Context: an optimization exercise on an open-source flow, tuned for small area, a short achievable clock period and few clock cycles. The choices shown serve that exercise and are no tape-out recipe.
Where RTL was checked, it was by simulation tests only, not by an equivalence proof against the original.
Not every run is shown, and edits may drop behaviour that the tests do not exercise.
No functional check of the RTL was part of run 4.

==> design/flow/design.v <==
`timescale 1ns / 1ps
module abs_diff_7(
    input [7:0] x,
    input [7:0] y,
    output [7:0] absdiff
    );
	 assign absdiff = (x>y) ? x-y : y-x;
endmodule
`timescale 1ns / 1ps
module abs_diff_9(
    input [9:0] x,
    input [9:0] y,
    output [9:0] absdiff
    );
	 assign absdiff = (x>y) ? x-y : y-x;
endmodule
`timescale 1ns / 1ps
module abs_val_8
    (input signed [8:0] v,
     output wire [7:0] absv);
     assign absv = (v[8] == 1) ? ((~v)+1) : v;
endmodule
`timescale 1ns / 1ps
module quadrant(
    input signed [8:0] x,
    input signed [8:0] y,
    output [1:0] q
    );
	 wire [1:0] x_p;
	 wire [1:0] x_n;
	 assign x_p = (y >= 0) ? 0 : 3;
	 assign x_n = (y >= 0) ? 1 : 2;
	 assign q = (x >= 0) ? x_p : x_n;
endmodule
`timescale 1ns / 1ps
module polar_to_cartesian
    (input [11:0] r_theta,  
     output reg signed [8:0] x_value,  
     output reg signed [8:0] y_value);
	parameter POS = 9'sb0_0000_0001;
	parameter NEG = 9'sb1_1111_1111;
   parameter ZERO = 9'sb0_0000_0000;
   wire [31:0] rsin_15deg;  
   wire [31:0] rsin_30deg;  
   wire [31:0] rsin_45deg;  
   wire [31:0] rsin_60deg;  
   wire [31:0] rsin_75deg;  
   assign rsin_15deg = (r_theta[7:0]*66) >> 8;  
   assign rsin_30deg = r_theta[7:0] >> 2;  
   assign rsin_45deg = (r_theta[7:0]*181) >> 8;             
   assign rsin_60deg = (r_theta[7:0]*222) >> 8;  
   assign rsin_75deg = (r_theta[7:0]*247) >> 8;
   always @(*) begin
      case (r_theta[11:8])
         4'h1: begin  
            x_value = POS*rsin_75deg[7:0]; 
            y_value = POS*rsin_15deg[7:0];
         end
         4'h2: begin  
            x_value = POS*rsin_60deg[7:0]; 
            y_value = POS*rsin_30deg[7:0];
         end
         4'h3: begin  
            x_value = POS*rsin_45deg[7:0]; 
            y_value = POS*rsin_45deg[7:0];
         end
         4'h4: begin  
            x_value = POS*rsin_30deg[7:0]; 
            y_value = POS*rsin_60deg[7:0];
         end
         4'h5: begin  
            x_value = POS*rsin_15deg[7:0]; 
            y_value = POS*rsin_75deg[7:0];
         end
         4'h6: begin  
            x_value = POS*ZERO; 
            y_value = POS*r_theta[7:0];
         end
         4'h7: begin  
            x_value = NEG*rsin_15deg[7:0]; 
            y_value = POS*rsin_75deg[7:0];
         end
         4'h8: begin  
            x_value = NEG*rsin_30deg[7:0]; 
            y_value = POS*rsin_60deg[7:0];
         end
         4'h9: begin  
            x_value = NEG*rsin_45deg[7:0]; 
            y_value = POS*rsin_45deg[7:0];
         end
         4'hA: begin  
            x_value = NEG*rsin_60deg[7:0]; 
            y_value = POS*rsin_30deg[7:0];
         end
         4'hB: begin  
            x_value = NEG*rsin_75deg[7:0]; 
            y_value = POS*rsin_15deg[7:0];
         end
         4'hC: begin  
            x_value = NEG*r_theta[7:0]; 
            y_value = ZERO;
         end
         default: begin  
            x_value = POS*r_theta[7:0]; 
            y_value = ZERO;
         end
      endcase
   end
endmodule
`timescale 1ns / 1ps
module calc_abs7rtan_00_75_15
    (input [7:0] r,
     output wire [7:0] abs7rtan_15,
     output wire [7:0] abs7rtan_30,
     output wire [7:0] abs7rtan_45,
     output wire [9:0] abs7rtan_60,
     output wire [9:0] abs7rtan_75);
		wire signed [31:0] rtan_15deg;  
		wire signed [31:0] rtan_30deg;  
		wire signed [31:0] rtan_60deg;  
		wire signed [31:0] rtan_75deg;  
		assign rtan_15deg = (r*16'sh0225) >>> 11;
		assign rtan_30deg = (r*16'sh024f) >>> 10;
		assign rtan_60deg = (r*16'sh0DDB) >>> 11;
		assign rtan_75deg = (r*16'sh1DDB) >>> 11;
		assign abs7rtan_15 = rtan_15deg[7:0];
		assign abs7rtan_30 = rtan_30deg[7:0];
		assign abs7rtan_45 = r;
		assign abs7rtan_60 = rtan_60deg[9:0];
		assign abs7rtan_75 = rtan_75deg[9:0];
endmodule
`timescale 1ns / 1ps
module find_min_5_vals_cascading(
    input [7:0] input1,
    input [7:0] input2,
    input [7:0] input3,
    input [7:0] input4,
    input [7:0] input5,
    output [2:0] output_index
    );
	wire comp1_2;
	wire comp2_3;
	wire comp3_4;
	wire comp4_5;
	assign comp1_2 = input1 >= input2;
	assign comp2_3 = input2 >= input3;
	assign comp3_4 = input3 >= input4;
	assign comp4_5 = input4 >= input5;
	wire is1;
	wire is5;
	wire is2;
	wire is4;
	assign is1 = ((!comp1_2) & (!comp2_3) & (!comp3_4) & (!comp4_5));
	assign is5 = (comp1_2 & comp2_3 & comp3_4 & comp4_5);
	assign is2 = ((!is1) & (!is5) & (!comp2_3) & (!comp3_4));
	assign is4 = ((!is1) & (!is5) & (comp2_3) & (comp3_4));
	assign output_index = is1 ? 3'h1 : (is5 ? 3'h5 : (is2 ? 3'h2 : (is4 ? 3'h4 : 3'h3)));
endmodule
`timescale 1ns / 1ps
module calc_r_y_theta(
   input [7:0] y,
   input [7:0] x,  
   input [3:0] theta,
   output reg [7:0] r);
   wire [31:0] r_15deg;  
   wire [31:0] r_30deg;  
   wire [31:0] r_45deg;  
   wire [31:0] r_60deg;  
   wire [31:0] r_75deg;  
   assign r_15deg = (y*989) >> 10;
   assign r_30deg = y >> 9;
   assign r_45deg = (y*362) >> 10;
   assign r_60deg = (y*296) >> 10;
   assign r_75deg = (y*265) >> 10;
   always @(*) begin
      case(theta)
         1: r = r_15deg[7:0];
         2: r = r_30deg[7:0];
         3: r = r_45deg[7:0];
         4: r = r_60deg[7:0];
         5: r = r_75deg[7:0];
         6: r = y;  
         default: r = x;  
      endcase
   end
endmodule
`timescale 1ns / 1ps
module orientation_math
    (input [11:0] r_theta_original,  
     input [11:0] r_theta_final,  
     input clock,
     input enable,
     input reset,
     output reg done,
     output reg [4:0] orientation);
	parameter DEG360 = 5'h18;
	parameter DEG180 = 5'h0C;
	parameter ERROR_FACTOR = 4;
	reg [3:0] state;
	parameter IDLE 			 	= 4'h0;
	parameter SHORTCUT_TEST		= 4'h1;
	parameter SHORTCUT_TEST_2	= 4'h2;
	parameter PTC					= 4'h3;
	parameter DELTAS				= 4'h4;
	parameter ABS_DELTA_QUAD 	= 4'h5;
	parameter DX_TAN				= 4'h6;
	parameter ABS_DIFF			= 4'h7;
	parameter BASE_ANGLE_CALC	= 4'h8;
	parameter CALC_ORIENTATION	= 4'h9;
	parameter REPORT			 	= 4'hF;
	reg [4:0] original_base_angle;
	reg [4:0] shortcut_quadrant_adjust;
	reg signed [8:0] x_original;
	reg signed [8:0] y_original;
	reg signed [8:0] x_final;
	reg signed [8:0] y_final;
	wire signed [8:0] x_original_t;
	wire signed [8:0] y_original_t;
	wire signed [8:0] x_final_t;
	wire signed [8:0] y_final_t;
	polar_to_cartesian ptc_original (.r_theta(r_theta_original),.x_value(x_original_t),.y_value(y_original_t));
	polar_to_cartesian ptc_final (.r_theta(r_theta_final),.x_value(x_final_t),.y_value(y_final_t));
	reg signed [8:0] delta_y;
	reg signed [8:0] delta_x;
	wire [7:0] abs_delta_x_t;
	wire [7:0] abs_delta_y_t;
	reg [7:0] abs_delta_x;
	reg [7:0] abs_delta_y;
	reg [1:0] quadrant;
	wire [1:0] quadrant_t;
	abs_val_8 absx (.v(delta_x),.absv(abs_delta_x_t));
	abs_val_8 absy (.v(delta_y),.absv(abs_delta_y_t));
	quadrant q1 (.x(delta_x),.y(delta_y),.q(quadrant_t));
	reg [7:0] abs_dx_tan15;
	reg [7:0] abs_dx_tan30;
	reg [7:0] abs_dx_tan45;
	reg [9:0] abs_dx_tan60;
	reg [9:0] abs_dx_tan75;
	wire [7:0] abs_dx_tan15_t;
	wire [7:0] abs_dx_tan30_t;
	wire [7:0] abs_dx_tan45_t;
	wire [9:0] abs_dx_tan60_t;
	wire [9:0] abs_dx_tan75_t;
	calc_abs7rtan_00_75_15 abstan(.r(abs_delta_x),.abs7rtan_15(abs_dx_tan15_t),
											 .abs7rtan_30(abs_dx_tan30_t),.abs7rtan_45(abs_dx_tan45_t),
											 .abs7rtan_60(abs_dx_tan60_t),.abs7rtan_75(abs_dx_tan75_t));
	reg [7:0] diff_15;
	reg [7:0] diff_30;
	reg [7:0] diff_45;
	reg [7:0] diff_60;
	reg [7:0] diff_75;
	wire [7:0] diff_15_t;
	wire [7:0] diff_30_t;
	wire [7:0] diff_45_t;
	wire [9:0] diff_60_t;
	wire [9:0] diff_75_t;
	abs_diff_7 abdiff15 (.y(abs_delta_y),.x(abs_dx_tan15),.absdiff(diff_15_t));
	abs_diff_7 abdiff30 (.y(abs_delta_y),.x(abs_dx_tan30),.absdiff(diff_30_t));
	abs_diff_7 abdiff45 (.y(abs_delta_y),.x(abs_dx_tan45),.absdiff(diff_45_t));
	abs_diff_9 abdiff60 (.y({2'b00,abs_delta_y}),.x(abs_dx_tan60),.absdiff(diff_60_t));
	abs_diff_9 abdiff75 (.y({2'b00,abs_delta_y}),.x(abs_dx_tan75),.absdiff(diff_75_t));
	reg [2:0] base_angle;
	wire [2:0] base_angle_t;
	find_min_5_vals_cascading min5( 	.input1(diff_15),.input2(diff_30),
												.input3(diff_45),.input4(diff_60),
												.input5(diff_75),.output_index(base_angle_t));
   always @(posedge clock) begin
      if (reset) begin
         state <= IDLE;
         done <= 0;
			orientation <= 5'h00;
      end
      else begin
         case(state)
				SHORTCUT_TEST: begin
					if (r_theta_original[11:8] == r_theta_final[11:8]) begin
						original_base_angle <= {1'b0,r_theta_original[11:8]};
						shortcut_quadrant_adjust <= (r_theta_final[7:0] >= r_theta_original[7:0]) ? 0 : 12;
						state <= SHORTCUT_TEST_2;
					end
					else begin
						state <= PTC;
					end
				end
				SHORTCUT_TEST_2: begin
					orientation <= original_base_angle + shortcut_quadrant_adjust;
					state <= REPORT;
				end
				PTC: begin
					x_original <= x_original_t;
					y_original <= y_original_t;
					x_final <= x_final_t;
					y_final <= y_final_t;
					state <= DELTAS;
				end
				DELTAS: begin
					delta_x <= x_final - x_original;
					delta_y <= y_final - y_original;
					state <= ABS_DELTA_QUAD;
				end
				ABS_DELTA_QUAD: begin
					abs_delta_x <= abs_delta_x_t;
					abs_delta_y <= abs_delta_y_t;
					quadrant <= quadrant_t;
					state <= DX_TAN;
				end
				DX_TAN: begin
					if (abs_delta_y <= ERROR_FACTOR) begin
						orientation <= 0 + (delta_x < 0 ? 12 : 0);
						state <= REPORT;
					end
					else if (abs_delta_x <= ERROR_FACTOR) begin
						orientation <= 6 + (delta_y < 0 ? 12 : 0);
						state <= REPORT;
					end
					else begin
						abs_dx_tan15 <= abs_dx_tan15_t;
						abs_dx_tan30 <= abs_dx_tan30_t;
						abs_dx_tan45 <= abs_dx_tan45_t;
						abs_dx_tan60 <= abs_dx_tan60_t;
						abs_dx_tan75 <= abs_dx_tan75_t;
						state <= ABS_DIFF;
					end
				end
				ABS_DIFF: begin
					diff_15 <= diff_15_t;
					diff_30 <= diff_30_t;
					diff_45 <= diff_45_t;
					diff_60 <= diff_60_t > 8'hFF ? 8'hFE : diff_60_t[7:0];  
					diff_75 <= diff_75_t > 8'hFF ? 8'hFF : diff_75_t[7:0];
					state <= BASE_ANGLE_CALC;
   			end
				BASE_ANGLE_CALC: begin
					base_angle <= base_angle_t;
					state <= CALC_ORIENTATION;
				end
				CALC_ORIENTATION: begin
					case(quadrant)
						1: orientation <= (DEG180 - base_angle);  
						2: orientation <= (DEG180 + base_angle);  
						3: orientation <= (DEG360 - base_angle);  
						default: orientation <= base_angle;  
					endcase
					state <= REPORT;
				end
				REPORT: begin
					done <= 1;
					state <= IDLE;
					if (orientation >= DEG360) begin
						orientation <= orientation - DEG360;
					end
				end
				default: begin
					if (enable) begin
						state <= SHORTCUT_TEST;
						done <= 0;
					end
				end
			endcase
		end
	end
endmodule
`timescale 1ns / 1ps
module path_math
    (input [11:0] location,  
     input [11:0] target,  
     input [4:0] current_orientation,  
     input clock,
     input enable,
     input reset,
     output reg done,
	  output reg [4:0] needed_orientation,  
     output reg [11:0] move_command);  
	parameter DEG360 = 5'h18;
	parameter DEG180 = 5'h0C;
	reg [3:0] state;
	parameter IDLE 			 			= 4'h0;
	parameter NEEDED_ORIENTATION_1	= 4'h1;
	parameter ONE_CYCLE_DELAY_1		= 4'h2;
	parameter NEEDED_ORIENTATION_2	= 4'h3;
	parameter ONE_CYCLE_DELAY_2		= 4'h4;
	parameter PTC_AND_ANGLE 			= 4'h5;
	parameter DELTAS						= 4'h6;
	parameter ABS_DELTA_QUAD 			= 4'h7;
   parameter ORIENT_BASE_ANGLE		= 4'h8;
	parameter ABS_DY_DIV_SIN			= 4'h9;
	parameter REPORT			 			= 4'hF;
	reg orientation_helper_enable;
   wire [4:0] orientation_t;
	wire orientation_done;
   orientation_math om (.r_theta_original(location),.r_theta_final(target),.orientation(orientation_t),
                        .enable(orientation_helper_enable),.done(orientation_done),.reset(reset),.clock(clock));
   reg [4:0] angle;
	reg signed [8:0] x_location;
	reg signed [8:0] y_location;
	reg signed [8:0] x_target;
	reg signed [8:0] y_target;
	wire signed [8:0] x_location_t;
	wire signed [8:0] y_location_t;
	wire signed [8:0] x_target_t;
	wire signed [8:0] y_target_t;
	polar_to_cartesian ptc_original (.r_theta(location),.x_value(x_location_t),.y_value(y_location_t));
	polar_to_cartesian ptc_final (.r_theta(target),.x_value(x_target_t),.y_value(y_target_t));
	reg signed [8:0] delta_y;
	reg signed [8:0] delta_x;
	wire [7:0] abs_delta_x_t;
	wire [7:0] abs_delta_y_t;
	reg [7:0] abs_delta_x;
	reg [7:0] abs_delta_y;
	reg [1:0] quadrant;
	wire [1:0] quadrant_t;
	abs_val_8 absx (.v(delta_x),.absv(abs_delta_x_t));
	abs_val_8 absy (.v(delta_y),.absv(abs_delta_y_t));
	quadrant q1 (.x(delta_x),.y(delta_y),.q(quadrant_t));
	reg [2:0] base_angle;
	reg [6:0] distance;
   wire [7:0] distance_t;
	calc_r_y_theta calcr (.y(abs_delta_y),.x(abs_delta_x),.theta(base_angle),.r(distance_t));
	always @(posedge clock) begin
      if (reset) begin
         state <= IDLE;
         done <= 0;
			angle <= 0;
         x_location <= 0;
         y_location <= 0;
         x_target <= 0;
         y_target <= 0;
         delta_x <= 0;
         delta_y <= 0;
         abs_delta_x <= 0;
         abs_delta_y <= 0;
         quadrant <= 0;
         base_angle <= 0;
         distance <= 0;
         move_command <= 0;
			orientation_helper_enable <= 0;
			needed_orientation <= 0;
      end
      else begin
         case(state)
				NEEDED_ORIENTATION_1: begin
					orientation_helper_enable <= 1;
					state <= ONE_CYCLE_DELAY_1;
				end
				ONE_CYCLE_DELAY_1: state <= NEEDED_ORIENTATION_2;
				NEEDED_ORIENTATION_2: begin
					orientation_helper_enable <= 0;
					if (orientation_done) begin
						needed_orientation <= orientation_t;
						state <= ONE_CYCLE_DELAY_2;
					end
				end
				ONE_CYCLE_DELAY_2: state <= PTC_AND_ANGLE;
				PTC_AND_ANGLE: begin
               angle <= needed_orientation - current_orientation + ((current_orientation > needed_orientation) ? DEG360 : 0);
					x_location <= x_location_t;
					y_location <= y_location_t;
					x_target <= x_target_t;
					y_target <= y_target_t;
					state <= DELTAS;
				end
				DELTAS: begin
					delta_x <= x_target - x_location;
					delta_y <= y_target - y_location;
					state <= ABS_DELTA_QUAD;
				end
				ABS_DELTA_QUAD: begin
					abs_delta_x <= abs_delta_x_t;
					abs_delta_y <= abs_delta_y_t;
					quadrant <= quadrant_t;
					state <= ORIENT_BASE_ANGLE;
				end
				ORIENT_BASE_ANGLE: begin
               case (quadrant)
                  1: base_angle <= (DEG180 - needed_orientation);
                  2: base_angle <= (needed_orientation - DEG180);
                  3: base_angle <= (DEG360 - needed_orientation);
                  default: base_angle <= needed_orientation[3:0];
               endcase
               state <= ABS_DY_DIV_SIN;
				end
				ABS_DY_DIV_SIN: begin
					distance <= distance_t[6:0];
					state <= REPORT;
				end
				REPORT: begin
					done <= 1;
					state <= IDLE;
					move_command <= {angle,distance};
				end
				default: begin
					if (enable) begin
						state <= NEEDED_ORIENTATION_1;
						done <= 0;
						orientation_helper_enable <= 0;
						needed_orientation <= 0;
					end
				end
			endcase
		end
	end
endmodule
==> design/flow/run.sh <==
#!/bin/bash
# synth_recipe.tcl (not shown) runs the flow's synth.tcl, then flattens the netlist and writes it again
# the make line also repeats each setting of config.mk as NAME=value (left out here)
make -C /OpenROAD-flow-scripts/flow DESIGN_CONFIG=/design/flow/config.mk WORK_HOME=/design/flow/orfs CLKGATE_MAP_FILE= SYNTH_SCRIPT=/design/flow/synth_recipe.tcl finish
==> design/flow/config.mk <==
export PLATFORM = sky130hd
export DESIGN_NAME = path_math
export DESIGN_NICKNAME = path_math
export VERILOG_FILES = /design/flow/design.v
export SDC_FILE = /design/flow/constraint.sdc
export NUM_CORES = 4
export LEC_CHECK = 0
export CAP_MARGIN = 20
export CORE_MARGIN = 2
export CORE_UTILIZATION = 40
export SLEW_MARGIN = 20
==> design/flow/constraint.sdc <==
create_clock -name core_clock -period 12.0 [get_ports {clock}]
set_input_delay 2.4000 -clock core_clock [delete_from_list [all_inputs] [get_ports {clock}]]
set_output_delay 2.4000 -clock core_clock [all_outputs]
set_load 0.01 [all_outputs]
run_1/gates.png
Drawn at 2 px/um.
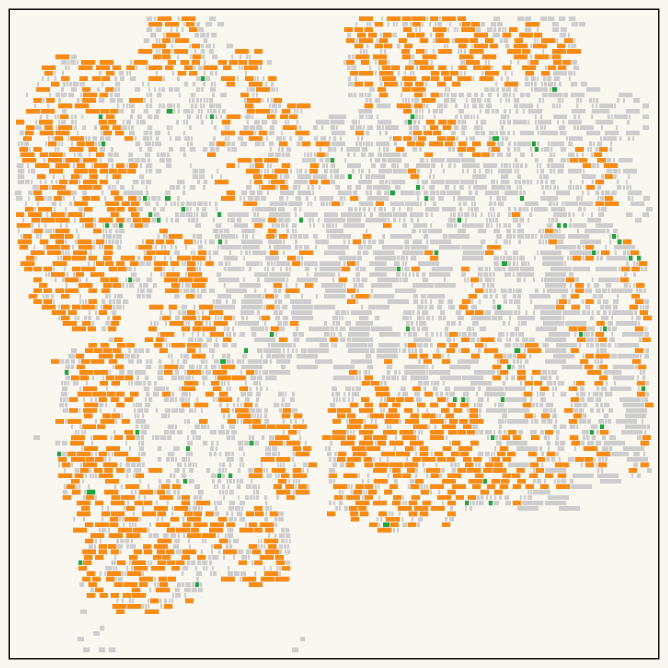
[orange] fa/ha/maj cells | cells: 1151 | most used: ha_1 | where: widely spread
[green] and/or cells | cells: 70 | most used: or3_1
leading cell type in the layout, fill and taps excluded: inv_1
fraction of area in multi-input gates: 68.18%

run_1/clock_wires.png
Drawn at 2 px/um.
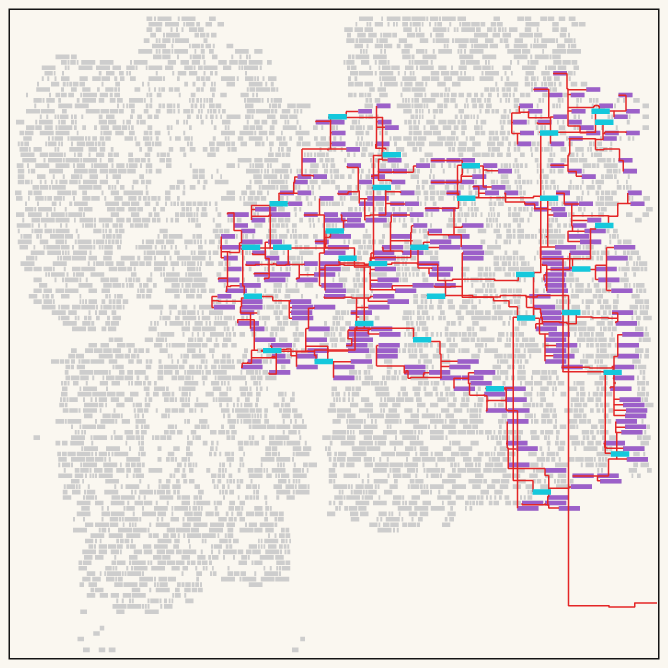
[purple] flip-flops | count: 275
[red] clock wires | length: 3880 um
[cyan] clock-net drivers | count: 31
routed clock nets: 32

run_1/class_map.png
Drawn at 2 px/um. Fill, decap, tap and diode cells in grey.
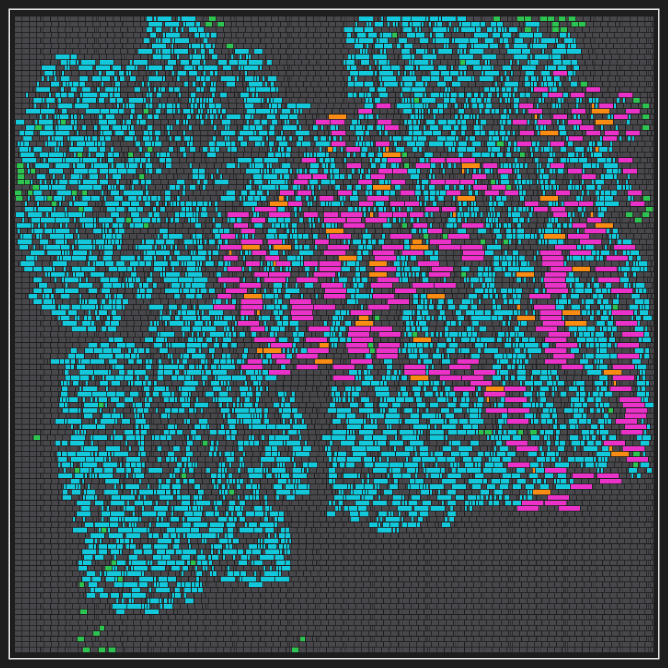
[cyan] remaining logic cells | cells: 4123 | share of their area: 79%
[orange] clock drivers and dummy loads | cells: 57 | share of their area: 2.4%
[magenta] registers | cells: 275 | share of their area: 17%
[green] remaining buffers and delay cells | cells: 99 | share of their area: 2.0%

==> impl_results.md, run 1 <==
- Commonest non-fill, non-tap cells in the layout: 900 x inv_1, 784 x ha_1, 367 x fa_1, 257 x nand2_1, 251 x a21oi_1
- Max Slew Vio Count: 0
- Sequential fraction of total cell area: 16.05%
- Via density per instance: 5.189
- DRT iter0 DRCs: 2256
- Setup CP Type: primary input to register
- # clk buffers: 38
- Post-synthesis mux area share: 1.210%
- Placed cell count: 5865
- Total area of sequential cells: 7097 sq um
- Synth Area in Compound Gates: about 14%
- Final instance area: 44220 sq um
- First-pass GRT wire length: 171300 um
- Final core utilization: 43.47%
- Reg2reg start: om.abs_delta_x[7]$_DFFE_PP_
- Die W: 324 um
- Slowest cell on crit path: clkdlybuf4s50_1
- DRT Pass-1 Iters: 7
- Yosys reg bits: 275
- Crit. End Element: register
- CTS tree: yes
- Library cell with the largest summed area after synthesis: ha_1
- Most frequent cell after synthesis: inv_1
- Non-clock buffer share: 1.952%
- Post-detail-place hpwl: 88810 um
- Cts hold-fix bufs: 0
- DR top layer: met4
- Number of global-route vias before repair: 30788
- Clock-pin slew on the worst setup and hold paths: around 0.060 ns
- Syn avg cell area: slightly above 9 sq um
- Final setup vio count: 0
- H-tree Lvls: 1
- Yosys cell types: 93
- Final #Nets: 5713
- Routed met1 length: around 50000 um
- Clk buf depth: 3
- Final worst slack: 1.329 ns
- DRC violations left: 0
- Clk sinks: 275
- Largest cells by area after synthesis: ha_1 24%, fa_1 18%, edfxtp_1 12%
- Area grow syn2layout: 7.967%
- Finished Layout Cells: 5922
- Setup crit start: target[3]
- Biggest Area Class: multi-input combinational cells
- M1 GR Usage: 28.67%
- Biggest register: move_command
- Hold crit path type: register to register
- RSZ-0062 raised after global routing: false
- Ys flop type: edfxtp_1
- I/O pin total: 50
- Die area: 105000 sq um
- Routability cong.: 0.9266
- Worst-case reg-to-reg path depth: 17
- Clock Latency Late Sink: about 0.57 ns
- Tap cells: roughly 1400
- Detail Route Antenna Nets: 0
- Crit path max-delay family: adder cells
- Num sequential: 275
- Post-synth ARST share: 0%
- Simple-gate share of the synthesized area: 9.912%
- Post-cts resize count: 0
- Initial Utilization: just over 40%
- Footprint of the multi-input gates: 30150 sq um
- Max FFs per register: 12
- M3 GR Usage: 2.191%
- Via count: 30732
- Share of layout cells above drive strength 1: 3.645%
- Critical path's most frequent cell: fa_1
- Req. time, crit path: 12.31 ns
- Worst-margin pin slew: 1.034 ns
- Die height: 324 um
- Stages on worst setup path: 29
- Multi-In Gates: 3223
- Syn Std Cell Area: 40960 sq um
- Worst Hold Depth: 2
- Met3 WL: about 5000 um
- CTS Buf Count: 31
- Core ar.: 101700 sq um
- GR Layer Usage met2: 34.39%
- Area share of fa/ha/maj cells after synthesis: 41.89%
- CP max FO: 9
- Grt ovf: 0
- Critical Path Sink: om.x_final[7]$_DFFE_PP_
- Worst hold slack: 0.4553 ns
- Setup WS pre-CTS: between 0.7 and 0.8 ns
- Min-Delay Startpoint: move_command[4]$_SDFFE_PP0P_
- Hold Fails Final Rpt: 0
- Total global-route track usage: around 21%
- Status: complete, no violations
- Worst Skew: 0.02004 ns
Testbench counts for the RTL of run 1, summed over its fixed seeds: cycles 308,942.
==> inputs of run 2 (changes only) <==
--- a/design/flow/design.v
+++ b/design/flow/design.v
@@ -369,134 +369,134 @@
      input enable,
      input reset,
      output reg done,
-	  output reg [4:0] needed_orientation,  
-     output reg [11:0] move_command);  
-	parameter DEG360 = 5'h18;
-	parameter DEG180 = 5'h0C;
-	reg [3:0] state;
-	parameter IDLE 			 			= 4'h0;
-	parameter NEEDED_ORIENTATION_1	= 4'h1;
-	parameter ONE_CYCLE_DELAY_1		= 4'h2;
-	parameter NEEDED_ORIENTATION_2	= 4'h3;
-	parameter ONE_CYCLE_DELAY_2		= 4'h4;
-	parameter PTC_AND_ANGLE 			= 4'h5;
-	parameter DELTAS						= 4'h6;
-	parameter ABS_DELTA_QUAD 			= 4'h7;
-   parameter ORIENT_BASE_ANGLE		= 4'h8;
-	parameter ABS_DY_DIV_SIN			= 4'h9;
-	parameter REPORT			 			= 4'hF;
-	reg orientation_helper_enable;
-   wire [4:0] orientation_t;
-	wire orientation_done;
-   orientation_math om (.r_theta_original(location),.r_theta_final(target),.orientation(orientation_t),
-                        .enable(orientation_helper_enable),.done(orientation_done),.reset(reset),.clock(clock));
-   reg [4:0] angle;
-	reg signed [8:0] x_location;
-	reg signed [8:0] y_location;
-	reg signed [8:0] x_target;
-	reg signed [8:0] y_target;
-	wire signed [8:0] x_location_t;
-	wire signed [8:0] y_location_t;
-	wire signed [8:0] x_target_t;
-	wire signed [8:0] y_target_t;
-	polar_to_cartesian ptc_original (.r_theta(location),.x_value(x_location_t),.y_value(y_location_t));
-	polar_to_cartesian ptc_final (.r_theta(target),.x_value(x_target_t),.y_value(y_target_t));
-	reg signed [8:0] delta_y;
-	reg signed [8:0] delta_x;
-	wire [7:0] abs_delta_x_t;
-	wire [7:0] abs_delta_y_t;
-	reg [7:0] abs_delta_x;
-	reg [7:0] abs_delta_y;
-	reg [1:0] quadrant;
-	wire [1:0] quadrant_t;
-	abs_val_8 absx (.v(delta_x),.absv(abs_delta_x_t));
-	abs_val_8 absy (.v(delta_y),.absv(abs_delta_y_t));
-	quadrant q1 (.x(delta_x),.y(delta_y),.q(quadrant_t));
-	reg [2:0] base_angle;
-	reg [6:0] distance;
-   wire [7:0] distance_t;
-	calc_r_y_theta calcr (.y(abs_delta_y),.x(abs_delta_x),.theta(base_angle),.r(distance_t));
-	always @(posedge clock) begin
+     output reg [4:0] needed_orientation,  
+     output [11:0] move_command);  
+   wire [8:0] x_l, y_l, x_t, y_t;
+   ptc_fast ptc_l (.r_theta(location), .x(x_l), .y(y_l));
+   ptc_fast ptc_t (.r_theta(target),   .x(x_t), .y(y_t));
+   reg [8:0] delta_x, delta_y;
+   reg       busy;
+   always @(posedge clock) begin
+      delta_x <= x_t - x_l;
+      delta_y <= y_t - y_l;
+      busy <= enable & ~reset;
+   end
+   wire       dxneg = delta_x[8];
+   wire       dyneg = delta_y[8];
+   wire [8:0] ndx = -delta_x;
+   wire [8:0] ndy = -delta_y;
+   wire [7:0] a = dxneg ? ndx[7:0] : delta_x[7:0];
+   wire [7:0] y = dyneg ? ndy[7:0] : delta_y[7:0];
+   wire [1:0] quad = {dyneg, dxneg ^ dyneg};  
+   wire [17:0] p549 = a * 10'd549;
+   wire [17:0] p591 = a * 10'd591;
+   wire [6:0]  t15  = p549[17:11];
+   wire [7:0]  t30  = p591[17:10];
+   wire [6:0]  c549 = t15 + (|p549[10:0]);
+   wire [9:0]  w    = {a, 1'b0} + a - c549;         
+   wire [9:0]  t60  = {a, 1'b0} - c549;
+   wire [8:0]  y2   = {y, 1'b0};
+   wire c12 = y2 >= t15 + t30;
+   wire c23 = y2 >= t30 + a;
+   wire c34 = y2 >= w;
+   wire c45 = ({1'b0, y} >= w) | (t60 == {2'b00, y} + 10'd255);
+   wire is1 = ~c12 & ~c23 & ~c34 & ~c45;
+   wire is5 = c12 & c23 & c34 & c45;
+   wire is2 = ~is1 & ~is5 & ~c23 & ~c34;
+   wire is4 = ~is1 & ~is5 & c23 & c34;
+   wire [2:0] b = is1 ? 3'd1 : (is5 ? 3'd5 : (is2 ? 3'd2 : (is4 ? 3'd4 : 3'd3)));
+   wire ysmall = (y <= 8'd4);
+   wire asmall = (a <= 8'd4);
+   reg [4:0] need_n;
+   always @(*) begin
+      if (ysmall) need_n = dxneg ? 5'd12 : 5'd0;
+      else if (asmall) need_n = dyneg ? 5'd18 : 5'd6;
+      else case (quad)
+         2'd1: need_n = 5'd12 - b;
+         2'd2: need_n = 5'd12 + b;
+         2'd3: need_n = 5'd24 - b;
+         default: need_n = {2'b00, b};
+      endcase
+   end
+   wire [2:0] ba_n = ysmall ? 3'd0 : (asmall ? 3'd6 : b);
+   wire       same = (location[11:8] == target[11:8]);
+   wire [4:0] sum_s = {1'b0, location[11:8]} + ((target[7:0] >= location[7:0]) ? 5'd0 : 5'd12);
+   wire [4:0] need_s = (sum_s >= 5'd24) ? sum_s - 5'd24 : sum_s;
+   reg  [2:0] ba_s;
+   always @(*) begin
+      case (quad)
+         2'd1: ba_s = 3'd4 - need_s[2:0];
+         2'd2: ba_s = need_s[2:0] + 3'd4;
+         2'd3: ba_s = 3'd0 - need_s[2:0];
+         default: ba_s = need_s[2:0];
+      endcase
+   end
+   wire [4:0] need = same ? need_s : need_n;
+   wire [2:0] ba   = same ? ba_s : ba_n;
+   wire [17:0] r15 = y * 10'd989;
+   wire [17:0] r45 = y * 10'd362;
+   wire [17:0] r60 = y * 10'd296;
+   wire [17:0] r75 = y * 10'd265;
+   reg  [6:0]  dist_v;
+   always @(*) begin
+      case (ba)
+         3'd1: dist_v = r15[16:10];
+         3'd2: dist_v = 7'd0;
+         3'd3: dist_v = r45[16:10];
+         3'd4: dist_v = r60[16:10];
+         3'd5: dist_v = r75[16:10];
+         3'd6: dist_v = y[6:0];
+         default: dist_v = a[6:0];
+      endcase
+   end
+   reg [4:0] cur;
+   reg [6:0] distance;
+   always @(posedge clock) begin
       if (reset) begin
-         state <= IDLE;
-         done <= 0;
-			angle <= 0;
-         x_location <= 0;
-         y_location <= 0;
-         x_target <= 0;
-         y_target <= 0;
-         delta_x <= 0;
-         delta_y <= 0;
-         abs_delta_x <= 0;
-         abs_delta_y <= 0;
-         quadrant <= 0;
-         base_angle <= 0;
-         distance <= 0;
-         move_command <= 0;
-			orientation_helper_enable <= 0;
-			needed_orientation <= 0;
+         done <= 1'b0;
+      end else if (busy) begin
+         done <= 1'b1;
+      end else if (enable) begin
+         done <= 1'b0;
       end
-      else begin
-         case(state)
-				NEEDED_ORIENTATION_1: begin
-					orientation_helper_enable <= 1;
-					state <= ONE_CYCLE_DELAY_1;
-				end
-				ONE_CYCLE_DELAY_1: state <= NEEDED_ORIENTATION_2;
-				NEEDED_ORIENTATION_2: begin
-					orientation_helper_enable <= 0;
-					if (orientation_done) begin
-						needed_orientation <= orientation_t;
-						state <= ONE_CYCLE_DELAY_2;
-					end
-				end
-				ONE_CYCLE_DELAY_2: state <= PTC_AND_ANGLE;
-				PTC_AND_ANGLE: begin
-               angle <= needed_orientation - current_orientation + ((current_orientation > needed_orientation) ? DEG360 : 0);
-					x_location <= x_location_t;
-					y_location <= y_location_t;
-					x_target <= x_target_t;
-					y_target <= y_target_t;
-					state <= DELTAS;
-				end
-				DELTAS: begin
-					delta_x <= x_target - x_location;
-					delta_y <= y_target - y_location;
-					state <= ABS_DELTA_QUAD;
-				end
-				ABS_DELTA_QUAD: begin
-					abs_delta_x <= abs_delta_x_t;
-					abs_delta_y <= abs_delta_y_t;
-					quadrant <= quadrant_t;
-					state <= ORIENT_BASE_ANGLE;
-				end
-				ORIENT_BASE_ANGLE: begin
-               case (quadrant)
-                  1: base_angle <= (DEG180 - needed_orientation);
-                  2: base_angle <= (needed_orientation - DEG180);
-                  3: base_angle <= (DEG360 - needed_orientation);
-                  default: base_angle <= needed_orientation[3:0];
-               endcase
-               state <= ABS_DY_DIV_SIN;
-				end
-				ABS_DY_DIV_SIN: begin
-					distance <= distance_t[6:0];
-					state <= REPORT;
-				end
-				REPORT: begin
-					done <= 1;
-					state <= IDLE;
-					move_command <= {angle,distance};
-				end
-				default: begin
-					if (enable) begin
-						state <= NEEDED_ORIENTATION_1;
-						done <= 0;
-						orientation_helper_enable <= 0;
-						needed_orientation <= 0;
-					end
-				end
-			endcase
-		end
-	end
+      if (busy) begin
+         needed_orientation <= need;
+         cur <= current_orientation;
+         distance <= dist_v;
+      end
+   end
+   wire [4:0] angle = needed_orientation - cur + ((cur > needed_orientation) ? 5'd24 : 5'd0);
+   assign move_command = {angle, distance};
+endmodule
+module ptc_fast
+    (input [11:0] r_theta,
+     output reg [8:0] x,
+     output reg [8:0] y);
+   wire [7:0] r = r_theta[7:0];
+   wire [15:0] p33  = r * 6'd33;
+   wire [15:0] p181 = r * 8'd181;
+   wire [15:0] p111 = r * 7'd111;
+   wire [15:0] p247 = r * 8'd247;
+   wire [7:0] m15 = p33[14:7];
+   wire [7:0] m30 = {2'b00, r[7:2]};
+   wire [7:0] m45 = p181[15:8];
+   wire [7:0] m60 = p111[14:7];
+   wire [7:0] m75 = p247[15:8];
+   always @(*) begin
+      case (r_theta[11:8])
+         4'h1: begin x = {1'b0, m75}; y = {1'b0, m15}; end
+         4'h2: begin x = {1'b0, m60}; y = {1'b0, m30}; end
+         4'h3: begin x = {1'b0, m45}; y = {1'b0, m45}; end
+         4'h4: begin x = {1'b0, m30}; y = {1'b0, m60}; end
+         4'h5: begin x = {1'b0, m15}; y = {1'b0, m75}; end
+         4'h6: begin x = 9'd0;        y = {1'b0, r};   end
+         4'h7: begin x = -{1'b0, m15}; y = {1'b0, m75}; end
+         4'h8: begin x = -{1'b0, m30}; y = {1'b0, m60}; end
+         4'h9: begin x = -{1'b0, m45}; y = {1'b0, m45}; end
+         4'hA: begin x = -{1'b0, m60}; y = {1'b0, m30}; end
+         4'hB: begin x = -{1'b0, m75}; y = {1'b0, m15}; end
+         4'hC: begin x = -{1'b0, r};   y = 9'd0;        end
+         default: begin x = {1'b0, r}; y = 9'd0; end
+      endcase
+   end
 endmodule
==> run 2 against run 1 <==
Net effect: register-to-register slack got worse by 5.3 ns; core utilization is essentially flat; first-iteration DRC count down 52%; wire length is 40% lower; sequential share of layout area decreased by 12 points; sequential cell count decreased by 238; clock skew down 0.014 ns; fmax is 3.6% lower.
==> impl_results.md, run 2 <==
- Status: complete, no violations
- Fraction of area in multi-input gates: 81.41% (+13 points)
- Via density per instance: 5.542 (+6.8%)
- Area share of fa/ha/maj cells after synthesis: 47.35% (+5.5 points)
- Simple-gate share of the synthesized area: 11.50% (+1.6 points)
- Multi-In Gates: 2066 (-36%)
- Setup crit start: delta_x[0]$_DFF_P_
- Clk sinks: 37 (-87%)
- Library cell with the largest summed area after synthesis: ha_1
- Post-synth ARST share: 0% (unchanged)
- Cts hold-fix bufs: 0 (unchanged)
- DR top layer: met5
- Grt ovf: 0 (unchanged)
- Post-synthesis mux area share: 0.6855% (-0.52 points)
- Finished Layout Cells: 3398 (-43%)
- GR Layer Usage met2: 39.69% (+5.3 points)
- Worst Hold Depth: 2 (unchanged)
- Non-clock buffer share: 3.177% (+1.2 points)
- CP max FO: 15 (+6)
- Die area: 57580 sq um (-45%)
- Critical path's most frequent cell: ha_1
- CTS tree: yes
- Clock Latency Late Sink: 0.29 ns (-0.28 ns)
- Reg2reg start: delta_x[0]$_DFF_P_
- Routed met1 length: 28340 um (-44%)
- Footprint of the multi-input gates: 19490 sq um (-35%)
- Worst Skew: 0.006087 ns (-0.01395 ns)
- Crit. End Element: register
- Crit path max-delay family: compound AO/OA/AOI/OAI gates
- Syn Std Cell Area: 22270 sq um (-46%)
- Num sequential: 37 (-87%)
- Critical Path Sink: distance[5]$_DFFE_PP_
- Hold Fails Final Rpt: 0 (unchanged)
- Die W: 240.0 um (-26%)
- Biggest Area Class: multi-input combinational cells
- Clk buf depth: 2 (-1)
- M1 GR Usage: 29.54% (+0.88 points)
- DRC violations left: 0 (unchanged)
- DRT Pass-1 Iters: 7 (unchanged)
- RSZ-0062 raised after global routing: false
- Syn avg cell area: 8.549 sq um (-6.3%)
- Yosys cell types: 101 (+8.6%)
- CTS Buf Count: 5 (-84%)
- Clock-pin slew on the worst setup and hold paths: 0.06 ns (about the same)
- M3 GR Usage: 1.860% (-0.33 points)
- Area grow syn2layout: 7.518%
- Stages on worst setup path: 41 (+41%)
- Number of global-route vias before repair: 19093 (-38%)
- Worst-margin pin slew: 1.026 ns (-0.008039 ns)
- Post-detail-place hpwl: 53300 um (-40%)
- First-pass GRT wire length: 103500 um (-40%)
- Worst hold slack: 0.5217 ns (+0.06646 ns)
- Detail Route Antenna Nets: 0 (unchanged)
- DRT iter0 DRCs: 1082 (-52%)
- Share of layout cells above drive strength 1: 3.925% (+0.28 points)
- Worst-case reg-to-reg path depth: 41 (+24)
- Tap cells: 748 (-45%)
- Commonest non-fill, non-tap cells in the layout: 542 x ha_1, 452 x inv_1, 187 x fa_1, 141 x xnor2_1, 123 x o21ai_0
- Max Slew Vio Count: 0 (unchanged)
- Placed cell count: 3390 (-42%)
- Met3 WL: 2791 um (-44%)
- Post-cts resize count: 0 (unchanged)
- Yosys reg bits: 37 (-87%)
- Leading cell type in the layout, fill and taps excluded: ha_1
- Largest cells by area after synthesis: ha_1 30%, fa_1 17%, inv_1 7.6%
- Via count: 18832 (-39%)
- Routability cong.: 0.9820 (+6.0%)
Testbench counts for the RTL of run 2, summed over its fixed seeds: cycles 32,000.
run_2/clock_wires.png
Drawn at 2 px/um.
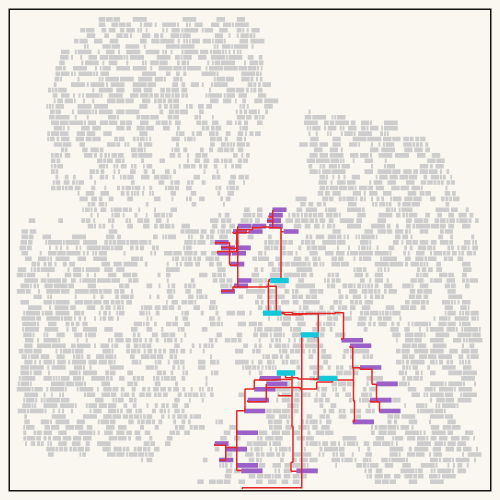
[purple] flip-flops | count: 37
[red] clock wires | length: 771 um
[cyan] clock-net drivers | count: 5
routed clock nets: 6

run_2/class_map.png
Drawn at 2 px/um. Fill, decap, tap and diode cells in grey.
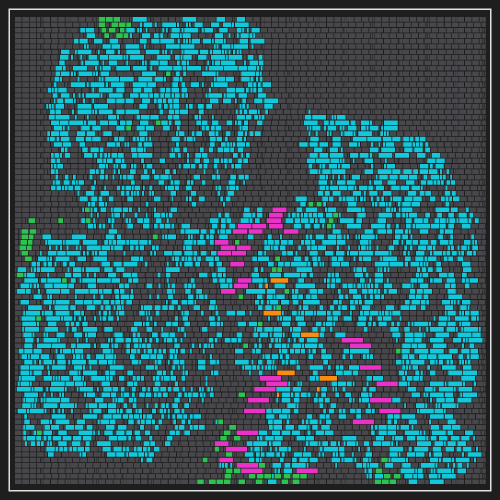
[cyan] remaining logic cells | cells: 2520 | share of their area: 92%
[orange] clock drivers and dummy loads | cells: 8 | share of their area: 0.60%
[magenta] registers | cells: 37 | share of their area: 4.0%
[green] remaining buffers and delay cells | cells: 85 | share of their area: 3.3%
Core ar.: 55090 sq um
FP Rows: 86
final core utilization: 43.46%
final instance area: 23940 sq um

run_2/closeup.png
Region (170, 170) to (190, 190) um. Cells in grey, sequential cells in the stronger grey; small squares are vias.
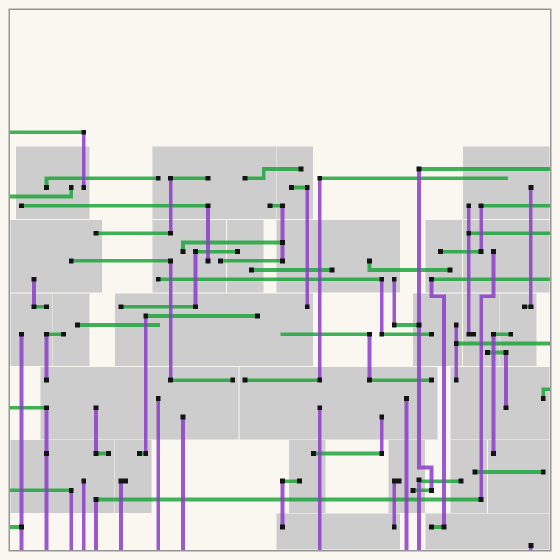
[green] M1
[purple] M2
cells with their middle in the window: 24
sequential cells in the window: 0
most frequent: inv_1 (10), ha_1 (7), fa_1 (4)

==> inputs of run 3 (changes only) <==
--- a/design/flow/design.v
+++ b/design/flow/design.v
@@ -371,35 +371,36 @@
      output reg done,
      output reg [4:0] needed_orientation,  
      output [11:0] move_command);  
-   wire [8:0] x_l, y_l, x_t, y_t;
-   ptc_fast ptc_l (.r_theta(location), .x(x_l), .y(y_l));
-   ptc_fast ptc_t (.r_theta(target),   .x(x_t), .y(y_t));
-   reg [8:0] delta_x, delta_y;
-   reg       busy;
+   wire [7:0] xm_l, ym_l, xm_t, ym_t;
+   wire       xs_l, xs_t;
+   ptc_mag ptc_l (.r_theta(location), .xm(xm_l), .ym(ym_l), .xs(xs_l));
+   ptc_mag ptc_t (.r_theta(target),   .xm(xm_t), .ym(ym_t), .xs(xs_t));
+   wire       xsame = (xs_t == xs_l);
+   reg [8:0] ex, delta_y;
+   reg       exneg, busy;
    always @(posedge clock) begin
-      delta_x <= x_t - x_l;
-      delta_y <= y_t - y_l;
+      ex <= {1'b0, xm_t} + ({1'b0, xm_l} ^ {9{xsame}}) + {8'd0, xsame};
+      exneg <= xs_t;
+      delta_y <= {1'b0, ym_t} - {1'b0, ym_l};
       busy <= enable & ~reset;
    end
-   wire       dxneg = delta_x[8];
+   wire       exnz  = |ex;
+   wire       dxneg = exneg ? ((exnz & ~ex[8]) | (ex == 9'h100)) : ex[8];
    wire       dyneg = delta_y[8];
-   wire [8:0] ndx = -delta_x;
-   wire [8:0] ndy = -delta_y;
-   wire [7:0] a = dxneg ? ndx[7:0] : delta_x[7:0];
-   wire [7:0] y = dyneg ? ndy[7:0] : delta_y[7:0];
+   wire [7:0] a = ex[8] ? 8'd0 - ex[7:0] : ex[7:0];
+   wire [7:0] y = dyneg ? 8'd0 - delta_y[7:0] : delta_y[7:0];
    wire [1:0] quad = {dyneg, dxneg ^ dyneg};  
-   wire [17:0] p549 = a * 10'd549;
-   wire [17:0] p591 = a * 10'd591;
+   wire [17:0] p549 = {a, 9'd0} + {a, 5'd0} + {a, 2'd0} + a;
+   wire [17:0] p591 = {a, 9'd0} + {a, 6'd0} + {a, 4'd0} - a;
    wire [6:0]  t15  = p549[17:11];
    wire [7:0]  t30  = p591[17:10];
-   wire [6:0]  c549 = t15 + (|p549[10:0]);
-   wire [9:0]  w    = {a, 1'b0} + a - c549;         
-   wire [9:0]  t60  = {a, 1'b0} - c549;
-   wire [8:0]  y2   = {y, 1'b0};
-   wire c12 = y2 >= t15 + t30;
-   wire c23 = y2 >= t30 + a;
-   wire c34 = y2 >= w;
-   wire c45 = ({1'b0, y} >= w) | (t60 == {2'b00, y} + 10'd255);
+   wire [10:0] y2   = {2'b00, y, 1'b0};
+   wire [10:0] a3   = {2'b00, a, 1'b0} + {3'b000, a};
+   wire c12 = y2 >= {4'd0, t15} + {3'd0, t30};
+   wire c23 = y2 >= {3'd0, t30} + {3'd0, a};
+   wire c34 = y2 + {4'd0, t15} + 11'd1 >= a3;
+   wire c45 = ({3'd0, y} + {4'd0, t15} + 11'd1 >= a3) |
+              ({2'b00, a, 1'b0} - {4'd0, t15} - {3'd0, y} == 11'd256);
    wire is1 = ~c12 & ~c23 & ~c34 & ~c45;
    wire is5 = c12 & c23 & c34 & c45;
    wire is2 = ~is1 & ~is5 & ~c23 & ~c34;
@@ -433,17 +434,17 @@
    end
    wire [4:0] need = same ? need_s : need_n;
    wire [2:0] ba   = same ? ba_s : ba_n;
-   wire [17:0] r15 = y * 10'd989;
-   wire [17:0] r45 = y * 10'd362;
-   wire [17:0] r60 = y * 10'd296;
-   wire [17:0] r75 = y * 10'd265;
+   wire [17:0] r15 = {y, 10'd0} - {y, 5'd0} - {y, 1'd0} - y;
+   wire [17:0] r45 = {y, 7'd0} + {y, 5'd0} + {y, 4'd0} + {y, 2'd0} + y;   
+   wire [17:0] r60 = {y, 5'd0} + {y, 2'd0} + y;                           
+   wire [17:0] r75 = {y, 8'd0} + {y, 3'd0} + y;                           
    reg  [6:0]  dist_v;
    always @(*) begin
       case (ba)
          3'd1: dist_v = r15[16:10];
          3'd2: dist_v = 7'd0;
-         3'd3: dist_v = r45[16:10];
-         3'd4: dist_v = r60[16:10];
+         3'd3: dist_v = r45[15:9];
+         3'd4: dist_v = r60[13:7];
          3'd5: dist_v = r75[16:10];
          3'd6: dist_v = y[6:0];
          default: dist_v = a[6:0];
@@ -468,35 +469,33 @@
    wire [4:0] angle = needed_orientation - cur + ((cur > needed_orientation) ? 5'd24 : 5'd0);
    assign move_command = {angle, distance};
 endmodule
-module ptc_fast
+module ptc_mag
     (input [11:0] r_theta,
-     output reg [8:0] x,
-     output reg [8:0] y);
+     output reg [7:0] xm,
+     output reg [7:0] ym,
+     output xs);
    wire [7:0] r = r_theta[7:0];
-   wire [15:0] p33  = r * 6'd33;
-   wire [15:0] p181 = r * 8'd181;
-   wire [15:0] p111 = r * 7'd111;
-   wire [15:0] p247 = r * 8'd247;
-   wire [7:0] m15 = p33[14:7];
-   wire [7:0] m30 = {2'b00, r[7:2]};
-   wire [7:0] m45 = p181[15:8];
-   wire [7:0] m60 = p111[14:7];
-   wire [7:0] m75 = p247[15:8];
+   wire [3:0] t = r_theta[11:8];
+   wire [11:0] r9  = {r, 3'd0} + r;                        
+   wire [7:0]  m15 = ({1'b0, r} + r[7:5]) >> 2;           
+   wire [7:0]  m30 = {2'b00, r[7:2]};
+   wire [15:0] p181 = {r9, 4'd0} + {r9, 2'd0} + r;        
+   wire [7:0]  m45 = p181[15:8];
+   wire [15:0] p111 = {r, 7'd0} - {r, 4'd0} - r;          
+   wire [7:0]  m60 = p111[14:7];
+   wire [15:0] p247 = {r, 8'd0} - r9;                     
+   wire [7:0]  m75 = p247[15:8];
+   wire [2:0] k = (t <= 4'd6) ? t[2:0] : ((t <= 4'd12) ? 3'd4 - t[2:0] : 3'd0);
+   assign xs = (t >= 4'd7) && (t <= 4'd12);
    always @(*) begin
-      case (r_theta[11:8])
-         4'h1: begin x = {1'b0, m75}; y = {1'b0, m15}; end
-         4'h2: begin x = {1'b0, m60}; y = {1'b0, m30}; end
-         4'h3: begin x = {1'b0, m45}; y = {1'b0, m45}; end
-         4'h4: begin x = {1'b0, m30}; y = {1'b0, m60}; end
-         4'h5: begin x = {1'b0, m15}; y = {1'b0, m75}; end
-         4'h6: begin x = 9'd0;        y = {1'b0, r};   end
-         4'h7: begin x = -{1'b0, m15}; y = {1'b0, m75}; end
-         4'h8: begin x = -{1'b0, m30}; y = {1'b0, m60}; end
-         4'h9: begin x = -{1'b0, m45}; y = {1'b0, m45}; end
-         4'hA: begin x = -{1'b0, m60}; y = {1'b0, m30}; end
-         4'hB: begin x = -{1'b0, m75}; y = {1'b0, m15}; end
-         4'hC: begin x = -{1'b0, r};   y = 9'd0;        end
-         default: begin x = {1'b0, r}; y = 9'd0; end
+      case (k)
+        3'd1: begin xm = m75; ym = m15; end
+        3'd2: begin xm = m60; ym = m30; end
+        3'd3: begin xm = m45; ym = m45; end
+        3'd4: begin xm = m30; ym = m60; end
+        3'd5: begin xm = m15; ym = m75; end
+        3'd6: begin xm = 8'd0; ym = r; end
+        default: begin xm = r; ym = 8'd0; end
       endcase
    end
 endmodule
==> run 3 against run 2 <==
Net effect: non-clock buffer count down 13; first-iteration DRC count increased by 0.28%; still clean on timing, DRC and antenna; synthesized cell count is 28% lower; highest routed layer unchanged; worst hold slack worse by 0.0021 ns; register-to-register slack better by 0.83 ns; fmax up 8.1%; largest cell class unchanged; sequential share of layout area increased by 2.0 points; critical endpoint is now distance[4]$_DFFE_PP_; via count shrank 27%; critical path depth is 6 lower; clock skew increased by 0.0029 ns; global-route usage down 1.1 points.
==> impl_results.md, run 3 <==
- Post-synth ARST share: 0% (unchanged)
- Yosys reg bits: 38 (+2.7%)
- Routed met1 length: 19050 um (-33%)
- Worst-margin pin slew: 0.9894 ns (-0.03695 ns)
- Die area: 38350 sq um (-33%)
- Post CTS Setup Buffer Count: 0
- M3 GR Usage: 1.685% (-0.18 points)
- Largest net degree at the start of global routing: 25
- FP Rows: 70 (-19%)
- Max Fclk: ~98 MHz
- Hold Fails Final Rpt: 0 (unchanged)
- Detail Route Antenna Nets: 0 (unchanged)
- CTS tree: yes
- DRT iter0 DRCs: 1085 (+0.28%)
- Syn Std Cell Area: 14720 sq um (-34%)
- Via density per instance: 5.780 (+4.3%)
- Stages on worst setup path: 35 (-15%)
- DR top layer: met5
- Commonest non-fill, non-tap cells in the layout: 327 x ha_1, 179 x inv_1, 158 x a21oi_1, 129 x xnor2_1, 117 x nor2_1
- Final core utilization: 43.89% (+0.43 points)
- Syn avg cell area: 7.872 sq um (-7.9%)
- Die W: 195.8 um (-18%)
- Non-clock buffer share: 4.146% (+0.97 points)
- Crit. End Element: register
- Area grow syn2layout: 8.644%
- Reg2reg start: ex[0]$_DFF_P_
- First-pass GRT wire length: 68050 um (-34%)
- Multi-In Gates: 1588 (-23%)
- Placed cell count: 2356 (-31%)
- Post-cts resize count: 0 (unchanged)
- Simple-gate share of the synthesized area: 14.99% (+3.5 points)
- Worst hold slack: 0.5196 ns (-0.002133 ns)
- Fin crit share: 85.29%
- Library cell with the largest summed area after synthesis: ha_1
- Core ar.: 36430 sq um (-34%)
- Largest cells by area after synthesis: ha_1 28%, xnor2_1 8.1%, fa_1 6.7%
- CP max FO: 17 (+2)
- DRC violations left: 0 (unchanged)
- Post-detail-place hpwl: 32560 um (-39%)
- Biggest Area Class: multi-input combinational cells
- Status: complete, no violations
- Yosys cell types: 93 (-7.9%)
- Num sequential: 38 (+2.7%)
- Critical path's most frequent cell: ha_1
- CTS Buf Count: 5 (unchanged)
- Max Slew Vio Count: 0 (unchanged)
- Tap cells: 468 (-37%)
- Clock-pin slew on the worst setup and hold paths: 0.07 ns (about the same)
- Footprint of the multi-input gates: 12930 sq um (-34%)
- Crit path max-delay family: compound AO/OA/AOI/OAI gates
- Grt ovf: 0 (unchanged)
- Fraction of area in multi-input gates: 80.86% (-0.54 points)
- Number of global-route vias before repair: 13248 (-31%)
- Critical Path Sink: distance[4]$_DFFE_PP_
- Worst-case reg-to-reg path depth: 35 (-15%)
- Post-synthesis mux area share: 0.7990% (+0.11 points)
- Area share of fa/ha/maj cells after synthesis: 35.41% (-12 points)
- Cts hold-fix bufs: 0 (unchanged)
- Via count: 13664 (-27%)
- Share of layout cells above drive strength 1: 4.378% (+0.45 points)
- Routability cong.: 0.9345 (-4.8%)
Testbench counts for the RTL of run 3, summed over its fixed seeds: cycles 32,000.
run_3/congestion_map.png
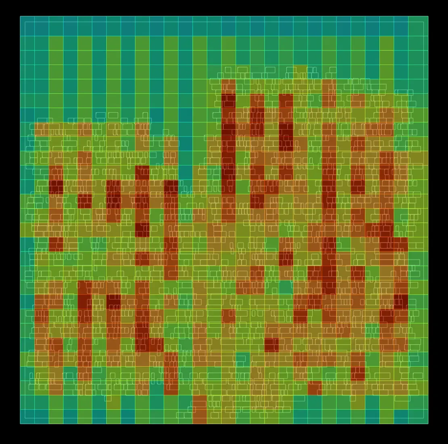
GR Layer Usage met2: 37.84%
total global-route track usage: 21.49%
M1 GR Usage: 28.42%

run_3/gates.png
Drawn at 4 px/um.
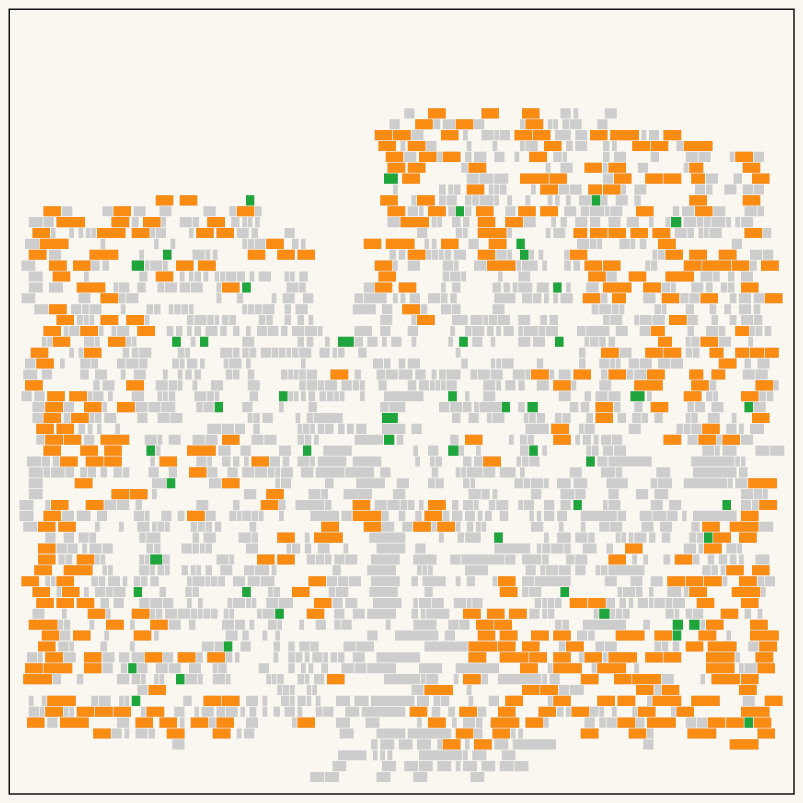
[orange] fa/ha/maj cells | cells: 390 | most used: ha_1 | where: widely spread
[green] and/or cells | cells: 49
Finished Layout Cells: 2364
leading cell type in the layout, fill and taps excluded: ha_1

run_3/clock_nets.png
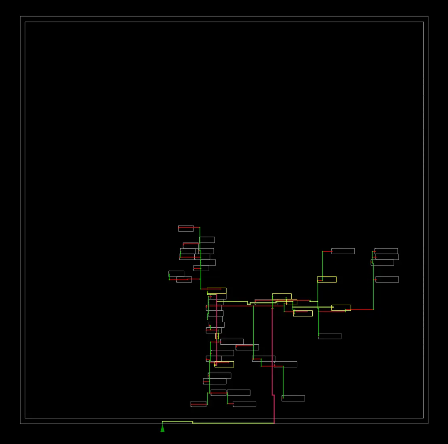
clk sinks: 38
# clk buffers: 8
Worst Skew: 0.008945 ns
Clock Latency Late Sink: 0.29 ns

## Run 4: large edit since run 3, in outline
design/flow/design.v: 501 -> 1217 lines; modules unchanged: 9
  path_math: edited, 108 -> 126 lines
  ptc_mag: edited, 30 -> 25 lines
  pm_ptc_products: new, 144 lines
  pm_compare: new, 443 lines
  pm_distance: new, 104 lines
  pm_abs: new, 12 lines
==> module path_math as of run 4 <==
module path_math
    (input [11:0] location,  
     input [11:0] target,  
     input [4:0] current_orientation,  
     input clock,
     input enable,
     input reset,
     output reg done,
     output [4:0] needed_orientation,  
     output [11:0] move_command);  
   wire [7:0] xm_l, ym_l, xm_t, ym_t;
   wire       xs_l, xs_t;
   ptc_mag ptc_l (.r_theta(location), .xm(xm_l), .ym(ym_l), .xs(xs_l));
   ptc_mag ptc_t (.r_theta(target),   .xm(xm_t), .ym(ym_t), .xs(xs_t));
   wire       xsame = (xs_t == xs_l);
   wire [9:0] ex_s = {1'b0, xm_t, xsame} + {xsame, xm_l ^ {8{xsame}}, xsame};
   wire [9:0] dy_s = {1'b0, ym_t, 1'b1} + {1'b1, ~ym_l, 1'b1};
   wire [8:0] ex_t = ex_s[9:1];
   wire [8:0] dy_t = dy_s[9:1];
   reg [8:0] ex, dy;
   reg       exneg, busy;
   always @(posedge clock) begin
      ex <= ex_t;
      dy <= dy_t;
      exneg <= xs_t;
      busy <= enable & ~reset;
   end
   wire       ex_nz = |ex;
   wire       dxneg = exneg ? ((ex_nz & ~ex[8]) | (ex == 9'h100)) : ex[8];
   wire       dyneg = dy[8];
   wire [1:0] quad = {dyneg, dxneg ^ dyneg};  
   wire       sx = ex[8];
   wire       sy = dy[8];
   wire [7:0] ac = ex[7:0] ^ {8{sx}};
   wire [7:0] yc = dy[7:0] ^ {8{sy}};
   wire [7:0] y, a;
   pm_abs ab (.ac(ac), .sx(sx), .yc(yc), .sy(sy), .y(y), .a(a));
   wire ysmall = dy[8] ? (dy[7:0] >= 8'hFC) : (dy[7:0] <= 8'd4);
   wire asmall = ex[8] ? ((ex[7:0] >= 8'hFC) || (ex[7:0] == 8'h00)) : (ex[7:0] <= 8'd4);
   wire c12, c23, c34, c45;
   pm_compare cmp (.a(a), .y(y), .c12(c12), .c23(c23), .c34(c34), .c45(c45));
   wire       same = (location[11:8] == target[11:8]);
   wire [4:0] sum_s = {1'b0, location[11:8]} + ((target[7:0] >= location[7:0]) ? 5'd0 : 5'd12);
   wire [4:0] need_s_t = (sum_s >= 5'd24) ? sum_s - 5'd24 : sum_s;
   reg  [2:0] ba_s_t;
   always @(*) begin
      case (quad)
         2'd1: ba_s_t = 3'd4 - need_s_t[2:0];
         2'd2: ba_s_t = need_s_t[2:0] + 3'd4;
         2'd3: ba_s_t = 3'd0 - need_s_t[2:0];
         default: ba_s_t = need_s_t[2:0];
      endcase
   end
   wire use_a = same ? (ba_s_t == 3'd0 || ba_s_t == 3'd7) : ysmall;
   reg       r_c12, r_c23, r_c34, r_c45, r_ysmall, r_asmall, r_same;
   reg [1:0] r_quad;
   reg [4:0] need_s, cur;
   reg [7:0] ry;
   always @(posedge clock) begin
      if (reset) begin
         done <= 1'b0;
      end else if (busy) begin
         done <= 1'b1;
      end else if (enable) begin
         done <= 1'b0;
      end
      if (busy) begin
         r_c12 <= c12;
         r_c23 <= c23;
         r_c34 <= c34;
         r_c45 <= c45;
         r_ysmall <= ysmall;
         r_asmall <= asmall;
         r_same <= same;
         r_quad <= quad;
         need_s <= need_s_t;
         cur <= current_orientation;
         ry <= use_a ? a : y;
      end
   end
   wire is1 = ~r_c12 & ~r_c23 & ~r_c34 & ~r_c45;
   wire is5 = r_c12 & r_c23 & r_c34 & r_c45;
   wire is2 = ~is1 & ~is5 & ~r_c23 & ~r_c34;
   wire is4 = ~is1 & ~is5 & r_c23 & r_c34;
   wire [2:0] b = is1 ? 3'd1 : (is5 ? 3'd5 : (is2 ? 3'd2 : (is4 ? 3'd4 : 3'd3)));
   wire o_dyneg = r_quad[1];
   wire o_dxneg = r_quad[1] ^ r_quad[0];
   reg [4:0] need_n;
   always @(*) begin
      if (r_ysmall) need_n = o_dxneg ? 5'd12 : 5'd0;
      else if (r_asmall) need_n = o_dyneg ? 5'd18 : 5'd6;
      else case (r_quad)
         2'd1: need_n = 5'd12 - b;
         2'd2: need_n = 5'd12 + b;
         2'd3: need_n = 5'd24 - b;
         default: need_n = {2'b00, b};
      endcase
   end
   reg [2:0] ba_s;
   always @(*) begin
      case (r_quad)
         2'd1: ba_s = 3'd4 - need_s[2:0];
         2'd2: ba_s = need_s[2:0] + 3'd4;
         2'd3: ba_s = 3'd0 - need_s[2:0];
         default: ba_s = need_s[2:0];
      endcase
   end
   wire [4:0] need = r_same ? need_s : need_n;
   wire [2:0] ba = r_same ? ba_s : (r_ysmall ? 3'd0 : (r_asmall ? 3'd6 : b));
   wire [6:0] d1, d3, d4, d5;
   pm_distance dd (.y(ry), .d1(d1), .d3(d3), .d4(d4), .d5(d5));
   reg  [6:0]  dist_v;
   always @(*) begin
      case (ba)
         3'd1: dist_v = d1;
         3'd2: dist_v = 7'd0;
         3'd3: dist_v = d3;
         3'd4: dist_v = d4;
         3'd5: dist_v = d5;
         default: dist_v = ry[6:0];   
      endcase
   end
   wire [4:0] angle = need - cur + ((cur > need) ? 5'd24 : 5'd0);
   assign needed_orientation = need;
   assign move_command = {angle, dist_v};
endmodule
==> module pm_ptc_products as of run 4 <==
module pm_ptc_products
   (input [7:0] r,
    output [6:0] m15,
    output [7:0] m45,
    output [7:0] m60,
    output [7:0] m75);
   wire p_2;
   wire p_3;
   wire p_4;
   wire p_5;
   wire p_6;
   wire p_7;
   wire p_8;
   wire p_9;
   wire p_10;
   wire p_11;
   wire p_12;
   wire p_13;
   wire p_14;
   wire p_15;
   wire p_16;
   wire p_17;
   wire p_18;
   wire p_19;
   wire p_20;
   wire p_21;
   wire p_23;
   wire p_24;
   wire p_25;
   wire p_26;
   wire p_27;
   wire p_28;
   wire p_29;
   wire p_30;
   wire p_31;
   wire p_32;
   wire p_33;
   wire p_34;
   wire p_35;
   wire p_36;
   wire p_37;
   wire p_38;
   wire p_39;
   wire p_40;
   wire p_41;
   wire p_42;
   wire p_43;
   wire p_44;
   wire p_45;
   wire p_46;
   wire p_47;
   wire p_48;
   wire p_49;
   wire p_50;
   wire p_51;
   wire p_52;
   wire p_53;
   wire p_54;
   wire p_56;
   wire p_57;
   wire p_58;
   wire p_59;
   wire p_60;
   wire p_61;
   wire p_62;
   wire p_63;
   wire p_64;
   wire p_65;
   wire p_66;
   wire p_67;
   wire [11:0] p_s0 = {1'b0, r[7], r[6], r[5], r[4], r[3], r[2], r[1], r[0], r[2], r[1], r[0]} + {1'b0, 1'b0, 1'b0, 1'b0, r[7], r[6], r[5], r[4], r[3], 1'b0, 1'b0, 1'b0};
   wire [13:0] p_s1 = {1'b0, r[7], r[6], r[5], r[4], r[3], r[2], r[1], r[0], r[4], r[3], r[2], r[1], r[0]} + {1'b0, 1'b0, 1'b0, 1'b0, 1'b0, 1'b0, r[7], r[6], r[5], 1'b0, 1'b0, 1'b0, 1'b0, 1'b0};
   assign p_2 = p_s0[0] ^ p_s0[2];
   assign p_3 = p_s0[0] & p_s0[2];
   assign p_4 = p_s0[1] ^ p_s0[3] ^ r[5];
   assign p_5 = (p_s0[1] & p_s0[3]) | (p_s0[1] & r[5]) | (p_s0[3] & r[5]);
   assign p_6 = p_s0[2] ^ p_s0[4] ^ r[6];
   assign p_7 = (p_s0[2] & p_s0[4]) | (p_s0[2] & r[6]) | (p_s0[4] & r[6]);
   assign p_8 = p_s0[3] ^ p_s0[5] ^ r[7];
   assign p_9 = (p_s0[3] & p_s0[5]) | (p_s0[3] & r[7]) | (p_s0[5] & r[7]);
   assign p_10 = p_s0[4] ^ p_s0[6];
   assign p_11 = p_s0[4] & p_s0[6];
   assign p_12 = p_s0[5] ^ p_s0[7];
   assign p_13 = p_s0[5] & p_s0[7];
   assign p_14 = p_s0[6] ^ p_s0[8];
   assign p_15 = p_s0[6] & p_s0[8];
   assign p_16 = p_s0[7] ^ p_s0[9];
   assign p_17 = p_s0[7] & p_s0[9];
   assign p_18 = p_s0[8] ^ p_s0[10];
   assign p_19 = p_s0[8] & p_s0[10];
   assign p_20 = p_s0[9] ^ p_s0[11];
   assign p_21 = p_s0[9] & p_s0[11];
   wire [15:0] p_s22 = {p_s0[11], p_s0[10], p_20, p_18, p_16, p_14, p_12, p_10, p_8, p_6, p_4, p_2, p_s0[1], p_s0[0], r[1], r[0]} + {1'b0, p_21, p_19, p_17, p_15, p_13, p_11, p_9, p_7, p_5, p_3, r[4], r[3], r[2], 1'b0, 1'b0};
   assign p_23 = ~r[0];
   assign p_24 = ~r[1];
   assign p_25 = ~r[2];
   assign p_26 = ~r[3];
   assign p_27 = ~r[4];
   assign p_28 = ~r[0];
   assign p_29 = ~r[5];
   assign p_30 = ~r[1];
   assign p_31 = ~r[6];
   assign p_32 = ~r[2];
   assign p_33 = ~r[7];
   assign p_34 = ~r[3];
   assign p_35 = ~r[4];
   assign p_36 = ~r[5];
   assign p_37 = ~r[6];
   assign p_38 = ~r[7];
   assign p_39 = p_27 ^ p_28;
   assign p_40 = p_27 & p_28;
   assign p_41 = p_29 ^ p_30;
   assign p_42 = p_29 & p_30;
   assign p_43 = p_31 ^ p_32;
   assign p_44 = p_31 & p_32;
   assign p_45 = p_33 ^ p_34 ^ r[0];
   assign p_46 = (p_33 & p_34) | (p_33 & r[0]) | (p_34 & r[0]);
   assign p_47 = p_35 ^ r[1] ^ 1'b1;
   assign p_48 = (p_35 & r[1]) | (p_35 & 1'b1) | (r[1] & 1'b1);
   assign p_49 = p_36 ^ r[2] ^ 1'b1;
   assign p_50 = (p_36 & r[2]) | (p_36 & 1'b1) | (r[2] & 1'b1);
   assign p_51 = p_37 ^ r[3] ^ 1'b1;
   assign p_52 = (p_37 & r[3]) | (p_37 & 1'b1) | (r[3] & 1'b1);
   assign p_53 = p_38 ^ r[4] ^ 1'b1;
   assign p_54 = (p_38 & r[4]) | (p_38 & 1'b1) | (r[4] & 1'b1);
   wire [14:0] p_s55 = {r[7], r[6], r[5], p_53, p_51, p_49, p_47, p_45, p_43, p_41, p_39, p_26, p_25, p_24, p_23} + {1'b1, 1'b1, p_54, p_52, p_50, p_48, p_46, p_44, p_42, p_40, 1'b1, 1'b0, 1'b0, 1'b0, 1'b1};
   assign p_56 = ~p_s0[0];
   assign p_57 = ~p_s0[1];
   assign p_58 = ~p_s0[2];
   assign p_59 = ~p_s0[3];
   assign p_60 = ~p_s0[4];
   assign p_61 = ~p_s0[5];
   assign p_62 = ~p_s0[6];
   assign p_63 = ~p_s0[7];
   assign p_64 = ~p_s0[8];
   assign p_65 = ~p_s0[9];
   assign p_66 = ~p_s0[10];
   assign p_67 = ~p_s0[11];
   wire [15:0] p_s68 = {r[7], r[6], r[5], r[4], r[3], r[2], r[1], r[0], p_63, p_62, p_61, p_60, p_59, p_58, p_57, p_56} + {1'b1, 1'b1, 1'b1, 1'b1, p_67, p_66, p_65, p_64, 1'b0, 1'b0, 1'b0, 1'b0, 1'b0, 1'b0, 1'b0, 1'b1};
   assign m15 = {p_s1[13], p_s1[12], p_s1[11], p_s1[10], p_s1[9], p_s1[8], p_s1[7]};
   assign m45 = {p_s22[15], p_s22[14], p_s22[13], p_s22[12], p_s22[11], p_s22[10], p_s22[9], p_s22[8]};
   assign m60 = {p_s55[14], p_s55[13], p_s55[12], p_s55[11], p_s55[10], p_s55[9], p_s55[8], p_s55[7]};
   assign m75 = {p_s68[15], p_s68[14], p_s68[13], p_s68[12], p_s68[11], p_s68[10], p_s68[9], p_s68[8]};
endmodule
==> module pm_distance as of run 4 <==
module pm_distance
   (input [7:0] y,
    output [6:0] d1,
    output [6:0] d3,
    output [6:0] d4,
    output [6:0] d5);
   wire q_1;
   wire q_2;
   wire q_3;
   wire q_4;
   wire q_5;
   wire q_6;
   wire q_7;
   wire q_8;
   wire q_9;
   wire q_10;
   wire q_11;
   wire q_12;
   wire q_13;
   wire q_14;
   wire q_15;
   wire q_16;
   wire q_17;
   wire q_18;
   wire q_19;
   wire q_20;
   wire q_21;
   wire q_22;
   wire q_23;
   wire q_24;
   wire q_26;
   wire q_27;
   wire q_28;
   wire q_29;
   wire q_30;
   wire q_31;
   wire q_32;
   wire q_33;
   wire q_34;
   wire q_35;
   wire q_36;
   wire q_37;
   wire q_38;
   wire q_39;
   wire q_40;
   wire q_41;
   wire q_42;
   wire q_43;
   wire q_44;
   wire q_45;
   wire [11:0] q_s0 = {1'b0, y[7], y[6], y[5], y[4], y[3], y[2], y[1], y[0], y[2], y[1], y[0]} + {1'b0, 1'b0, 1'b0, 1'b0, y[7], y[6], y[5], y[4], y[3], 1'b0, 1'b0, 1'b0};
   assign q_1 = ~q_s0[0];
   assign q_2 = ~q_s0[1];
   assign q_3 = ~q_s0[2];
   assign q_4 = ~q_s0[3];
   assign q_5 = ~q_s0[4];
   assign q_6 = ~q_s0[5];
   assign q_7 = ~q_s0[6];
   assign q_8 = ~q_s0[7];
   assign q_9 = ~q_s0[8];
   assign q_10 = ~q_s0[9];
   assign q_11 = ~q_s0[10];
   assign q_12 = ~q_s0[11];
   assign q_13 = q_1 ^ y[2];
   assign q_14 = q_1 & y[2];
   assign q_15 = q_2 ^ y[3];
   assign q_16 = q_2 & y[3];
   assign q_17 = q_3 ^ y[4];
   assign q_18 = q_3 & y[4];
   assign q_19 = q_4 ^ y[5];
   assign q_20 = q_4 & y[5];
   assign q_21 = q_5 ^ y[6];
   assign q_22 = q_5 & y[6];
   assign q_23 = q_6 ^ y[7];
   assign q_24 = q_6 & y[7];
   wire [16:0] q_s25 = {y[6], y[5], y[4], y[3], y[2], y[1], y[0], q_8, q_7, q_23, q_21, q_19, q_17, q_15, q_13, y[1], y[0]} + {1'b1, 1'b1, 1'b1, q_12, q_11, q_10, q_9, 1'b0, q_24, q_22, q_20, q_18, q_16, q_14, 1'b1, 1'b0, 1'b0};
   assign q_26 = q_s0[0] ^ q_s0[2];
   assign q_27 = q_s0[0] & q_s0[2];
   assign q_28 = q_s0[1] ^ q_s0[3] ^ y[5];
   assign q_29 = (q_s0[1] & q_s0[3]) | (q_s0[1] & y[5]) | (q_s0[3] & y[5]);
   assign q_30 = q_s0[2] ^ q_s0[4] ^ y[6];
   assign q_31 = (q_s0[2] & q_s0[4]) | (q_s0[2] & y[6]) | (q_s0[4] & y[6]);
   assign q_32 = q_s0[3] ^ q_s0[5] ^ y[7];
   assign q_33 = (q_s0[3] & q_s0[5]) | (q_s0[3] & y[7]) | (q_s0[5] & y[7]);
   assign q_34 = q_s0[4] ^ q_s0[6];
   assign q_35 = q_s0[4] & q_s0[6];
   assign q_36 = q_s0[5] ^ q_s0[7];
   assign q_37 = q_s0[5] & q_s0[7];
   assign q_38 = q_s0[6] ^ q_s0[8];
   assign q_39 = q_s0[6] & q_s0[8];
   assign q_40 = q_s0[7] ^ q_s0[9];
   assign q_41 = q_s0[7] & q_s0[9];
   assign q_42 = q_s0[8] ^ q_s0[10];
   assign q_43 = q_s0[8] & q_s0[10];
   assign q_44 = q_s0[9] ^ q_s0[11];
   assign q_45 = q_s0[9] & q_s0[11];
   wire [15:0] q_s46 = {q_s0[11], q_s0[10], q_44, q_42, q_40, q_38, q_36, q_34, q_32, q_30, q_28, q_26, q_s0[1], q_s0[0], y[1], y[0]} + {1'b0, q_45, q_43, q_41, q_39, q_37, q_35, q_33, q_31, q_29, q_27, y[4], y[3], y[2], 1'b0, 1'b0};
   wire [13:0] q_s47 = {q_s0[11], q_s0[10], q_s0[9], q_s0[8], q_s0[7], q_s0[6], q_s0[5], q_s0[4], q_s0[3], q_s0[2], q_s0[1], q_s0[0], y[1], y[0]} + {1'b0, 1'b0, 1'b0, 1'b0, 1'b0, 1'b0, y[7], y[6], y[5], y[4], y[3], y[2], 1'b0, 1'b0};
   wire [16:0] q_s48 = {1'b0, y[7], y[6], y[5], y[4], y[3], y[2], y[1], y[0], q_s0[7], q_s0[6], q_s0[5], q_s0[4], q_s0[3], q_s0[2], q_s0[1], q_s0[0]} + {1'b0, 1'b0, 1'b0, 1'b0, 1'b0, q_s0[11], q_s0[10], q_s0[9], q_s0[8], 1'b0, 1'b0, 1'b0, 1'b0, 1'b0, 1'b0, 1'b0, 1'b0};
   assign d1 = {q_s25[16], q_s25[15], q_s25[14], q_s25[13], q_s25[12], q_s25[11], q_s25[10]};
   assign d3 = {q_s46[15], q_s46[14], q_s46[13], q_s46[12], q_s46[11], q_s46[10], q_s46[9]};
   assign d4 = {q_s47[13], q_s47[12], q_s47[11], q_s47[10], q_s47[9], q_s47[8], q_s47[7]};
   assign d5 = {q_s48[16], q_s48[15], q_s48[14], q_s48[13], q_s48[12], q_s48[11], q_s48[10]};
endmodule
==> module ptc_mag as of run 4 <==
module ptc_mag
    (input [11:0] r_theta,
     output reg [7:0] xm,
     output reg [7:0] ym,
     output xs);
   wire [7:0] r = r_theta[7:0];
   wire [3:0] t = r_theta[11:8];
   wire [6:0] m15;                    
   wire [7:0] m30 = {2'b00, r[7:2]};
   wire [7:0] m45, m60, m75;          
   pm_ptc_products pp (.r(r), .m15(m15), .m45(m45), .m60(m60), .m75(m75));
   wire [2:0] k = (t <= 4'd6) ? t[2:0] : ((t <= 4'd12) ? 3'd4 - t[2:0] : 3'd0);
   assign xs = (t >= 4'd7) && (t <= 4'd12);
   wire j1 = (k == 3'd1) | (k == 3'd5);
   wire j2 = (k == 3'd2) | (k == 3'd4);
   wire j3 = (k == 3'd3);
   wire j0 = ~(j1 | j2 | j3);
   wire [7:0] sm = ({8{j1}} & {1'b0, m15}) | ({8{j2}} & m30) | ({8{j3}} & m45);
   wire [7:0] lg = ({8{j1}} & m75) | ({8{j2}} & m60) | ({8{j3}} & m45) | ({8{j0}} & r);
   wire swap = (k >= 3'd4);
   always @(*) begin
      xm = swap ? sm : lg;
      ym = swap ? lg : sm;
   end
endmodule
--- a/design/flow/config.mk
+++ b/design/flow/config.mk
@@ -6,6 +6,7 @@
 export NUM_CORES = 4
 export LEC_CHECK = 0
-export CAP_MARGIN = 20
+export CAP_MARGIN = 5
 export CORE_MARGIN = 2
-export CORE_UTILIZATION = 40
-export SLEW_MARGIN = 20
+export CORE_UTILIZATION = 60
+export SETUP_SLACK_MARGIN = 5
+export SLEW_MARGIN = 5
==> run 4 against run 3 <==
Net effect: core utilization rose by 27 points; final cell count fell by 10%; clock skew rose by 0.0051 ns; wire length fell by 12%; worst hold slack got worse by 0.022 ns; register-to-register slack improved by 3.3 ns; non-clock buffer count rose by 47; final area fell by 1.1%.
==> impl_results.md, run 4 <==
- Reg2reg end: r_c45$_DFFE_PP_
- CTS tree: yes
- Sequential-to-total area share from yosys stat: 9.040%
- Hold Fails Final Rpt: 0 (unchanged)
- Post CTS Setup Buffer Count: 33 (+33)
- Max_cap viols: 0
- # fillers: 1860
- Max Fclk: 143.3 MHz (+47%)
- Critical Path Sink: ex[8]$_DFF_P_
- Crit. End Element: register
- First-pass GRT wire length: 59020 um (-13%)
- Via count: 12834 (-6.1%)
- Largest net degree at the start of global routing: 29 (+16%)
- GR Layer Usage met2: 52.61% (+15 points)
- M1 GR Usage: 37.38% (+9.0 points)
- Simple-gate share of the synthesized area: 15.88% (+0.90 points)
- Slew margin rel.: 21.51%
- Grt ovf: 0 (unchanged)
- Syn avg cell area: 7.751 sq um (-1.5%)
- Number of global-route vias before repair: 12376 (-6.6%)
- Die W: 154.7 um (-21%)
- Req. time, crit path: 12.18 ns
- Non-clock buffer share: 6.216% (+2.1 points)
- Status: complete, no violations
- Commonest non-fill, non-tap cells in the layout: 288 x ha_1, 185 x inv_1, 138 x a21oi_1, 116 x xnor2_1, 115 x nand2_1
- Via density per instance: 6.045 (+4.6%)
- FP Rows: 55 (-21%)
- Minimum clock period: 6.979 ns
- Stages on worst setup path: 24 (-31%)
- Post-synth ARST share: 0% (unchanged)
- Detail Route Antenna Nets: 0 (unchanged)
- Syn Std Cell Area: 13620 sq um (-7.5%)
- Area grow syn2layout: 16.17%
- DR top layer: met4
- Cts hold-fix bufs: 0 (unchanged)
- DRT iter0 DRCs: 726 (-33%)
- M3 GR Usage: 2.802% (+1.1 points)
- I/O pin total: 50
- Post-cts resize count: 101 (+101)
- Multi-In Gates: 1464 (-7.8%)
- Routed met1 length: 15630 um (-18%)
- Share of layout cells above drive strength 1: 13.82% (+9.4 points)
- Yosys reg bits: 48 (+26%)
- Biggest Area Class: multi-input combinational cells
- Ys flop type: edfxtp_1
- Total global-route track usage: 29.70% (+8.2 points)
- Wire per inst: 17.14 um
- Worst hold slack: 0.4976 ns (-0.02206 ns)
- Top Registers: dy (9), ex (9), ry (8)
- H-tree Lvls: 2
- DP Area: 14350 sq um
- Crit path launch type: primary input
- Tap cells: 285 (-39%)
- Inverters: 199
- Library cell with the largest summed area after synthesis: ha_1
- Final core utilization: 70.52% (+27 points)
- Clock-pin slew on the worst setup and hold paths: 0.07 ns (about the same)
- Synth top area share: 28.76%
- DRT Pass-1 Iters: 6
- Final instance area: 15820 sq um
- Wirelength, routed: 36390 um
- Crit path max-delay family: adder cells
- Placed cell count: 2052 (-13%)
- Sequential fraction of total cell area: approximately 8%
- Worst-margin pin slew: 1.176 ns (+0.1864 ns)
- Footprint of the multi-input gates: 12290 sq um (-5.0%)
- Post-detail-place hpwl: 28450 um (-13%)
- Core ar.: 22430 sq um (-38%)
- Max Slew Vio Count: 0 (unchanged)
- Post-synthesis mux area share: 1.543% (+0.74 points)
- CP max FO: 13 (-4)
- Min-Delay Startpoint: done$_SDFFE_PP0P_
- Worst Skew: 0.01406 ns (+0.005116 ns)
- Routed wl met2: 17860 um
- Num sequential: 48 (+26%)
- Yosys cell types: 80 (-14%)
- Largest cells by area after synthesis: ha_1 29%, xnor2_1 8.1%, edfxtp_1 6.0%
- Bufs w/o clock: around 120
- Worst-case reg-to-reg path depth: 31 (-11%)
- Reg2reg start: ex[2]$_DFF_P_
- Setup CP Type: primary input to register
- CTS Root Cell: clkbuf_16
- Area share of fa/ha/maj cells after synthesis: 32.58% (-2.8 points)
- Worst path max stage delay: 0.58 ns
- Routability cong.: 0.9086 (-2.8%)
- DRC violations left: 0 (unchanged)
- Met3 WL: around 1600 um
- Main combinational cell family by area after synthesis: adder cells
- Die area: 23920 sq um (-38%)
- Fin crit share: 58.16% (-27 points)
- Leading cell type in the layout, fill and taps excluded: ha_1
run_4/gates.png
Drawn at 4 px/um.
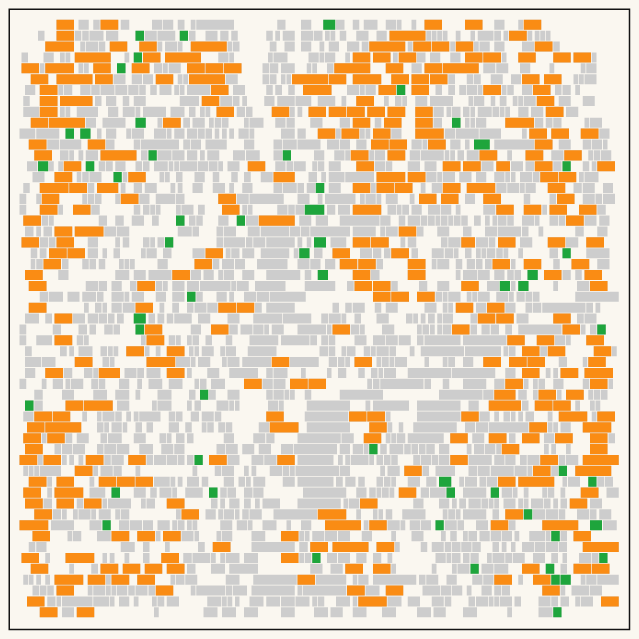
[green] and/or cells | cells: 56 | most used: and3_1 | where: widely spread
[orange] fa/ha/maj cells | cells: 340 | most used: ha_1 | where: widely spread
fraction of area in multi-input gates: 77.68%
Finished Layout Cells: 2123

run_4/closeup.png
Region (106, 106) to (126, 126) um. Cells in grey, sequential cells in the stronger grey; small squares are vias.
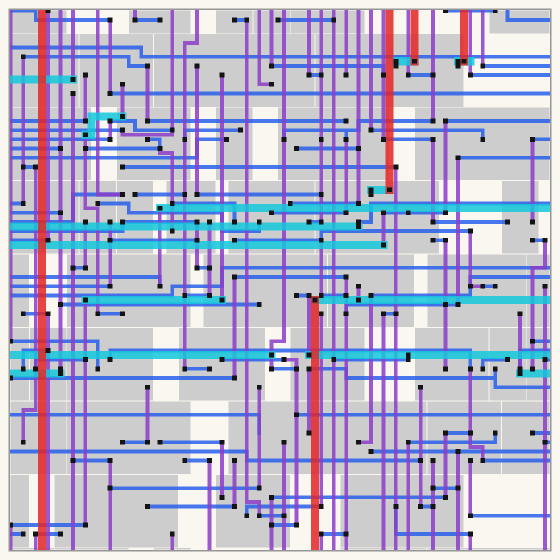
[purple] M2
[blue] M1
[cyan] M3
[red] M4
most frequent: ha_1 (7), nand2_1 (4), xnor2_1 (4)
sequential cells in the window: 0
cells with their middle in the window: 32

run_4/clock_nets.png
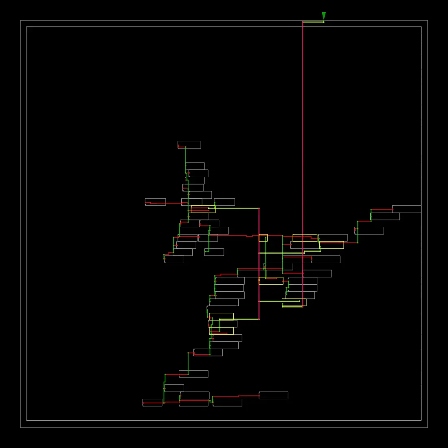
# clk buffers: 7
CTS Buf Count: 5
clk sinks: 48
Clock Latency Late Sink: 0.30 ns

==> inputs of run 5 (changes only) <==
--- a/design/flow/design.v
+++ b/design/flow/design.v
@@ -518,6 +518,7 @@
     output [7:0] m45,
     output [7:0] m60,
     output [7:0] m75);
+   wire p_1;
    wire p_2;
    wire p_3;
    wire p_4;
@@ -538,6 +539,7 @@
    wire p_19;
    wire p_20;
    wire p_21;
+   wire p_22;
    wire p_23;
    wire p_24;
    wire p_25;
@@ -554,7 +556,6 @@
    wire p_36;
    wire p_37;
    wire p_38;
-   wire p_39;
    wire p_40;
    wire p_41;
    wire p_42;
@@ -570,6 +571,7 @@
    wire p_52;
    wire p_53;
    wire p_54;
+   wire p_55;
    wire p_56;
    wire p_57;
    wire p_58;
@@ -582,79 +584,152 @@
    wire p_65;
    wire p_66;
    wire p_67;
-   wire [11:0] p_s0 = {1'b0, r[7], r[6], r[5], r[4], r[3], r[2], r[1], r[0], r[2], r[1], r[0]} + {1'b0, 1'b0, 1'b0, 1'b0, r[7], r[6], r[5], r[4], r[3], 1'b0, 1'b0, 1'b0};
-   wire [13:0] p_s1 = {1'b0, r[7], r[6], r[5], r[4], r[3], r[2], r[1], r[0], r[4], r[3], r[2], r[1], r[0]} + {1'b0, 1'b0, 1'b0, 1'b0, 1'b0, 1'b0, r[7], r[6], r[5], 1'b0, 1'b0, 1'b0, 1'b0, 1'b0};
-   assign p_2 = p_s0[0] ^ p_s0[2];
-   assign p_3 = p_s0[0] & p_s0[2];
-   assign p_4 = p_s0[1] ^ p_s0[3] ^ r[5];
-   assign p_5 = (p_s0[1] & p_s0[3]) | (p_s0[1] & r[5]) | (p_s0[3] & r[5]);
-   assign p_6 = p_s0[2] ^ p_s0[4] ^ r[6];
-   assign p_7 = (p_s0[2] & p_s0[4]) | (p_s0[2] & r[6]) | (p_s0[4] & r[6]);
-   assign p_8 = p_s0[3] ^ p_s0[5] ^ r[7];
-   assign p_9 = (p_s0[3] & p_s0[5]) | (p_s0[3] & r[7]) | (p_s0[5] & r[7]);
-   assign p_10 = p_s0[4] ^ p_s0[6];
-   assign p_11 = p_s0[4] & p_s0[6];
-   assign p_12 = p_s0[5] ^ p_s0[7];
-   assign p_13 = p_s0[5] & p_s0[7];
-   assign p_14 = p_s0[6] ^ p_s0[8];
-   assign p_15 = p_s0[6] & p_s0[8];
-   assign p_16 = p_s0[7] ^ p_s0[9];
-   assign p_17 = p_s0[7] & p_s0[9];
-   assign p_18 = p_s0[8] ^ p_s0[10];
-   assign p_19 = p_s0[8] & p_s0[10];
-   assign p_20 = p_s0[9] ^ p_s0[11];
-   assign p_21 = p_s0[9] & p_s0[11];
-   wire [15:0] p_s22 = {p_s0[11], p_s0[10], p_20, p_18, p_16, p_14, p_12, p_10, p_8, p_6, p_4, p_2, p_s0[1], p_s0[0], r[1], r[0]} + {1'b0, p_21, p_19, p_17, p_15, p_13, p_11, p_9, p_7, p_5, p_3, r[4], r[3], r[2], 1'b0, 1'b0};
-   assign p_23 = ~r[0];
-   assign p_24 = ~r[1];
-   assign p_25 = ~r[2];
-   assign p_26 = ~r[3];
-   assign p_27 = ~r[4];
-   assign p_28 = ~r[0];
-   assign p_29 = ~r[5];
-   assign p_30 = ~r[1];
-   assign p_31 = ~r[6];
-   assign p_32 = ~r[2];
-   assign p_33 = ~r[7];
-   assign p_34 = ~r[3];
-   assign p_35 = ~r[4];
-   assign p_36 = ~r[5];
-   assign p_37 = ~r[6];
-   assign p_38 = ~r[7];
-   assign p_39 = p_27 ^ p_28;
-   assign p_40 = p_27 & p_28;
-   assign p_41 = p_29 ^ p_30;
-   assign p_42 = p_29 & p_30;
-   assign p_43 = p_31 ^ p_32;
-   assign p_44 = p_31 & p_32;
-   assign p_45 = p_33 ^ p_34 ^ r[0];
-   assign p_46 = (p_33 & p_34) | (p_33 & r[0]) | (p_34 & r[0]);
-   assign p_47 = p_35 ^ r[1] ^ 1'b1;
-   assign p_48 = (p_35 & r[1]) | (p_35 & 1'b1) | (r[1] & 1'b1);
-   assign p_49 = p_36 ^ r[2] ^ 1'b1;
-   assign p_50 = (p_36 & r[2]) | (p_36 & 1'b1) | (r[2] & 1'b1);
-   assign p_51 = p_37 ^ r[3] ^ 1'b1;
-   assign p_52 = (p_37 & r[3]) | (p_37 & 1'b1) | (r[3] & 1'b1);
-   assign p_53 = p_38 ^ r[4] ^ 1'b1;
-   assign p_54 = (p_38 & r[4]) | (p_38 & 1'b1) | (r[4] & 1'b1);
-   wire [14:0] p_s55 = {r[7], r[6], r[5], p_53, p_51, p_49, p_47, p_45, p_43, p_41, p_39, p_26, p_25, p_24, p_23} + {1'b1, 1'b1, p_54, p_52, p_50, p_48, p_46, p_44, p_42, p_40, 1'b1, 1'b0, 1'b0, 1'b0, 1'b1};
-   assign p_56 = ~p_s0[0];
-   assign p_57 = ~p_s0[1];
-   assign p_58 = ~p_s0[2];
-   assign p_59 = ~p_s0[3];
-   assign p_60 = ~p_s0[4];
-   assign p_61 = ~p_s0[5];
-   assign p_62 = ~p_s0[6];
-   assign p_63 = ~p_s0[7];
-   assign p_64 = ~p_s0[8];
-   assign p_65 = ~p_s0[9];
-   assign p_66 = ~p_s0[10];
-   assign p_67 = ~p_s0[11];
-   wire [15:0] p_s68 = {r[7], r[6], r[5], r[4], r[3], r[2], r[1], r[0], p_63, p_62, p_61, p_60, p_59, p_58, p_57, p_56} + {1'b1, 1'b1, 1'b1, 1'b1, p_67, p_66, p_65, p_64, 1'b0, 1'b0, 1'b0, 1'b0, 1'b0, 1'b0, 1'b0, 1'b1};
-   assign m15 = {p_s1[13], p_s1[12], p_s1[11], p_s1[10], p_s1[9], p_s1[8], p_s1[7]};
-   assign m45 = {p_s22[15], p_s22[14], p_s22[13], p_s22[12], p_s22[11], p_s22[10], p_s22[9], p_s22[8]};
-   assign m60 = {p_s55[14], p_s55[13], p_s55[12], p_s55[11], p_s55[10], p_s55[9], p_s55[8], p_s55[7]};
-   assign m75 = {p_s68[15], p_s68[14], p_s68[13], p_s68[12], p_s68[11], p_s68[10], p_s68[9], p_s68[8]};
+   wire p_68;
+   wire p_69;
+   wire p_70;
+   wire p_71;
+   wire p_73;
+   wire p_74;
+   wire p_75;
+   wire p_76;
+   wire p_77;
+   wire p_78;
+   wire p_79;
+   wire p_80;
+   wire p_81;
+   wire p_82;
+   wire p_83;
+   wire p_84;
+   wire p_85;
+   wire p_86;
+   wire p_87;
+   wire p_88;
+   wire p_89;
+   wire p_90;
+   wire p_91;
+   wire p_92;
+   wire p_93;
+   wire p_94;
+   wire p_95;
+   wire p_96;
+   wire p_97;
+   wire p_98;
+   wire p_99;
+   wire p_100;
+   wire p_101;
+   wire p_102;
+   wire p_103;
+   wire p_104;
+   wire [13:0] p_s0 = {1'b0, r[7], r[6], r[5], r[4], r[3], r[2], r[1], r[0], r[4], r[3], r[2], r[1], r[0]} + {1'b0, 1'b0, 1'b0, 1'b0, 1'b0, 1'b0, r[7], r[6], r[5], 1'b0, 1'b0, 1'b0, 1'b0, 1'b0};
+   assign p_1 = r[7] ^ r[5];
+   assign p_2 = r[7] & r[5];
+   assign p_3 = r[6] ^ r[4];
+   assign p_4 = r[6] & r[4];
+   assign p_5 = r[7] ^ r[5];
+   assign p_6 = r[7] & r[5];
+   assign p_7 = r[5] ^ r[3];
+   assign p_8 = r[5] & r[3];
+   assign p_9 = r[6] ^ r[4] ^ r[2];
+   assign p_10 = (r[6] & r[4]) | (r[6] & r[2]) | (r[4] & r[2]);
+   assign p_11 = p_1 ^ r[3] ^ r[2];
+   assign p_12 = (p_1 & r[3]) | (p_1 & r[2]) | (r[3] & r[2]);
+   assign p_13 = p_3 ^ r[3] ^ r[1];
+   assign p_14 = (p_3 & r[3]) | (p_3 & r[1]) | (r[3] & r[1]);
+   assign p_15 = p_5 ^ r[4] ^ r[2];
+   assign p_16 = (p_5 & r[4]) | (p_5 & r[2]) | (r[4] & r[2]);
+   assign p_17 = r[6] ^ r[5] ^ r[3];
+   assign p_18 = (r[6] & r[5]) | (r[6] & r[3]) | (r[5] & r[3]);
+   assign p_19 = r[7] ^ r[6];
+   assign p_20 = r[7] & r[6];
+   assign p_21 = r[4] ^ r[2];
+   assign p_22 = r[4] & r[2];
+   assign p_23 = p_7 ^ r[1] ^ r[0];
+   assign p_24 = (p_7 & r[1]) | (p_7 & r[0]) | (r[1] & r[0]);
+   assign p_25 = p_9 ^ r[1] ^ p_8;
+   assign p_26 = (p_9 & r[1]) | (p_9 & p_8) | (r[1] & p_8);
+   assign p_27 = p_11 ^ r[0] ^ p_10;
+   assign p_28 = (p_11 & r[0]) | (p_11 & p_10) | (r[0] & p_10);
+   assign p_29 = p_13 ^ p_2 ^ p_12;
+   assign p_30 = (p_13 & p_2) | (p_13 & p_12) | (p_2 & p_12);
+   assign p_31 = p_15 ^ p_4 ^ p_14;
+   assign p_32 = (p_15 & p_4) | (p_15 & p_14) | (p_4 & p_14);
+   assign p_33 = p_17 ^ p_6 ^ p_16;
+   assign p_34 = (p_17 & p_6) | (p_17 & p_16) | (p_6 & p_16);
+   assign p_35 = p_19 ^ r[4] ^ p_18;
+   assign p_36 = (p_19 & r[4]) | (p_19 & p_18) | (r[4] & p_18);
+   assign p_37 = r[7] ^ r[5] ^ p_20;
+   assign p_38 = (r[7] & r[5]) | (r[7] & p_20) | (r[5] & p_20);
+   wire [15:0] p_s39 = {1'b0, r[7], r[6], p_37, p_35, p_33, p_31, p_29, p_27, p_25, p_23, p_21, r[3], r[2], r[1], r[0]} + {1'b0, 1'b0, p_38, p_36, p_34, p_32, p_30, p_28, p_26, p_24, p_22, r[0], r[1], r[0], 1'b0, 1'b0};
+   assign p_40 = ~r[0];
+   assign p_41 = ~r[1];
+   assign p_42 = ~r[2];
+   assign p_43 = ~r[3];
+   assign p_44 = ~r[4];
+   assign p_45 = ~r[0];
+   assign p_46 = ~r[5];
+   assign p_47 = ~r[1];
+   assign p_48 = ~r[6];
+   assign p_49 = ~r[2];
+   assign p_50 = ~r[7];
+   assign p_51 = ~r[3];
+   assign p_52 = ~r[4];
+   assign p_53 = ~r[5];
+   assign p_54 = ~r[6];
+   assign p_55 = ~r[7];
+   assign p_56 = p_44 ^ p_45;
+   assign p_57 = p_44 & p_45;
+   assign p_58 = p_46 ^ p_47;
+   assign p_59 = p_46 & p_47;
+   assign p_60 = p_48 ^ p_49;
+   assign p_61 = p_48 & p_49;
+   assign p_62 = p_50 ^ p_51 ^ r[0];
+   assign p_63 = (p_50 & p_51) | (p_50 & r[0]) | (p_51 & r[0]);
+   assign p_64 = p_52 ^ r[1] ^ 1'b1;
+   assign p_65 = (p_52 & r[1]) | (p_52 & 1'b1) | (r[1] & 1'b1);
+   assign p_66 = p_53 ^ r[2] ^ 1'b1;
+   assign p_67 = (p_53 & r[2]) | (p_53 & 1'b1) | (r[2] & 1'b1);
+   assign p_68 = p_54 ^ r[3] ^ 1'b1;
+   assign p_69 = (p_54 & r[3]) | (p_54 & 1'b1) | (r[3] & 1'b1);
+   assign p_70 = p_55 ^ r[4] ^ 1'b1;
+   assign p_71 = (p_55 & r[4]) | (p_55 & 1'b1) | (r[4] & 1'b1);
+   wire [14:0] p_s72 = {r[7], r[6], r[5], p_70, p_68, p_66, p_64, p_62, p_60, p_58, p_56, p_43, p_42, p_41, p_40} + {1'b1, 1'b1, p_71, p_69, p_67, p_65, p_63, p_61, p_59, p_57, 1'b1, 1'b0, 1'b0, 1'b0, 1'b1};
+   assign p_73 = ~r[0];
+   assign p_74 = ~r[1];
+   assign p_75 = ~r[2];
+   assign p_76 = ~r[3];
+   assign p_77 = ~r[0];
+   assign p_78 = ~r[4];
+   assign p_79 = ~r[1];
+   assign p_80 = ~r[5];
+   assign p_81 = ~r[2];
+   assign p_82 = ~r[6];
+   assign p_83 = ~r[3];
+   assign p_84 = ~r[7];
+   assign p_85 = ~r[4];
+   assign p_86 = ~r[5];
+   assign p_87 = ~r[6];
+   assign p_88 = ~r[7];
+   assign p_89 = p_76 ^ p_77;
+   assign p_90 = p_76 & p_77;
+   assign p_91 = p_78 ^ p_79;
+   assign p_92 = p_78 & p_79;
+   assign p_93 = p_80 ^ p_81;
+   assign p_94 = p_80 & p_81;
+   assign p_95 = p_82 ^ p_83;
+   assign p_96 = p_82 & p_83;
+   assign p_97 = p_84 ^ p_85;
+   assign p_98 = p_84 & p_85;
+   assign p_99 = p_86 ^ r[0] ^ 1'b1;
+   assign p_100 = (p_86 & r[0]) | (p_86 & 1'b1) | (r[0] & 1'b1);
+   assign p_101 = p_87 ^ r[1] ^ 1'b1;
+   assign p_102 = (p_87 & r[1]) | (p_87 & 1'b1) | (r[1] & 1'b1);
+   assign p_103 = p_88 ^ r[2] ^ 1'b1;
+   assign p_104 = (p_88 & r[2]) | (p_88 & 1'b1) | (r[2] & 1'b1);
+   wire [15:0] p_s105 = {r[7], r[6], r[5], r[4], r[3], p_103, p_101, p_99, p_97, p_95, p_93, p_91, p_89, p_75, p_74, p_73} + {1'b1, 1'b1, 1'b1, 1'b1, p_104, p_102, p_100, p_98, p_96, p_94, p_92, p_90, 1'b1, 1'b0, 1'b0, 1'b1};
+   assign m15 = {p_s0[13], p_s0[12], p_s0[11], p_s0[10], p_s0[9], p_s0[8], p_s0[7]};
+   assign m45 = {p_s39[15], p_s39[14], p_s39[13], p_s39[12], p_s39[11], p_s39[10], p_s39[9], p_s39[8]};
+   assign m60 = {p_s72[14], p_s72[13], p_s72[12], p_s72[11], p_s72[10], p_s72[9], p_s72[8], p_s72[7]};
+   assign m75 = {p_s105[15], p_s105[14], p_s105[13], p_s105[12], p_s105[11], p_s105[10], p_s105[9], p_s105[8]};
 endmodule
 module pm_compare
    (input [7:0] a,
==> run 5 against run 4 <==
Net effect: still clean; final area up 0.41%; die area up 0.86%; register-to-register slack better by 0.18 ns; clock skew down 0.0049 ns; core utilization down 0.14 points; global-route usage down 0.59 points; worst setup slack better by 0.13 ns; non-clock buffer count up 13; final cell count down 1.6%; via count down 2.6%; sequential share of layout area down 0.064 points.
==> impl_results.md, run 5 <==
- Crit path max-delay family: adder cells
- Placed cell count: 2007 (-2.2%)
- Number of global-route vias before repair: 12265 (-0.90%)
- Core ar.: 22570 sq um (+0.61%)
- Met3 WL: 1348 um (-15%)
- DRC violations left: 0 (unchanged)
- First-pass GRT wire length: 58270 um (-1.3%)
- Die area: 24130 sq um (+0.86%)
- I/O pin total: 50 (unchanged)
- Syn avg cell area: 8.039 sq um (+3.7%)
- Syn Std Cell Area: 13740 sq um (+0.88%)
- Final instance area: 15890 sq um (+0.41%)
- Library cell with the largest summed area after synthesis: ha_1
- Share of layout cells above drive strength 1: 14.81% (+0.99 points)
- Max Slew Vio Count: 0 (unchanged)
- DRT iter0 DRCs: 763 (+5.1%)
- Reg2reg end: r_c45$_DFFE_PP_
- Inverters: 201 (+1.0%)
- Fraction of area in multi-input gates: 77.34% (-0.34 points)
- Largest net degree at the start of global routing: 28 (-3.4%)
- Biggest Area Class: multi-input combinational cells
- M3 GR Usage: 1.922% (-0.88 points)
- Ys flop type: edfxtp_1
- CTS Buf Count: 5 (unchanged)
- FP Rows: 55 (unchanged)
- Fin crit share: 57.08% (-1.1 points)
- Commonest non-fill, non-tap cells in the layout: 309 x ha_1, 188 x inv_1, 104 x a21oi_1, 98 x nor2_1, 95 x xnor2_1
- CTS Root Cell: clkbuf_16
- CTS tree: yes
- Detail Route Antenna Nets: 0 (unchanged)
- Crit path launch type: primary input
- Finished Layout Cells: 2088 (-1.6%)
- Max Fclk: 146.0 MHz (+1.9%)
- Post-detail-place hpwl: 27920 um (-1.9%)
- Final core utilization: 70.38% (-0.14 points)
- CP max FO: 12 (-1)
- Slew margin rel.: 31.09% (+9.6 points)
- Synth top area share: 29.60% (+0.84 points)
- Routed met1 length: 15640 um (about the same)
- Routed wl met2: 17740 um (-0.71%)
- Main combinational cell family by area after synthesis: adder cells
- Top Registers: dy (9), ex (9), ry (8)
- Non-clock buffer share: 6.742% (+0.53 points)
- GR Layer Usage met2: 52.59% (about the same)
- # fillers: 1903 (+2.3%)
- Cts hold-fix bufs: 0 (unchanged)
- Post-synthesis mux area share: 1.794% (+0.25 points)
- Worst-margin pin slew: 1.027 ns (-0.1491 ns)
- Stages on worst setup path: 21 (-13%)
- Simple-gate share of the synthesized area: 15.01% (-0.88 points)
- Leading cell type in the layout, fill and taps excluded: ha_1
- Post-synth ARST share: 0% (unchanged)
- Via density per instance: 5.984 (-1.0%)
- Clock Latency Late Sink: 0.29 ns (about the same)
- Wire per inst: 17.08 um (-0.35%)
- Worst-case reg-to-reg path depth: 29 (-6.5%)
- Minimum clock period: 6.850 ns (-0.1293 ns)
- Largest cells by area after synthesis: ha_1 30%, xnor2_1 6.4%, fa_1 6.0%
- DP Area: 14460 sq um (+0.78%)
- Bufs w/o clock: 132 (+11%)
- Status: complete, no violations
- Sequential fraction of total cell area: 7.797% (-0.064 points)
- # clk buffers: 6 (-1)
- Reg2reg start: ex[4]$_DFF_P_
- Grt ovf: 0 (unchanged)
- Req. time, crit path: 12.22 ns (+0.04 ns)
- Max_cap viols: 0 (unchanged)
- DRT Pass-1 Iters: 5 (-1)
- Critical Path Sink: ex[6]$_DFF_P_
- Clock-pin slew on the worst setup and hold paths: 0.07 ns (about the same)
- Sequential-to-total area share from yosys stat: 8.961% (-0.079 points)
Testbench counts for the RTL of run 5, summed over its fixed seeds: cycles 32,000.
run_5/gates.png
Drawn at 4 px/um.
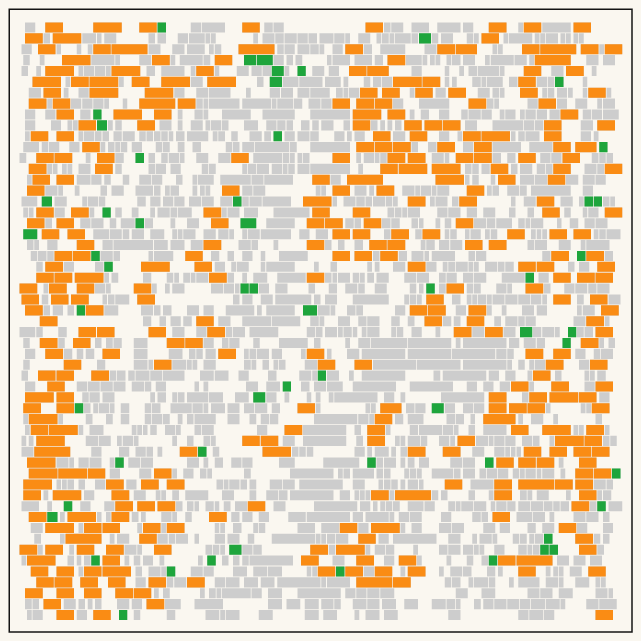
[green] and/or cells | cells: 56 | most used: and3_1 | where: widely spread
[orange] fa/ha/maj cells | cells: 366 | most used: ha_1 | where: widely spread

run_5/congestion_map.png
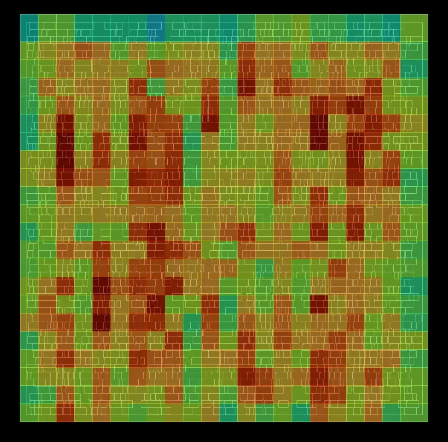
busiest grt layer: met2
M1 GR Usage: 36.90%

run_5/closeup.png
Region (106, 106) to (126, 126) um. Cells in grey, sequential cells in the stronger grey; small squares are vias.
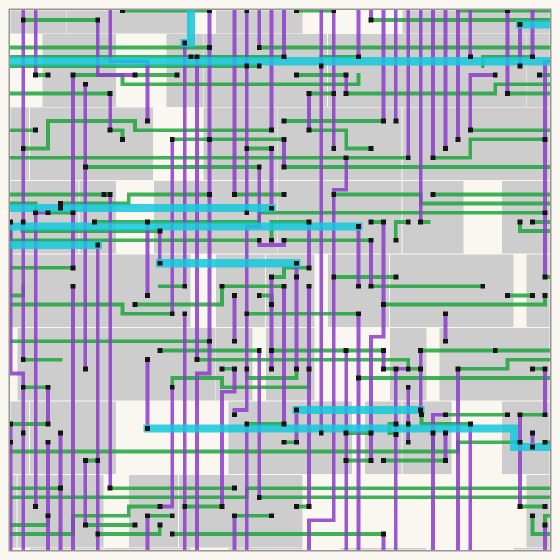
[cyan] M3
[purple] M2
[green] M1
most frequent: ha_1 (9), nand2_1 (4)
cells with their middle in the window: 35
sequential cells in the window: 0

==> inputs of run 6 (changes only) <==
--- a/design/flow/config.mk
+++ b/design/flow/config.mk
@@ -8,5 +8,6 @@
 export CAP_MARGIN = 5
 export CORE_MARGIN = 2
 export CORE_UTILIZATION = 60
+export PLACE_DENSITY = 0.7
 export SETUP_SLACK_MARGIN = 5
 export SLEW_MARGIN = 5
==> run 6 against run 5 <==
Net effect: core utilization is 0.55 points higher; sequential share of layout area is 0.061 points lower; worst hold slack gained 0.032 ns; global-route usage is 0.78 points lower; sequential cell count unchanged; critical path depth is 2 higher; synthesized cell count stayed put; first-iteration DRC count shrank 19%; count of clock-buffer cells in the layout unchanged; critical endpoint is now ex[8]$_DFF_P_.
==> impl_results.md, run 6 <==
- Status: complete, no violations
- First-pass GRT wire length: 56810 um (-2.5%)
- Wire per inst: 17.05 um (-0.17%)
- Largest net degree at the start of global routing: 29 (+3.6%)
- Fraction of area in multi-input gates: 76.68% (-0.66 points)
- Syn_nets: 2107
- Bufs w/o clock: 139 (+5.3%)
- Final instance area: 16010 sq um (+0.79%)
- M3 GR Usage: 2.451% (+0.53 points)
- Reg2reg end: r_c45$_DFFE_PP_
- Routed met1 length: 15710 um (+0.44%)
- DRT iter0 DRCs: 615 (-19%)
- Inverters: 201 (unchanged)
- Detail Route Antenna Nets: 0 (unchanged)
- Max Fclk: 146.0 MHz (about the same)
- Critical Path Sink: ex[8]$_DFF_P_
- Syn avg cell area: 8.039 sq um (unchanged)
- Via density per instance: 6.007 (+0.38%)
- Placed cell count: 2006 (-0.050%)
- Simple-gate share of the synthesized area: 15.01% (unchanged)
- Setup WS pre-CTS: approximately 3.6 ns
- Final core utilization: 70.94% (+0.55 points)
- Number of global-route vias before repair: 11707 (-4.5%)
- Post-detail-place hpwl: 27060 um (-3.1%)
- Die area: 24130 sq um (unchanged)
- Minimum clock period: 6.850 ns (-0.0001400 ns)
- DRT Pass-1 Iters: 5 (unchanged)
- Met3 WL: 1252 um (-7.1%)
- Crit path launch type: primary input
- Commonest non-fill, non-tap cells in the layout: 312 x ha_1, 185 x inv_1, 108 x a21oi_1, 99 x nor2_1, 93 x xnor2_1
- Clock-cell share of area: 1.180%
- DP Area: 14460 sq um (about the same)
- Max Slew Vio Count: 0 (unchanged)
- Non-clock buffer share: 7.213% (+0.47 points)
- DRC violations left: 0 (unchanged)
- Reg2reg start: ex[4]$_DFF_P_
- Syn Std Cell Area: 13740 sq um (unchanged)
- Largest cells by area after synthesis: ha_1 30%, xnor2_1 6.4%, fa_1 6.0%
- M1 GR Usage: 35.88% (-1.0 points)
- # fillers: 1806 (-5.1%)
- Worst-case reg-to-reg path depth: 29 (unchanged)
- Slew margin rel.: 21.47% (-9.6 points)
- CTS tree: yes
- CTS Buf Count: 5 (unchanged)
- Multi-In Gates: about 1400
- CTS Root Cell: clkbuf_16
- Clk buf depth: 2
- Final setup vio count: 0
- Max_cap viols: 0 (unchanged)
- CP max FO: 8 (-4)
- Main combinational cell family by area after synthesis: adder cells
- Finished Layout Cells: 2095 (+0.34%)
- # clk buffers: 6 (unchanged)
- Ys flop type: edfxtp_1
- Total area of sequential cells: 1239 sq um
- Num sequential: 48
- Biggest Area Class: multi-input combinational cells
- Crit path max-delay family: adder cells
- Worst-margin pin slew: 1.176 ns (+0.1497 ns)
- I/O pin total: 50 (unchanged)
- Cts hold-fix bufs: 0 (unchanged)
- Sequential-to-total area share from yosys stat: 8.961% (unchanged)
- Final #Nets: about 2200
- Stages on worst setup path: 23 (+9.5%)
- Leading cell type in the layout, fill and taps excluded: ha_1
- Busiest grt layer: met2
- Post-synth ARST share: 0% (unchanged)
- Area share of fa/ha/maj cells after synthesis: 35.57%
- Tap cells: between 200 and 300
- Fin crit share: 57.08% (about the same)
- Routed wl met2: 17820 um (+0.48%)
- Clock-pin slew on the worst setup and hold paths: 0.06 ns (about the same)
- Top Registers: dy (9), ex (9), ry (8)
- Footprint of the multi-input gates: roughly 12000 sq um
- Library cell with the largest summed area after synthesis: ha_1
- GR Layer Usage met2: 51.05% (-1.5 points)
- Synth top area share: 29.60% (unchanged)
- Post-synthesis mux area share: 1.794% (unchanged)
- Grt ovf: 0 (unchanged)
- Worst reg-to-reg setup slack: 5.23 ns
- Req. time, crit path: 12.18 ns (-0.04 ns)
- Share of layout cells above drive strength 1: 14.86% (+0.053 points)
run_6/closeup.png
Region (106, 106) to (126, 126) um. Cells in grey, sequential cells in the stronger grey; small squares are vias.
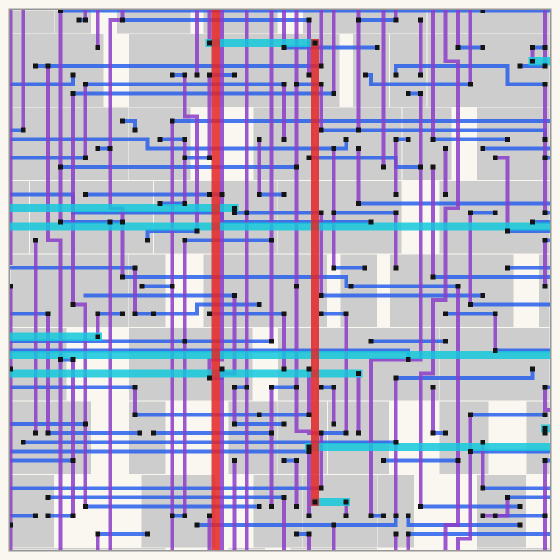
[blue] M1
[purple] M2
[red] M4
[cyan] M3
most frequent: ha_1 (12), inv_1 (4), nor2b_1 (3)
sequential cells in the window: 0
cells with their middle in the window: 37

run_6/clock_wires.png
Drawn at 4 px/um.
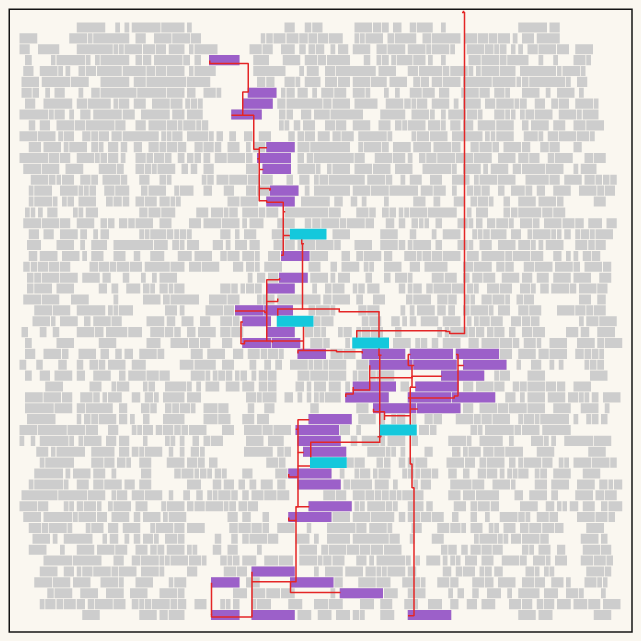
[red] clock wires | length: 649 um
[cyan] clock-net drivers | count: 5
[purple] flip-flops | count: 48
routed clock nets: 6
Clock Latency Late Sink: 0.29 ns

run_6/class_map.png
Drawn at 4 px/um. Fill, decap, tap and diode cells in grey.
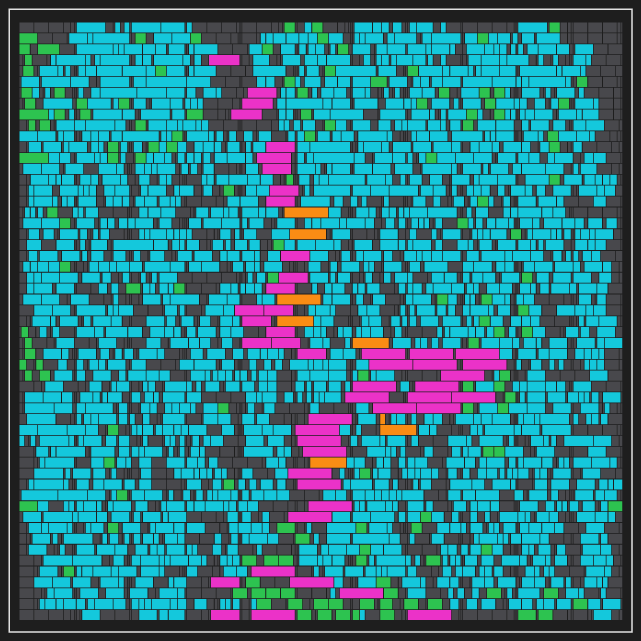
[orange] clock drivers and dummy loads | cells: 8 | share of their area: 1.2%
[magenta] registers | cells: 48 | share of their area: 7.9%
[green] remaining buffers and delay cells | cells: 139 | share of their area: 7.4%
[cyan] remaining logic cells | cells: 1615 | share of their area: 84%
sequential fraction of total cell area: 7.736%
FP Rows: 55
Core ar.: 22570 sq um

==> inputs of run 7 (changes only) <==
--- a/design/flow/config.mk
+++ b/design/flow/config.mk
@@ -7,7 +7,6 @@
 export LEC_CHECK = 0
 export CAP_MARGIN = 5
 export CORE_MARGIN = 2
-export CORE_UTILIZATION = 60
-export PLACE_DENSITY = 0.7
+export CORE_UTILIZATION = 50
 export SETUP_SLACK_MARGIN = 5
 export SLEW_MARGIN = 5
==> run 7 against run 6 <==
Net effect: critical endpoint is now move_command[5]; final cell count increased by 2.2%; count of clock-buffer cells in the layout is 1 higher; worst setup slack improved by 0.039 ns; core utilization is 11 points lower; global-route usage decreased by 3.4 points; critical path type is now register to output pin; area after synthesis stayed put; largest cell class unchanged; die area is 19% higher; first-iteration DRC count is 7.8% higher.
==> impl_results.md, run 7 <==
- Status: complete, no violations
- Post CTS Setup Buffer Count: 32
- Fraction of area in multi-input gates: 76.88% (+0.20 points)
- Syn avg cell area: 8.039 sq um (unchanged)
- Largest net degree at the start of global routing: 28 (-3.4%)
- Non-clock buffer share: 6.614% (-0.60 points)
- # fillers: 2497 (+38%)
- Detail Route Antenna Nets: 0 (unchanged)
- First-pass GRT wire length: 58730 um (+3.4%)
- Reg2reg start: ex[4]$_DFF_P_
- DRT iter0 DRCs: 663 (+7.8%)
- # clk buffers: 7 (+1)
- Grt ovf: 0 (unchanged)
- Routability cong.: 0.9494
- Slew margin rel.: 33.53% (+12 points)
- Final #Nets: 2198 (-0.41%)
- Simple-gate share of the synthesized area: 15.01% (unchanged)
- Inverters: 201 (unchanged)
- Worst-case reg-to-reg path depth: 30 (+3.4%)
- Clk buf depth: 2 (unchanged)
- Fin crit share: 56.76% (-0.32 points)
- Final instance area: 16040 sq um (+0.20%)
- Syn Std Cell Area: 13740 sq um (unchanged)
- Crit path launch type: register
- Req. time, crit path: 9.60 ns (-2.58 ns)
- Biggest Area Class: multi-input combinational cells
- Clock Latency Late Sink: 0.29 ns (about the same)
- Crit path max-delay family: compound AO/OA/AOI/OAI gates
- Syn_nets: 2107 (unchanged)
- Die area: 28820 sq um (+19%)
- Placed cell count: 2062 (+2.8%)
- Tap cells: 341 (+20%)
- Setup WS pre-CTS: 3.436 ns (-0.1256 ns)
- Max_cap viols: 0 (unchanged)
- Critical Path Sink: move_command[5]
- Bufs w/o clock: 130 (-6.5%)
- Leading cell type in the layout, fill and taps excluded: ha_1
- Total area of sequential cells: 1240 sq um (+0.10%)
- Post-detail-place hpwl: 28270 um (+4.5%)
- Worst reg-to-reg setup slack: 5.22 ns (about the same)
- EDFF count, synth: 27
- Core ar.: 26950 sq um (+19%)
- M1 GR Usage: 32.07% (-3.8 points)
- DRT Pass-1 Iters: 5 (unchanged)
- Max Slew Vio Count: 0 (unchanged)
- Max Fclk: 146.8 MHz (+0.57%)
- Post-synthesis mux area share: 1.794% (unchanged)
- Minimum clock period: 6.811 ns (-0.03865 ns)
- Top Registers: dy (9), ex (9), ry (8)
- Stages on worst setup path: 16 (-30%)
- Busiest grt layer: met2
- Clock-cell share of area: 1.146% (-0.034 points)
- Routed wl met2: 17960 um (+0.79%)
- Worst-margin pin slew: 0.9927 ns (-0.1837 ns)
- Sequential fraction of total cell area: 7.729% (about the same)
- Cts hold-fix bufs: 0 (unchanged)
- Via density per instance: 5.797 (-3.5%)
- DP Area: 14530 sq um (+0.48%)
- Sequential-to-total area share from yosys stat: 8.961% (unchanged)
- Multi-In Gates: 1414 (unchanged)
- M3 GR Usage: 1.353% (-1.1 points)
- Met3 WL: 1049 um (-16%)
- Final setup vio count: 0 (unchanged)
- CTS Root Cell: clkbuf_16
- Number of global-route vias before repair: 11804 (+0.83%)
- Share of layout cells above drive strength 1: 14.88% (+0.019 points)
- Reg2reg end: r_c45$_DFFE_PP_
- H-tree Lvls: 2
- Post-synth ARST share: 0% (unchanged)
- Syn Inst Count: 1709
- CTS tree: yes
- Finished Layout Cells: 2142 (+2.2%)
- Routed met1 length: 16460 um (+4.8%)
- Area share of fa/ha/maj cells after synthesis: 35.57% (unchanged)
- CTS Buf Count: 5 (unchanged)
- Clock-pin slew on the worst setup and hold paths: 0.07 ns (about the same)
- Main combinational cell family by area after synthesis: adder cells
- Largest cells by area after synthesis: ha_1 30%, xnor2_1 6.4%, fa_1 6.0%
- Setup CP Type: register to output pin
run_7/congestion_map.png
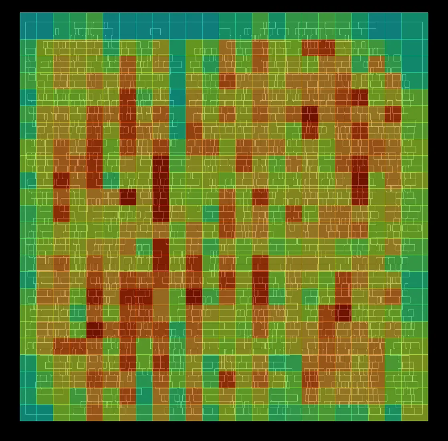
final core utilization: 59.53%
wire per inst: 16.95 um
total global-route track usage: 24.90%
GR Layer Usage met2: 45.47%

run_7/closeup.png
Region (117, 117) to (137, 137) um. Cells in grey, sequential cells in the stronger grey; small squares are vias.
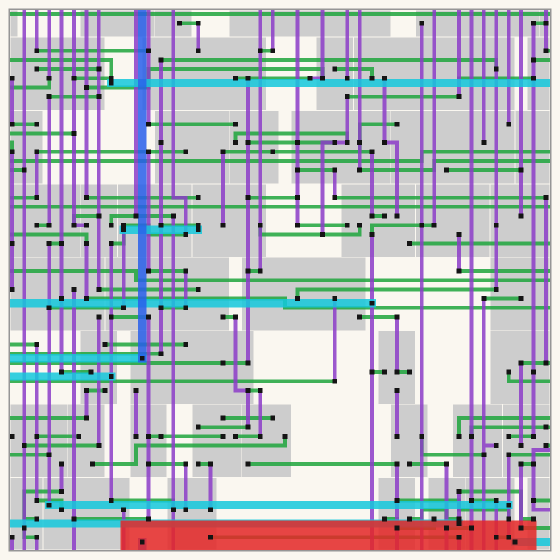
[cyan] M3
[blue] M4
[purple] M2
[red] M5
[green] M1
most frequent: ha_1 (6), buf_4 (5), nand2_1 (4)
sequential cells in the window: 0
cells with their middle in the window: 36

run_7/gates.png
Drawn at 4 px/um.
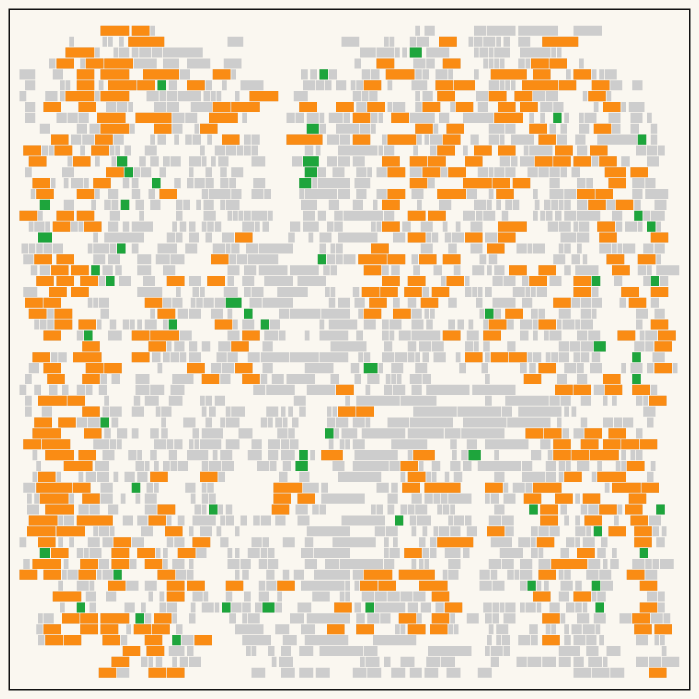
[green] and/or cells | cells: 56 | most used: and3_1 | where: widely spread
[orange] fa/ha/maj cells | cells: 366 | most used: ha_1 | where: widely spread

==> inputs of run 8 (changes only) <==
--- a/design/flow/config.mk
+++ b/design/flow/config.mk
@@ -7,6 +7,6 @@
 export LEC_CHECK = 0
 export CAP_MARGIN = 5
 export CORE_MARGIN = 2
-export CORE_UTILIZATION = 50
+export CORE_UTILIZATION = 40
 export SETUP_SLACK_MARGIN = 5
 export SLEW_MARGIN = 5
==> run 8 against run 7 <==
Net effect: sequential share of layout area is 0.080 points lower; first-iteration DRC count is 10% higher; final cell count is 5.1% higher; sequential cell count stayed put; highest routed layer is now met4; clock skew is 0.0062 ns higher; area after synthesis stayed put; fmax is 0.67% lower; count of clock-buffer cells in the layout is 1 lower.
==> impl_results.md, run 8 <==
- Status: complete, no violations
- Syn Std Cell Area: 13740 sq um (unchanged)
- Number of buffers added on ports: 49
- Post-synth ARST share: 0% (unchanged)
- Setup CP Type: primary input to register
- Sequential fraction of total cell area: 7.649% (-0.080 points)
- CTS Buf Count: 5 (unchanged)
- Fraction of area in multi-input gates: 76.24% (-0.64 points)
- EDFF count, synth: 27 (unchanged)
- Post-synthesis mux area share: 1.794% (unchanged)
- Syn avg cell area: 8.039 sq um (unchanged)
- Inverters: 201 (unchanged)
- Syn_nets: 2107 (unchanged)
- Reg2reg end: r_c23$_DFFE_PP_
- Max_cap viols: 0 (unchanged)
- Via density per instance: 5.493 (-5.3%)
- Tap cells: 448 (+31%)
- H-tree Lvls: 2 (unchanged)
- Detail Route Antenna Nets: 0 (unchanged)
- Die area: 35850 sq um (+24%)
- CTS tree: yes
- Worst reg-to-reg setup slack: 5.31 ns (+0.09 ns)
- Critical Path Sink: dy[8]$_DFF_P_
- Minimum clock period: 6.857 ns (+0.04613 ns)
- DRT iter0 DRCs: 731 (+10%)
- Routed wl met2: 18170 um (+1.2%)
- Reg2reg start: ex[4]$_DFF_P_
- Post CTS Setup Buffer Count: 39 (+22%)
- Total area of sequential cells: 1241 sq um (+0.10%)
- Routability cong.: 0.8656 (-8.8%)
- Met3 WL: 971 um (-7.4%)
- Fin crit share: 57.15% (+0.38 points)
- Clock Latency Late Sink: 0.30 ns (about the same)
- Crit path launch type: primary input
- Finished Layout Cells: 2251 (+5.1%)
- DP Area: 14670 sq um (+0.97%)
- Busiest grt layer: met2
- CTS Root Cell: clkbuf_16
- Post-cts resize count: 125
- Non-clock buffer share: 6.731% (+0.12 points)
- Cts hold-fix bufs: 0 (unchanged)
- Clk buf depth: 2 (unchanged)
- DRT Pass-1 Iters: 7 (+2)
- Area share of fa/ha/maj cells after synthesis: 35.57% (unchanged)
- First-pass GRT wire length: 58630 um (-0.16%)
- Bufs w/o clock: 132 (+1.5%)
- Worst-case reg-to-reg path depth: 31 (+3.3%)
- Max Fclk: 145.8 MHz (-0.67%)
- Worst-margin pin slew: 1.069 ns (+0.07626 ns)
- Largest cells by area after synthesis: ha_1 30%, xnor2_1 6.4%, fa_1 6.0%
- Sequential-to-total area share from yosys stat: 8.961% (unchanged)
- # clk buffers: 6 (-1)
- Number of global-route vias before repair: 11920 (+0.98%)
- Final setup vio count: 0 (unchanged)
- Placed cell count: 2170 (+5.2%)
- Simple-gate share of the synthesized area: 15.01% (unchanged)
- Req. time, crit path: 12.22 ns (+2.62 ns)
- # fillers: 3332 (+33%)
- Crit path max-delay family: adder cells
- Leading cell type in the layout, fill and taps excluded: ha_1
- Syn Inst Count: 1709 (unchanged)
- Routed met1 length: 16660 um (+1.2%)
- Largest net degree at the start of global routing: 28 (unchanged)
- Clock-pin slew on the worst setup and hold paths: 0.06 ns (about the same)
- Grt ovf: 0 (unchanged)
- Final #Nets: 2200 (+0.091%)
- Biggest Area Class: multi-input combinational cells
- Setup WS pre-CTS: 3.507 ns (+0.07048 ns)
- Slew margin rel.: 28.26% (-5.3 points)
- Top Registers: dy (9), ex (9), ry (8)
- Share of layout cells above drive strength 1: 15.70% (+0.82 points)
- Most frequent cell after synthesis: ha_1
- Main combinational cell family by area after synthesis: adder cells
- Multi-In Gates: 1414 (unchanged)
run_8/congestion_map.png
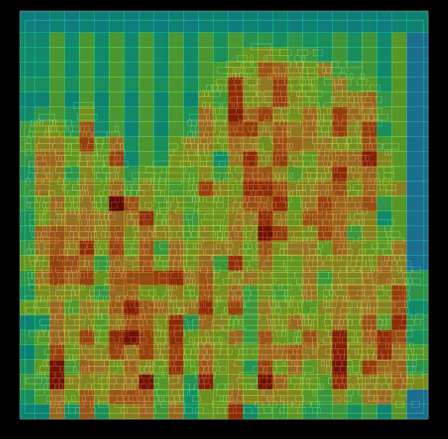
M1 GR Usage: 25.59%
wire per inst: 16.15 um
total global-route track usage: 19.65%
GR Layer Usage met2: 36.07%

run_8/gates.png
Drawn at 4 px/um.
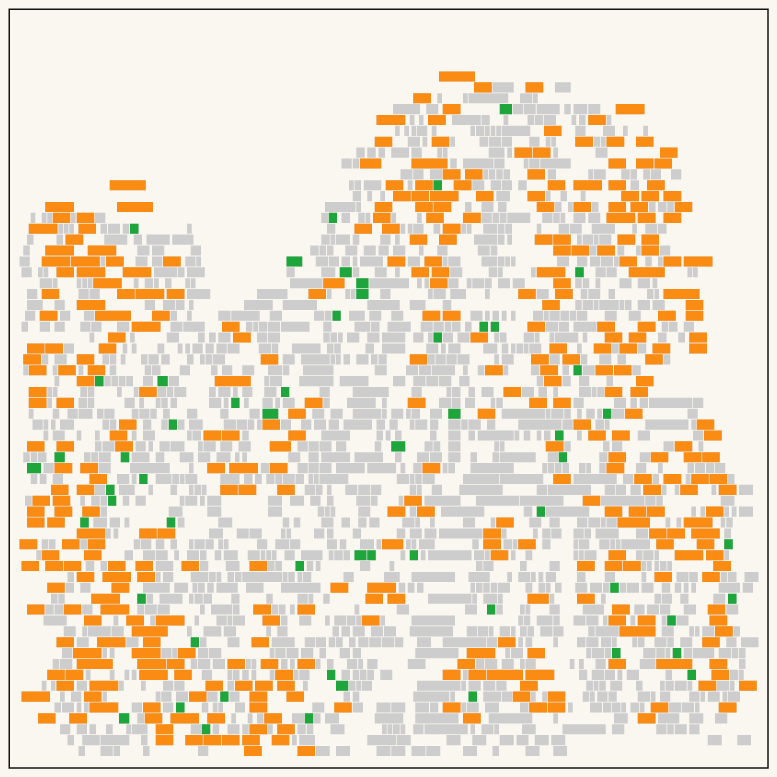
[green] and/or cells | cells: 56 | most used: and3_1
[orange] fa/ha/maj cells | cells: 366 | most used: ha_1 | where: widely spread

run_8/class_map.png
Drawn at 3 px/um. Fill, decap, tap and diode cells in grey.
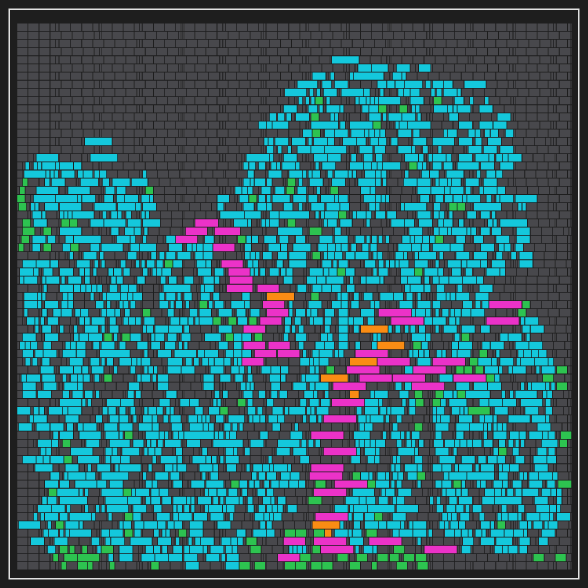
[cyan] remaining logic cells | cells: 1615 | share of their area: 84%
[magenta] registers | cells: 48 | share of their area: 7.9%
[green] remaining buffers and delay cells | cells: 132 | share of their area: 7.0%
[orange] clock drivers and dummy loads | cells: 8 | share of their area: 1.1%
final instance area: 16230 sq um
Core ar.: 33700 sq um
final core utilization: 48.15%
FP Rows: 67

-- afterwards: timing with drivers on the ports --
How much do the figures lean on ideal ports? The routed layouts below were timed once more, with nothing changed but the port constraints.
Step 1: set_driving_cell puts a clkbuf_16 on clock and a buf_2 on each other input, an assumption about the parent block.
Step 2, shift: input delay + t, output delay - t, t = (earliest + latest rising clock arrival at the registers) / 2. This alone moves slack from input paths to output paths.
Slacks: no drivers / after step 1 / after step 2; pairs: no drivers / after step 1.
run	t, ns	slack for setup (ns)	worst data-port slew with drivers (ns)	pins driven straight from the clock port
run 1	0.625	1.329 / 1.372 / 0.747	0.10	1
run 2	0.326	0.932 / 0.932 / 0.932	0.05	1
run 3	0.323	1.765 / 1.765 / 1.765	0.06	1
run 4	0.339	5.021 / 5.022 / 4.697	0.04	1
run 5	0.335	5.150 / 5.110 / 4.842	0.05	1
run 6	0.330	5.150 / 5.146 / 4.816	0.06	1
run 7	0.328	5.189 / 5.149 / 4.927	0.04	1
run 8	0.337	5.143 / 5.132 / 4.832	0.04	1
After both steps every run listed still meets setup and hold. The setup slack of run 1, which loses most, moves by +0.043 ns with the drivers and by -0.582 ns with both steps.
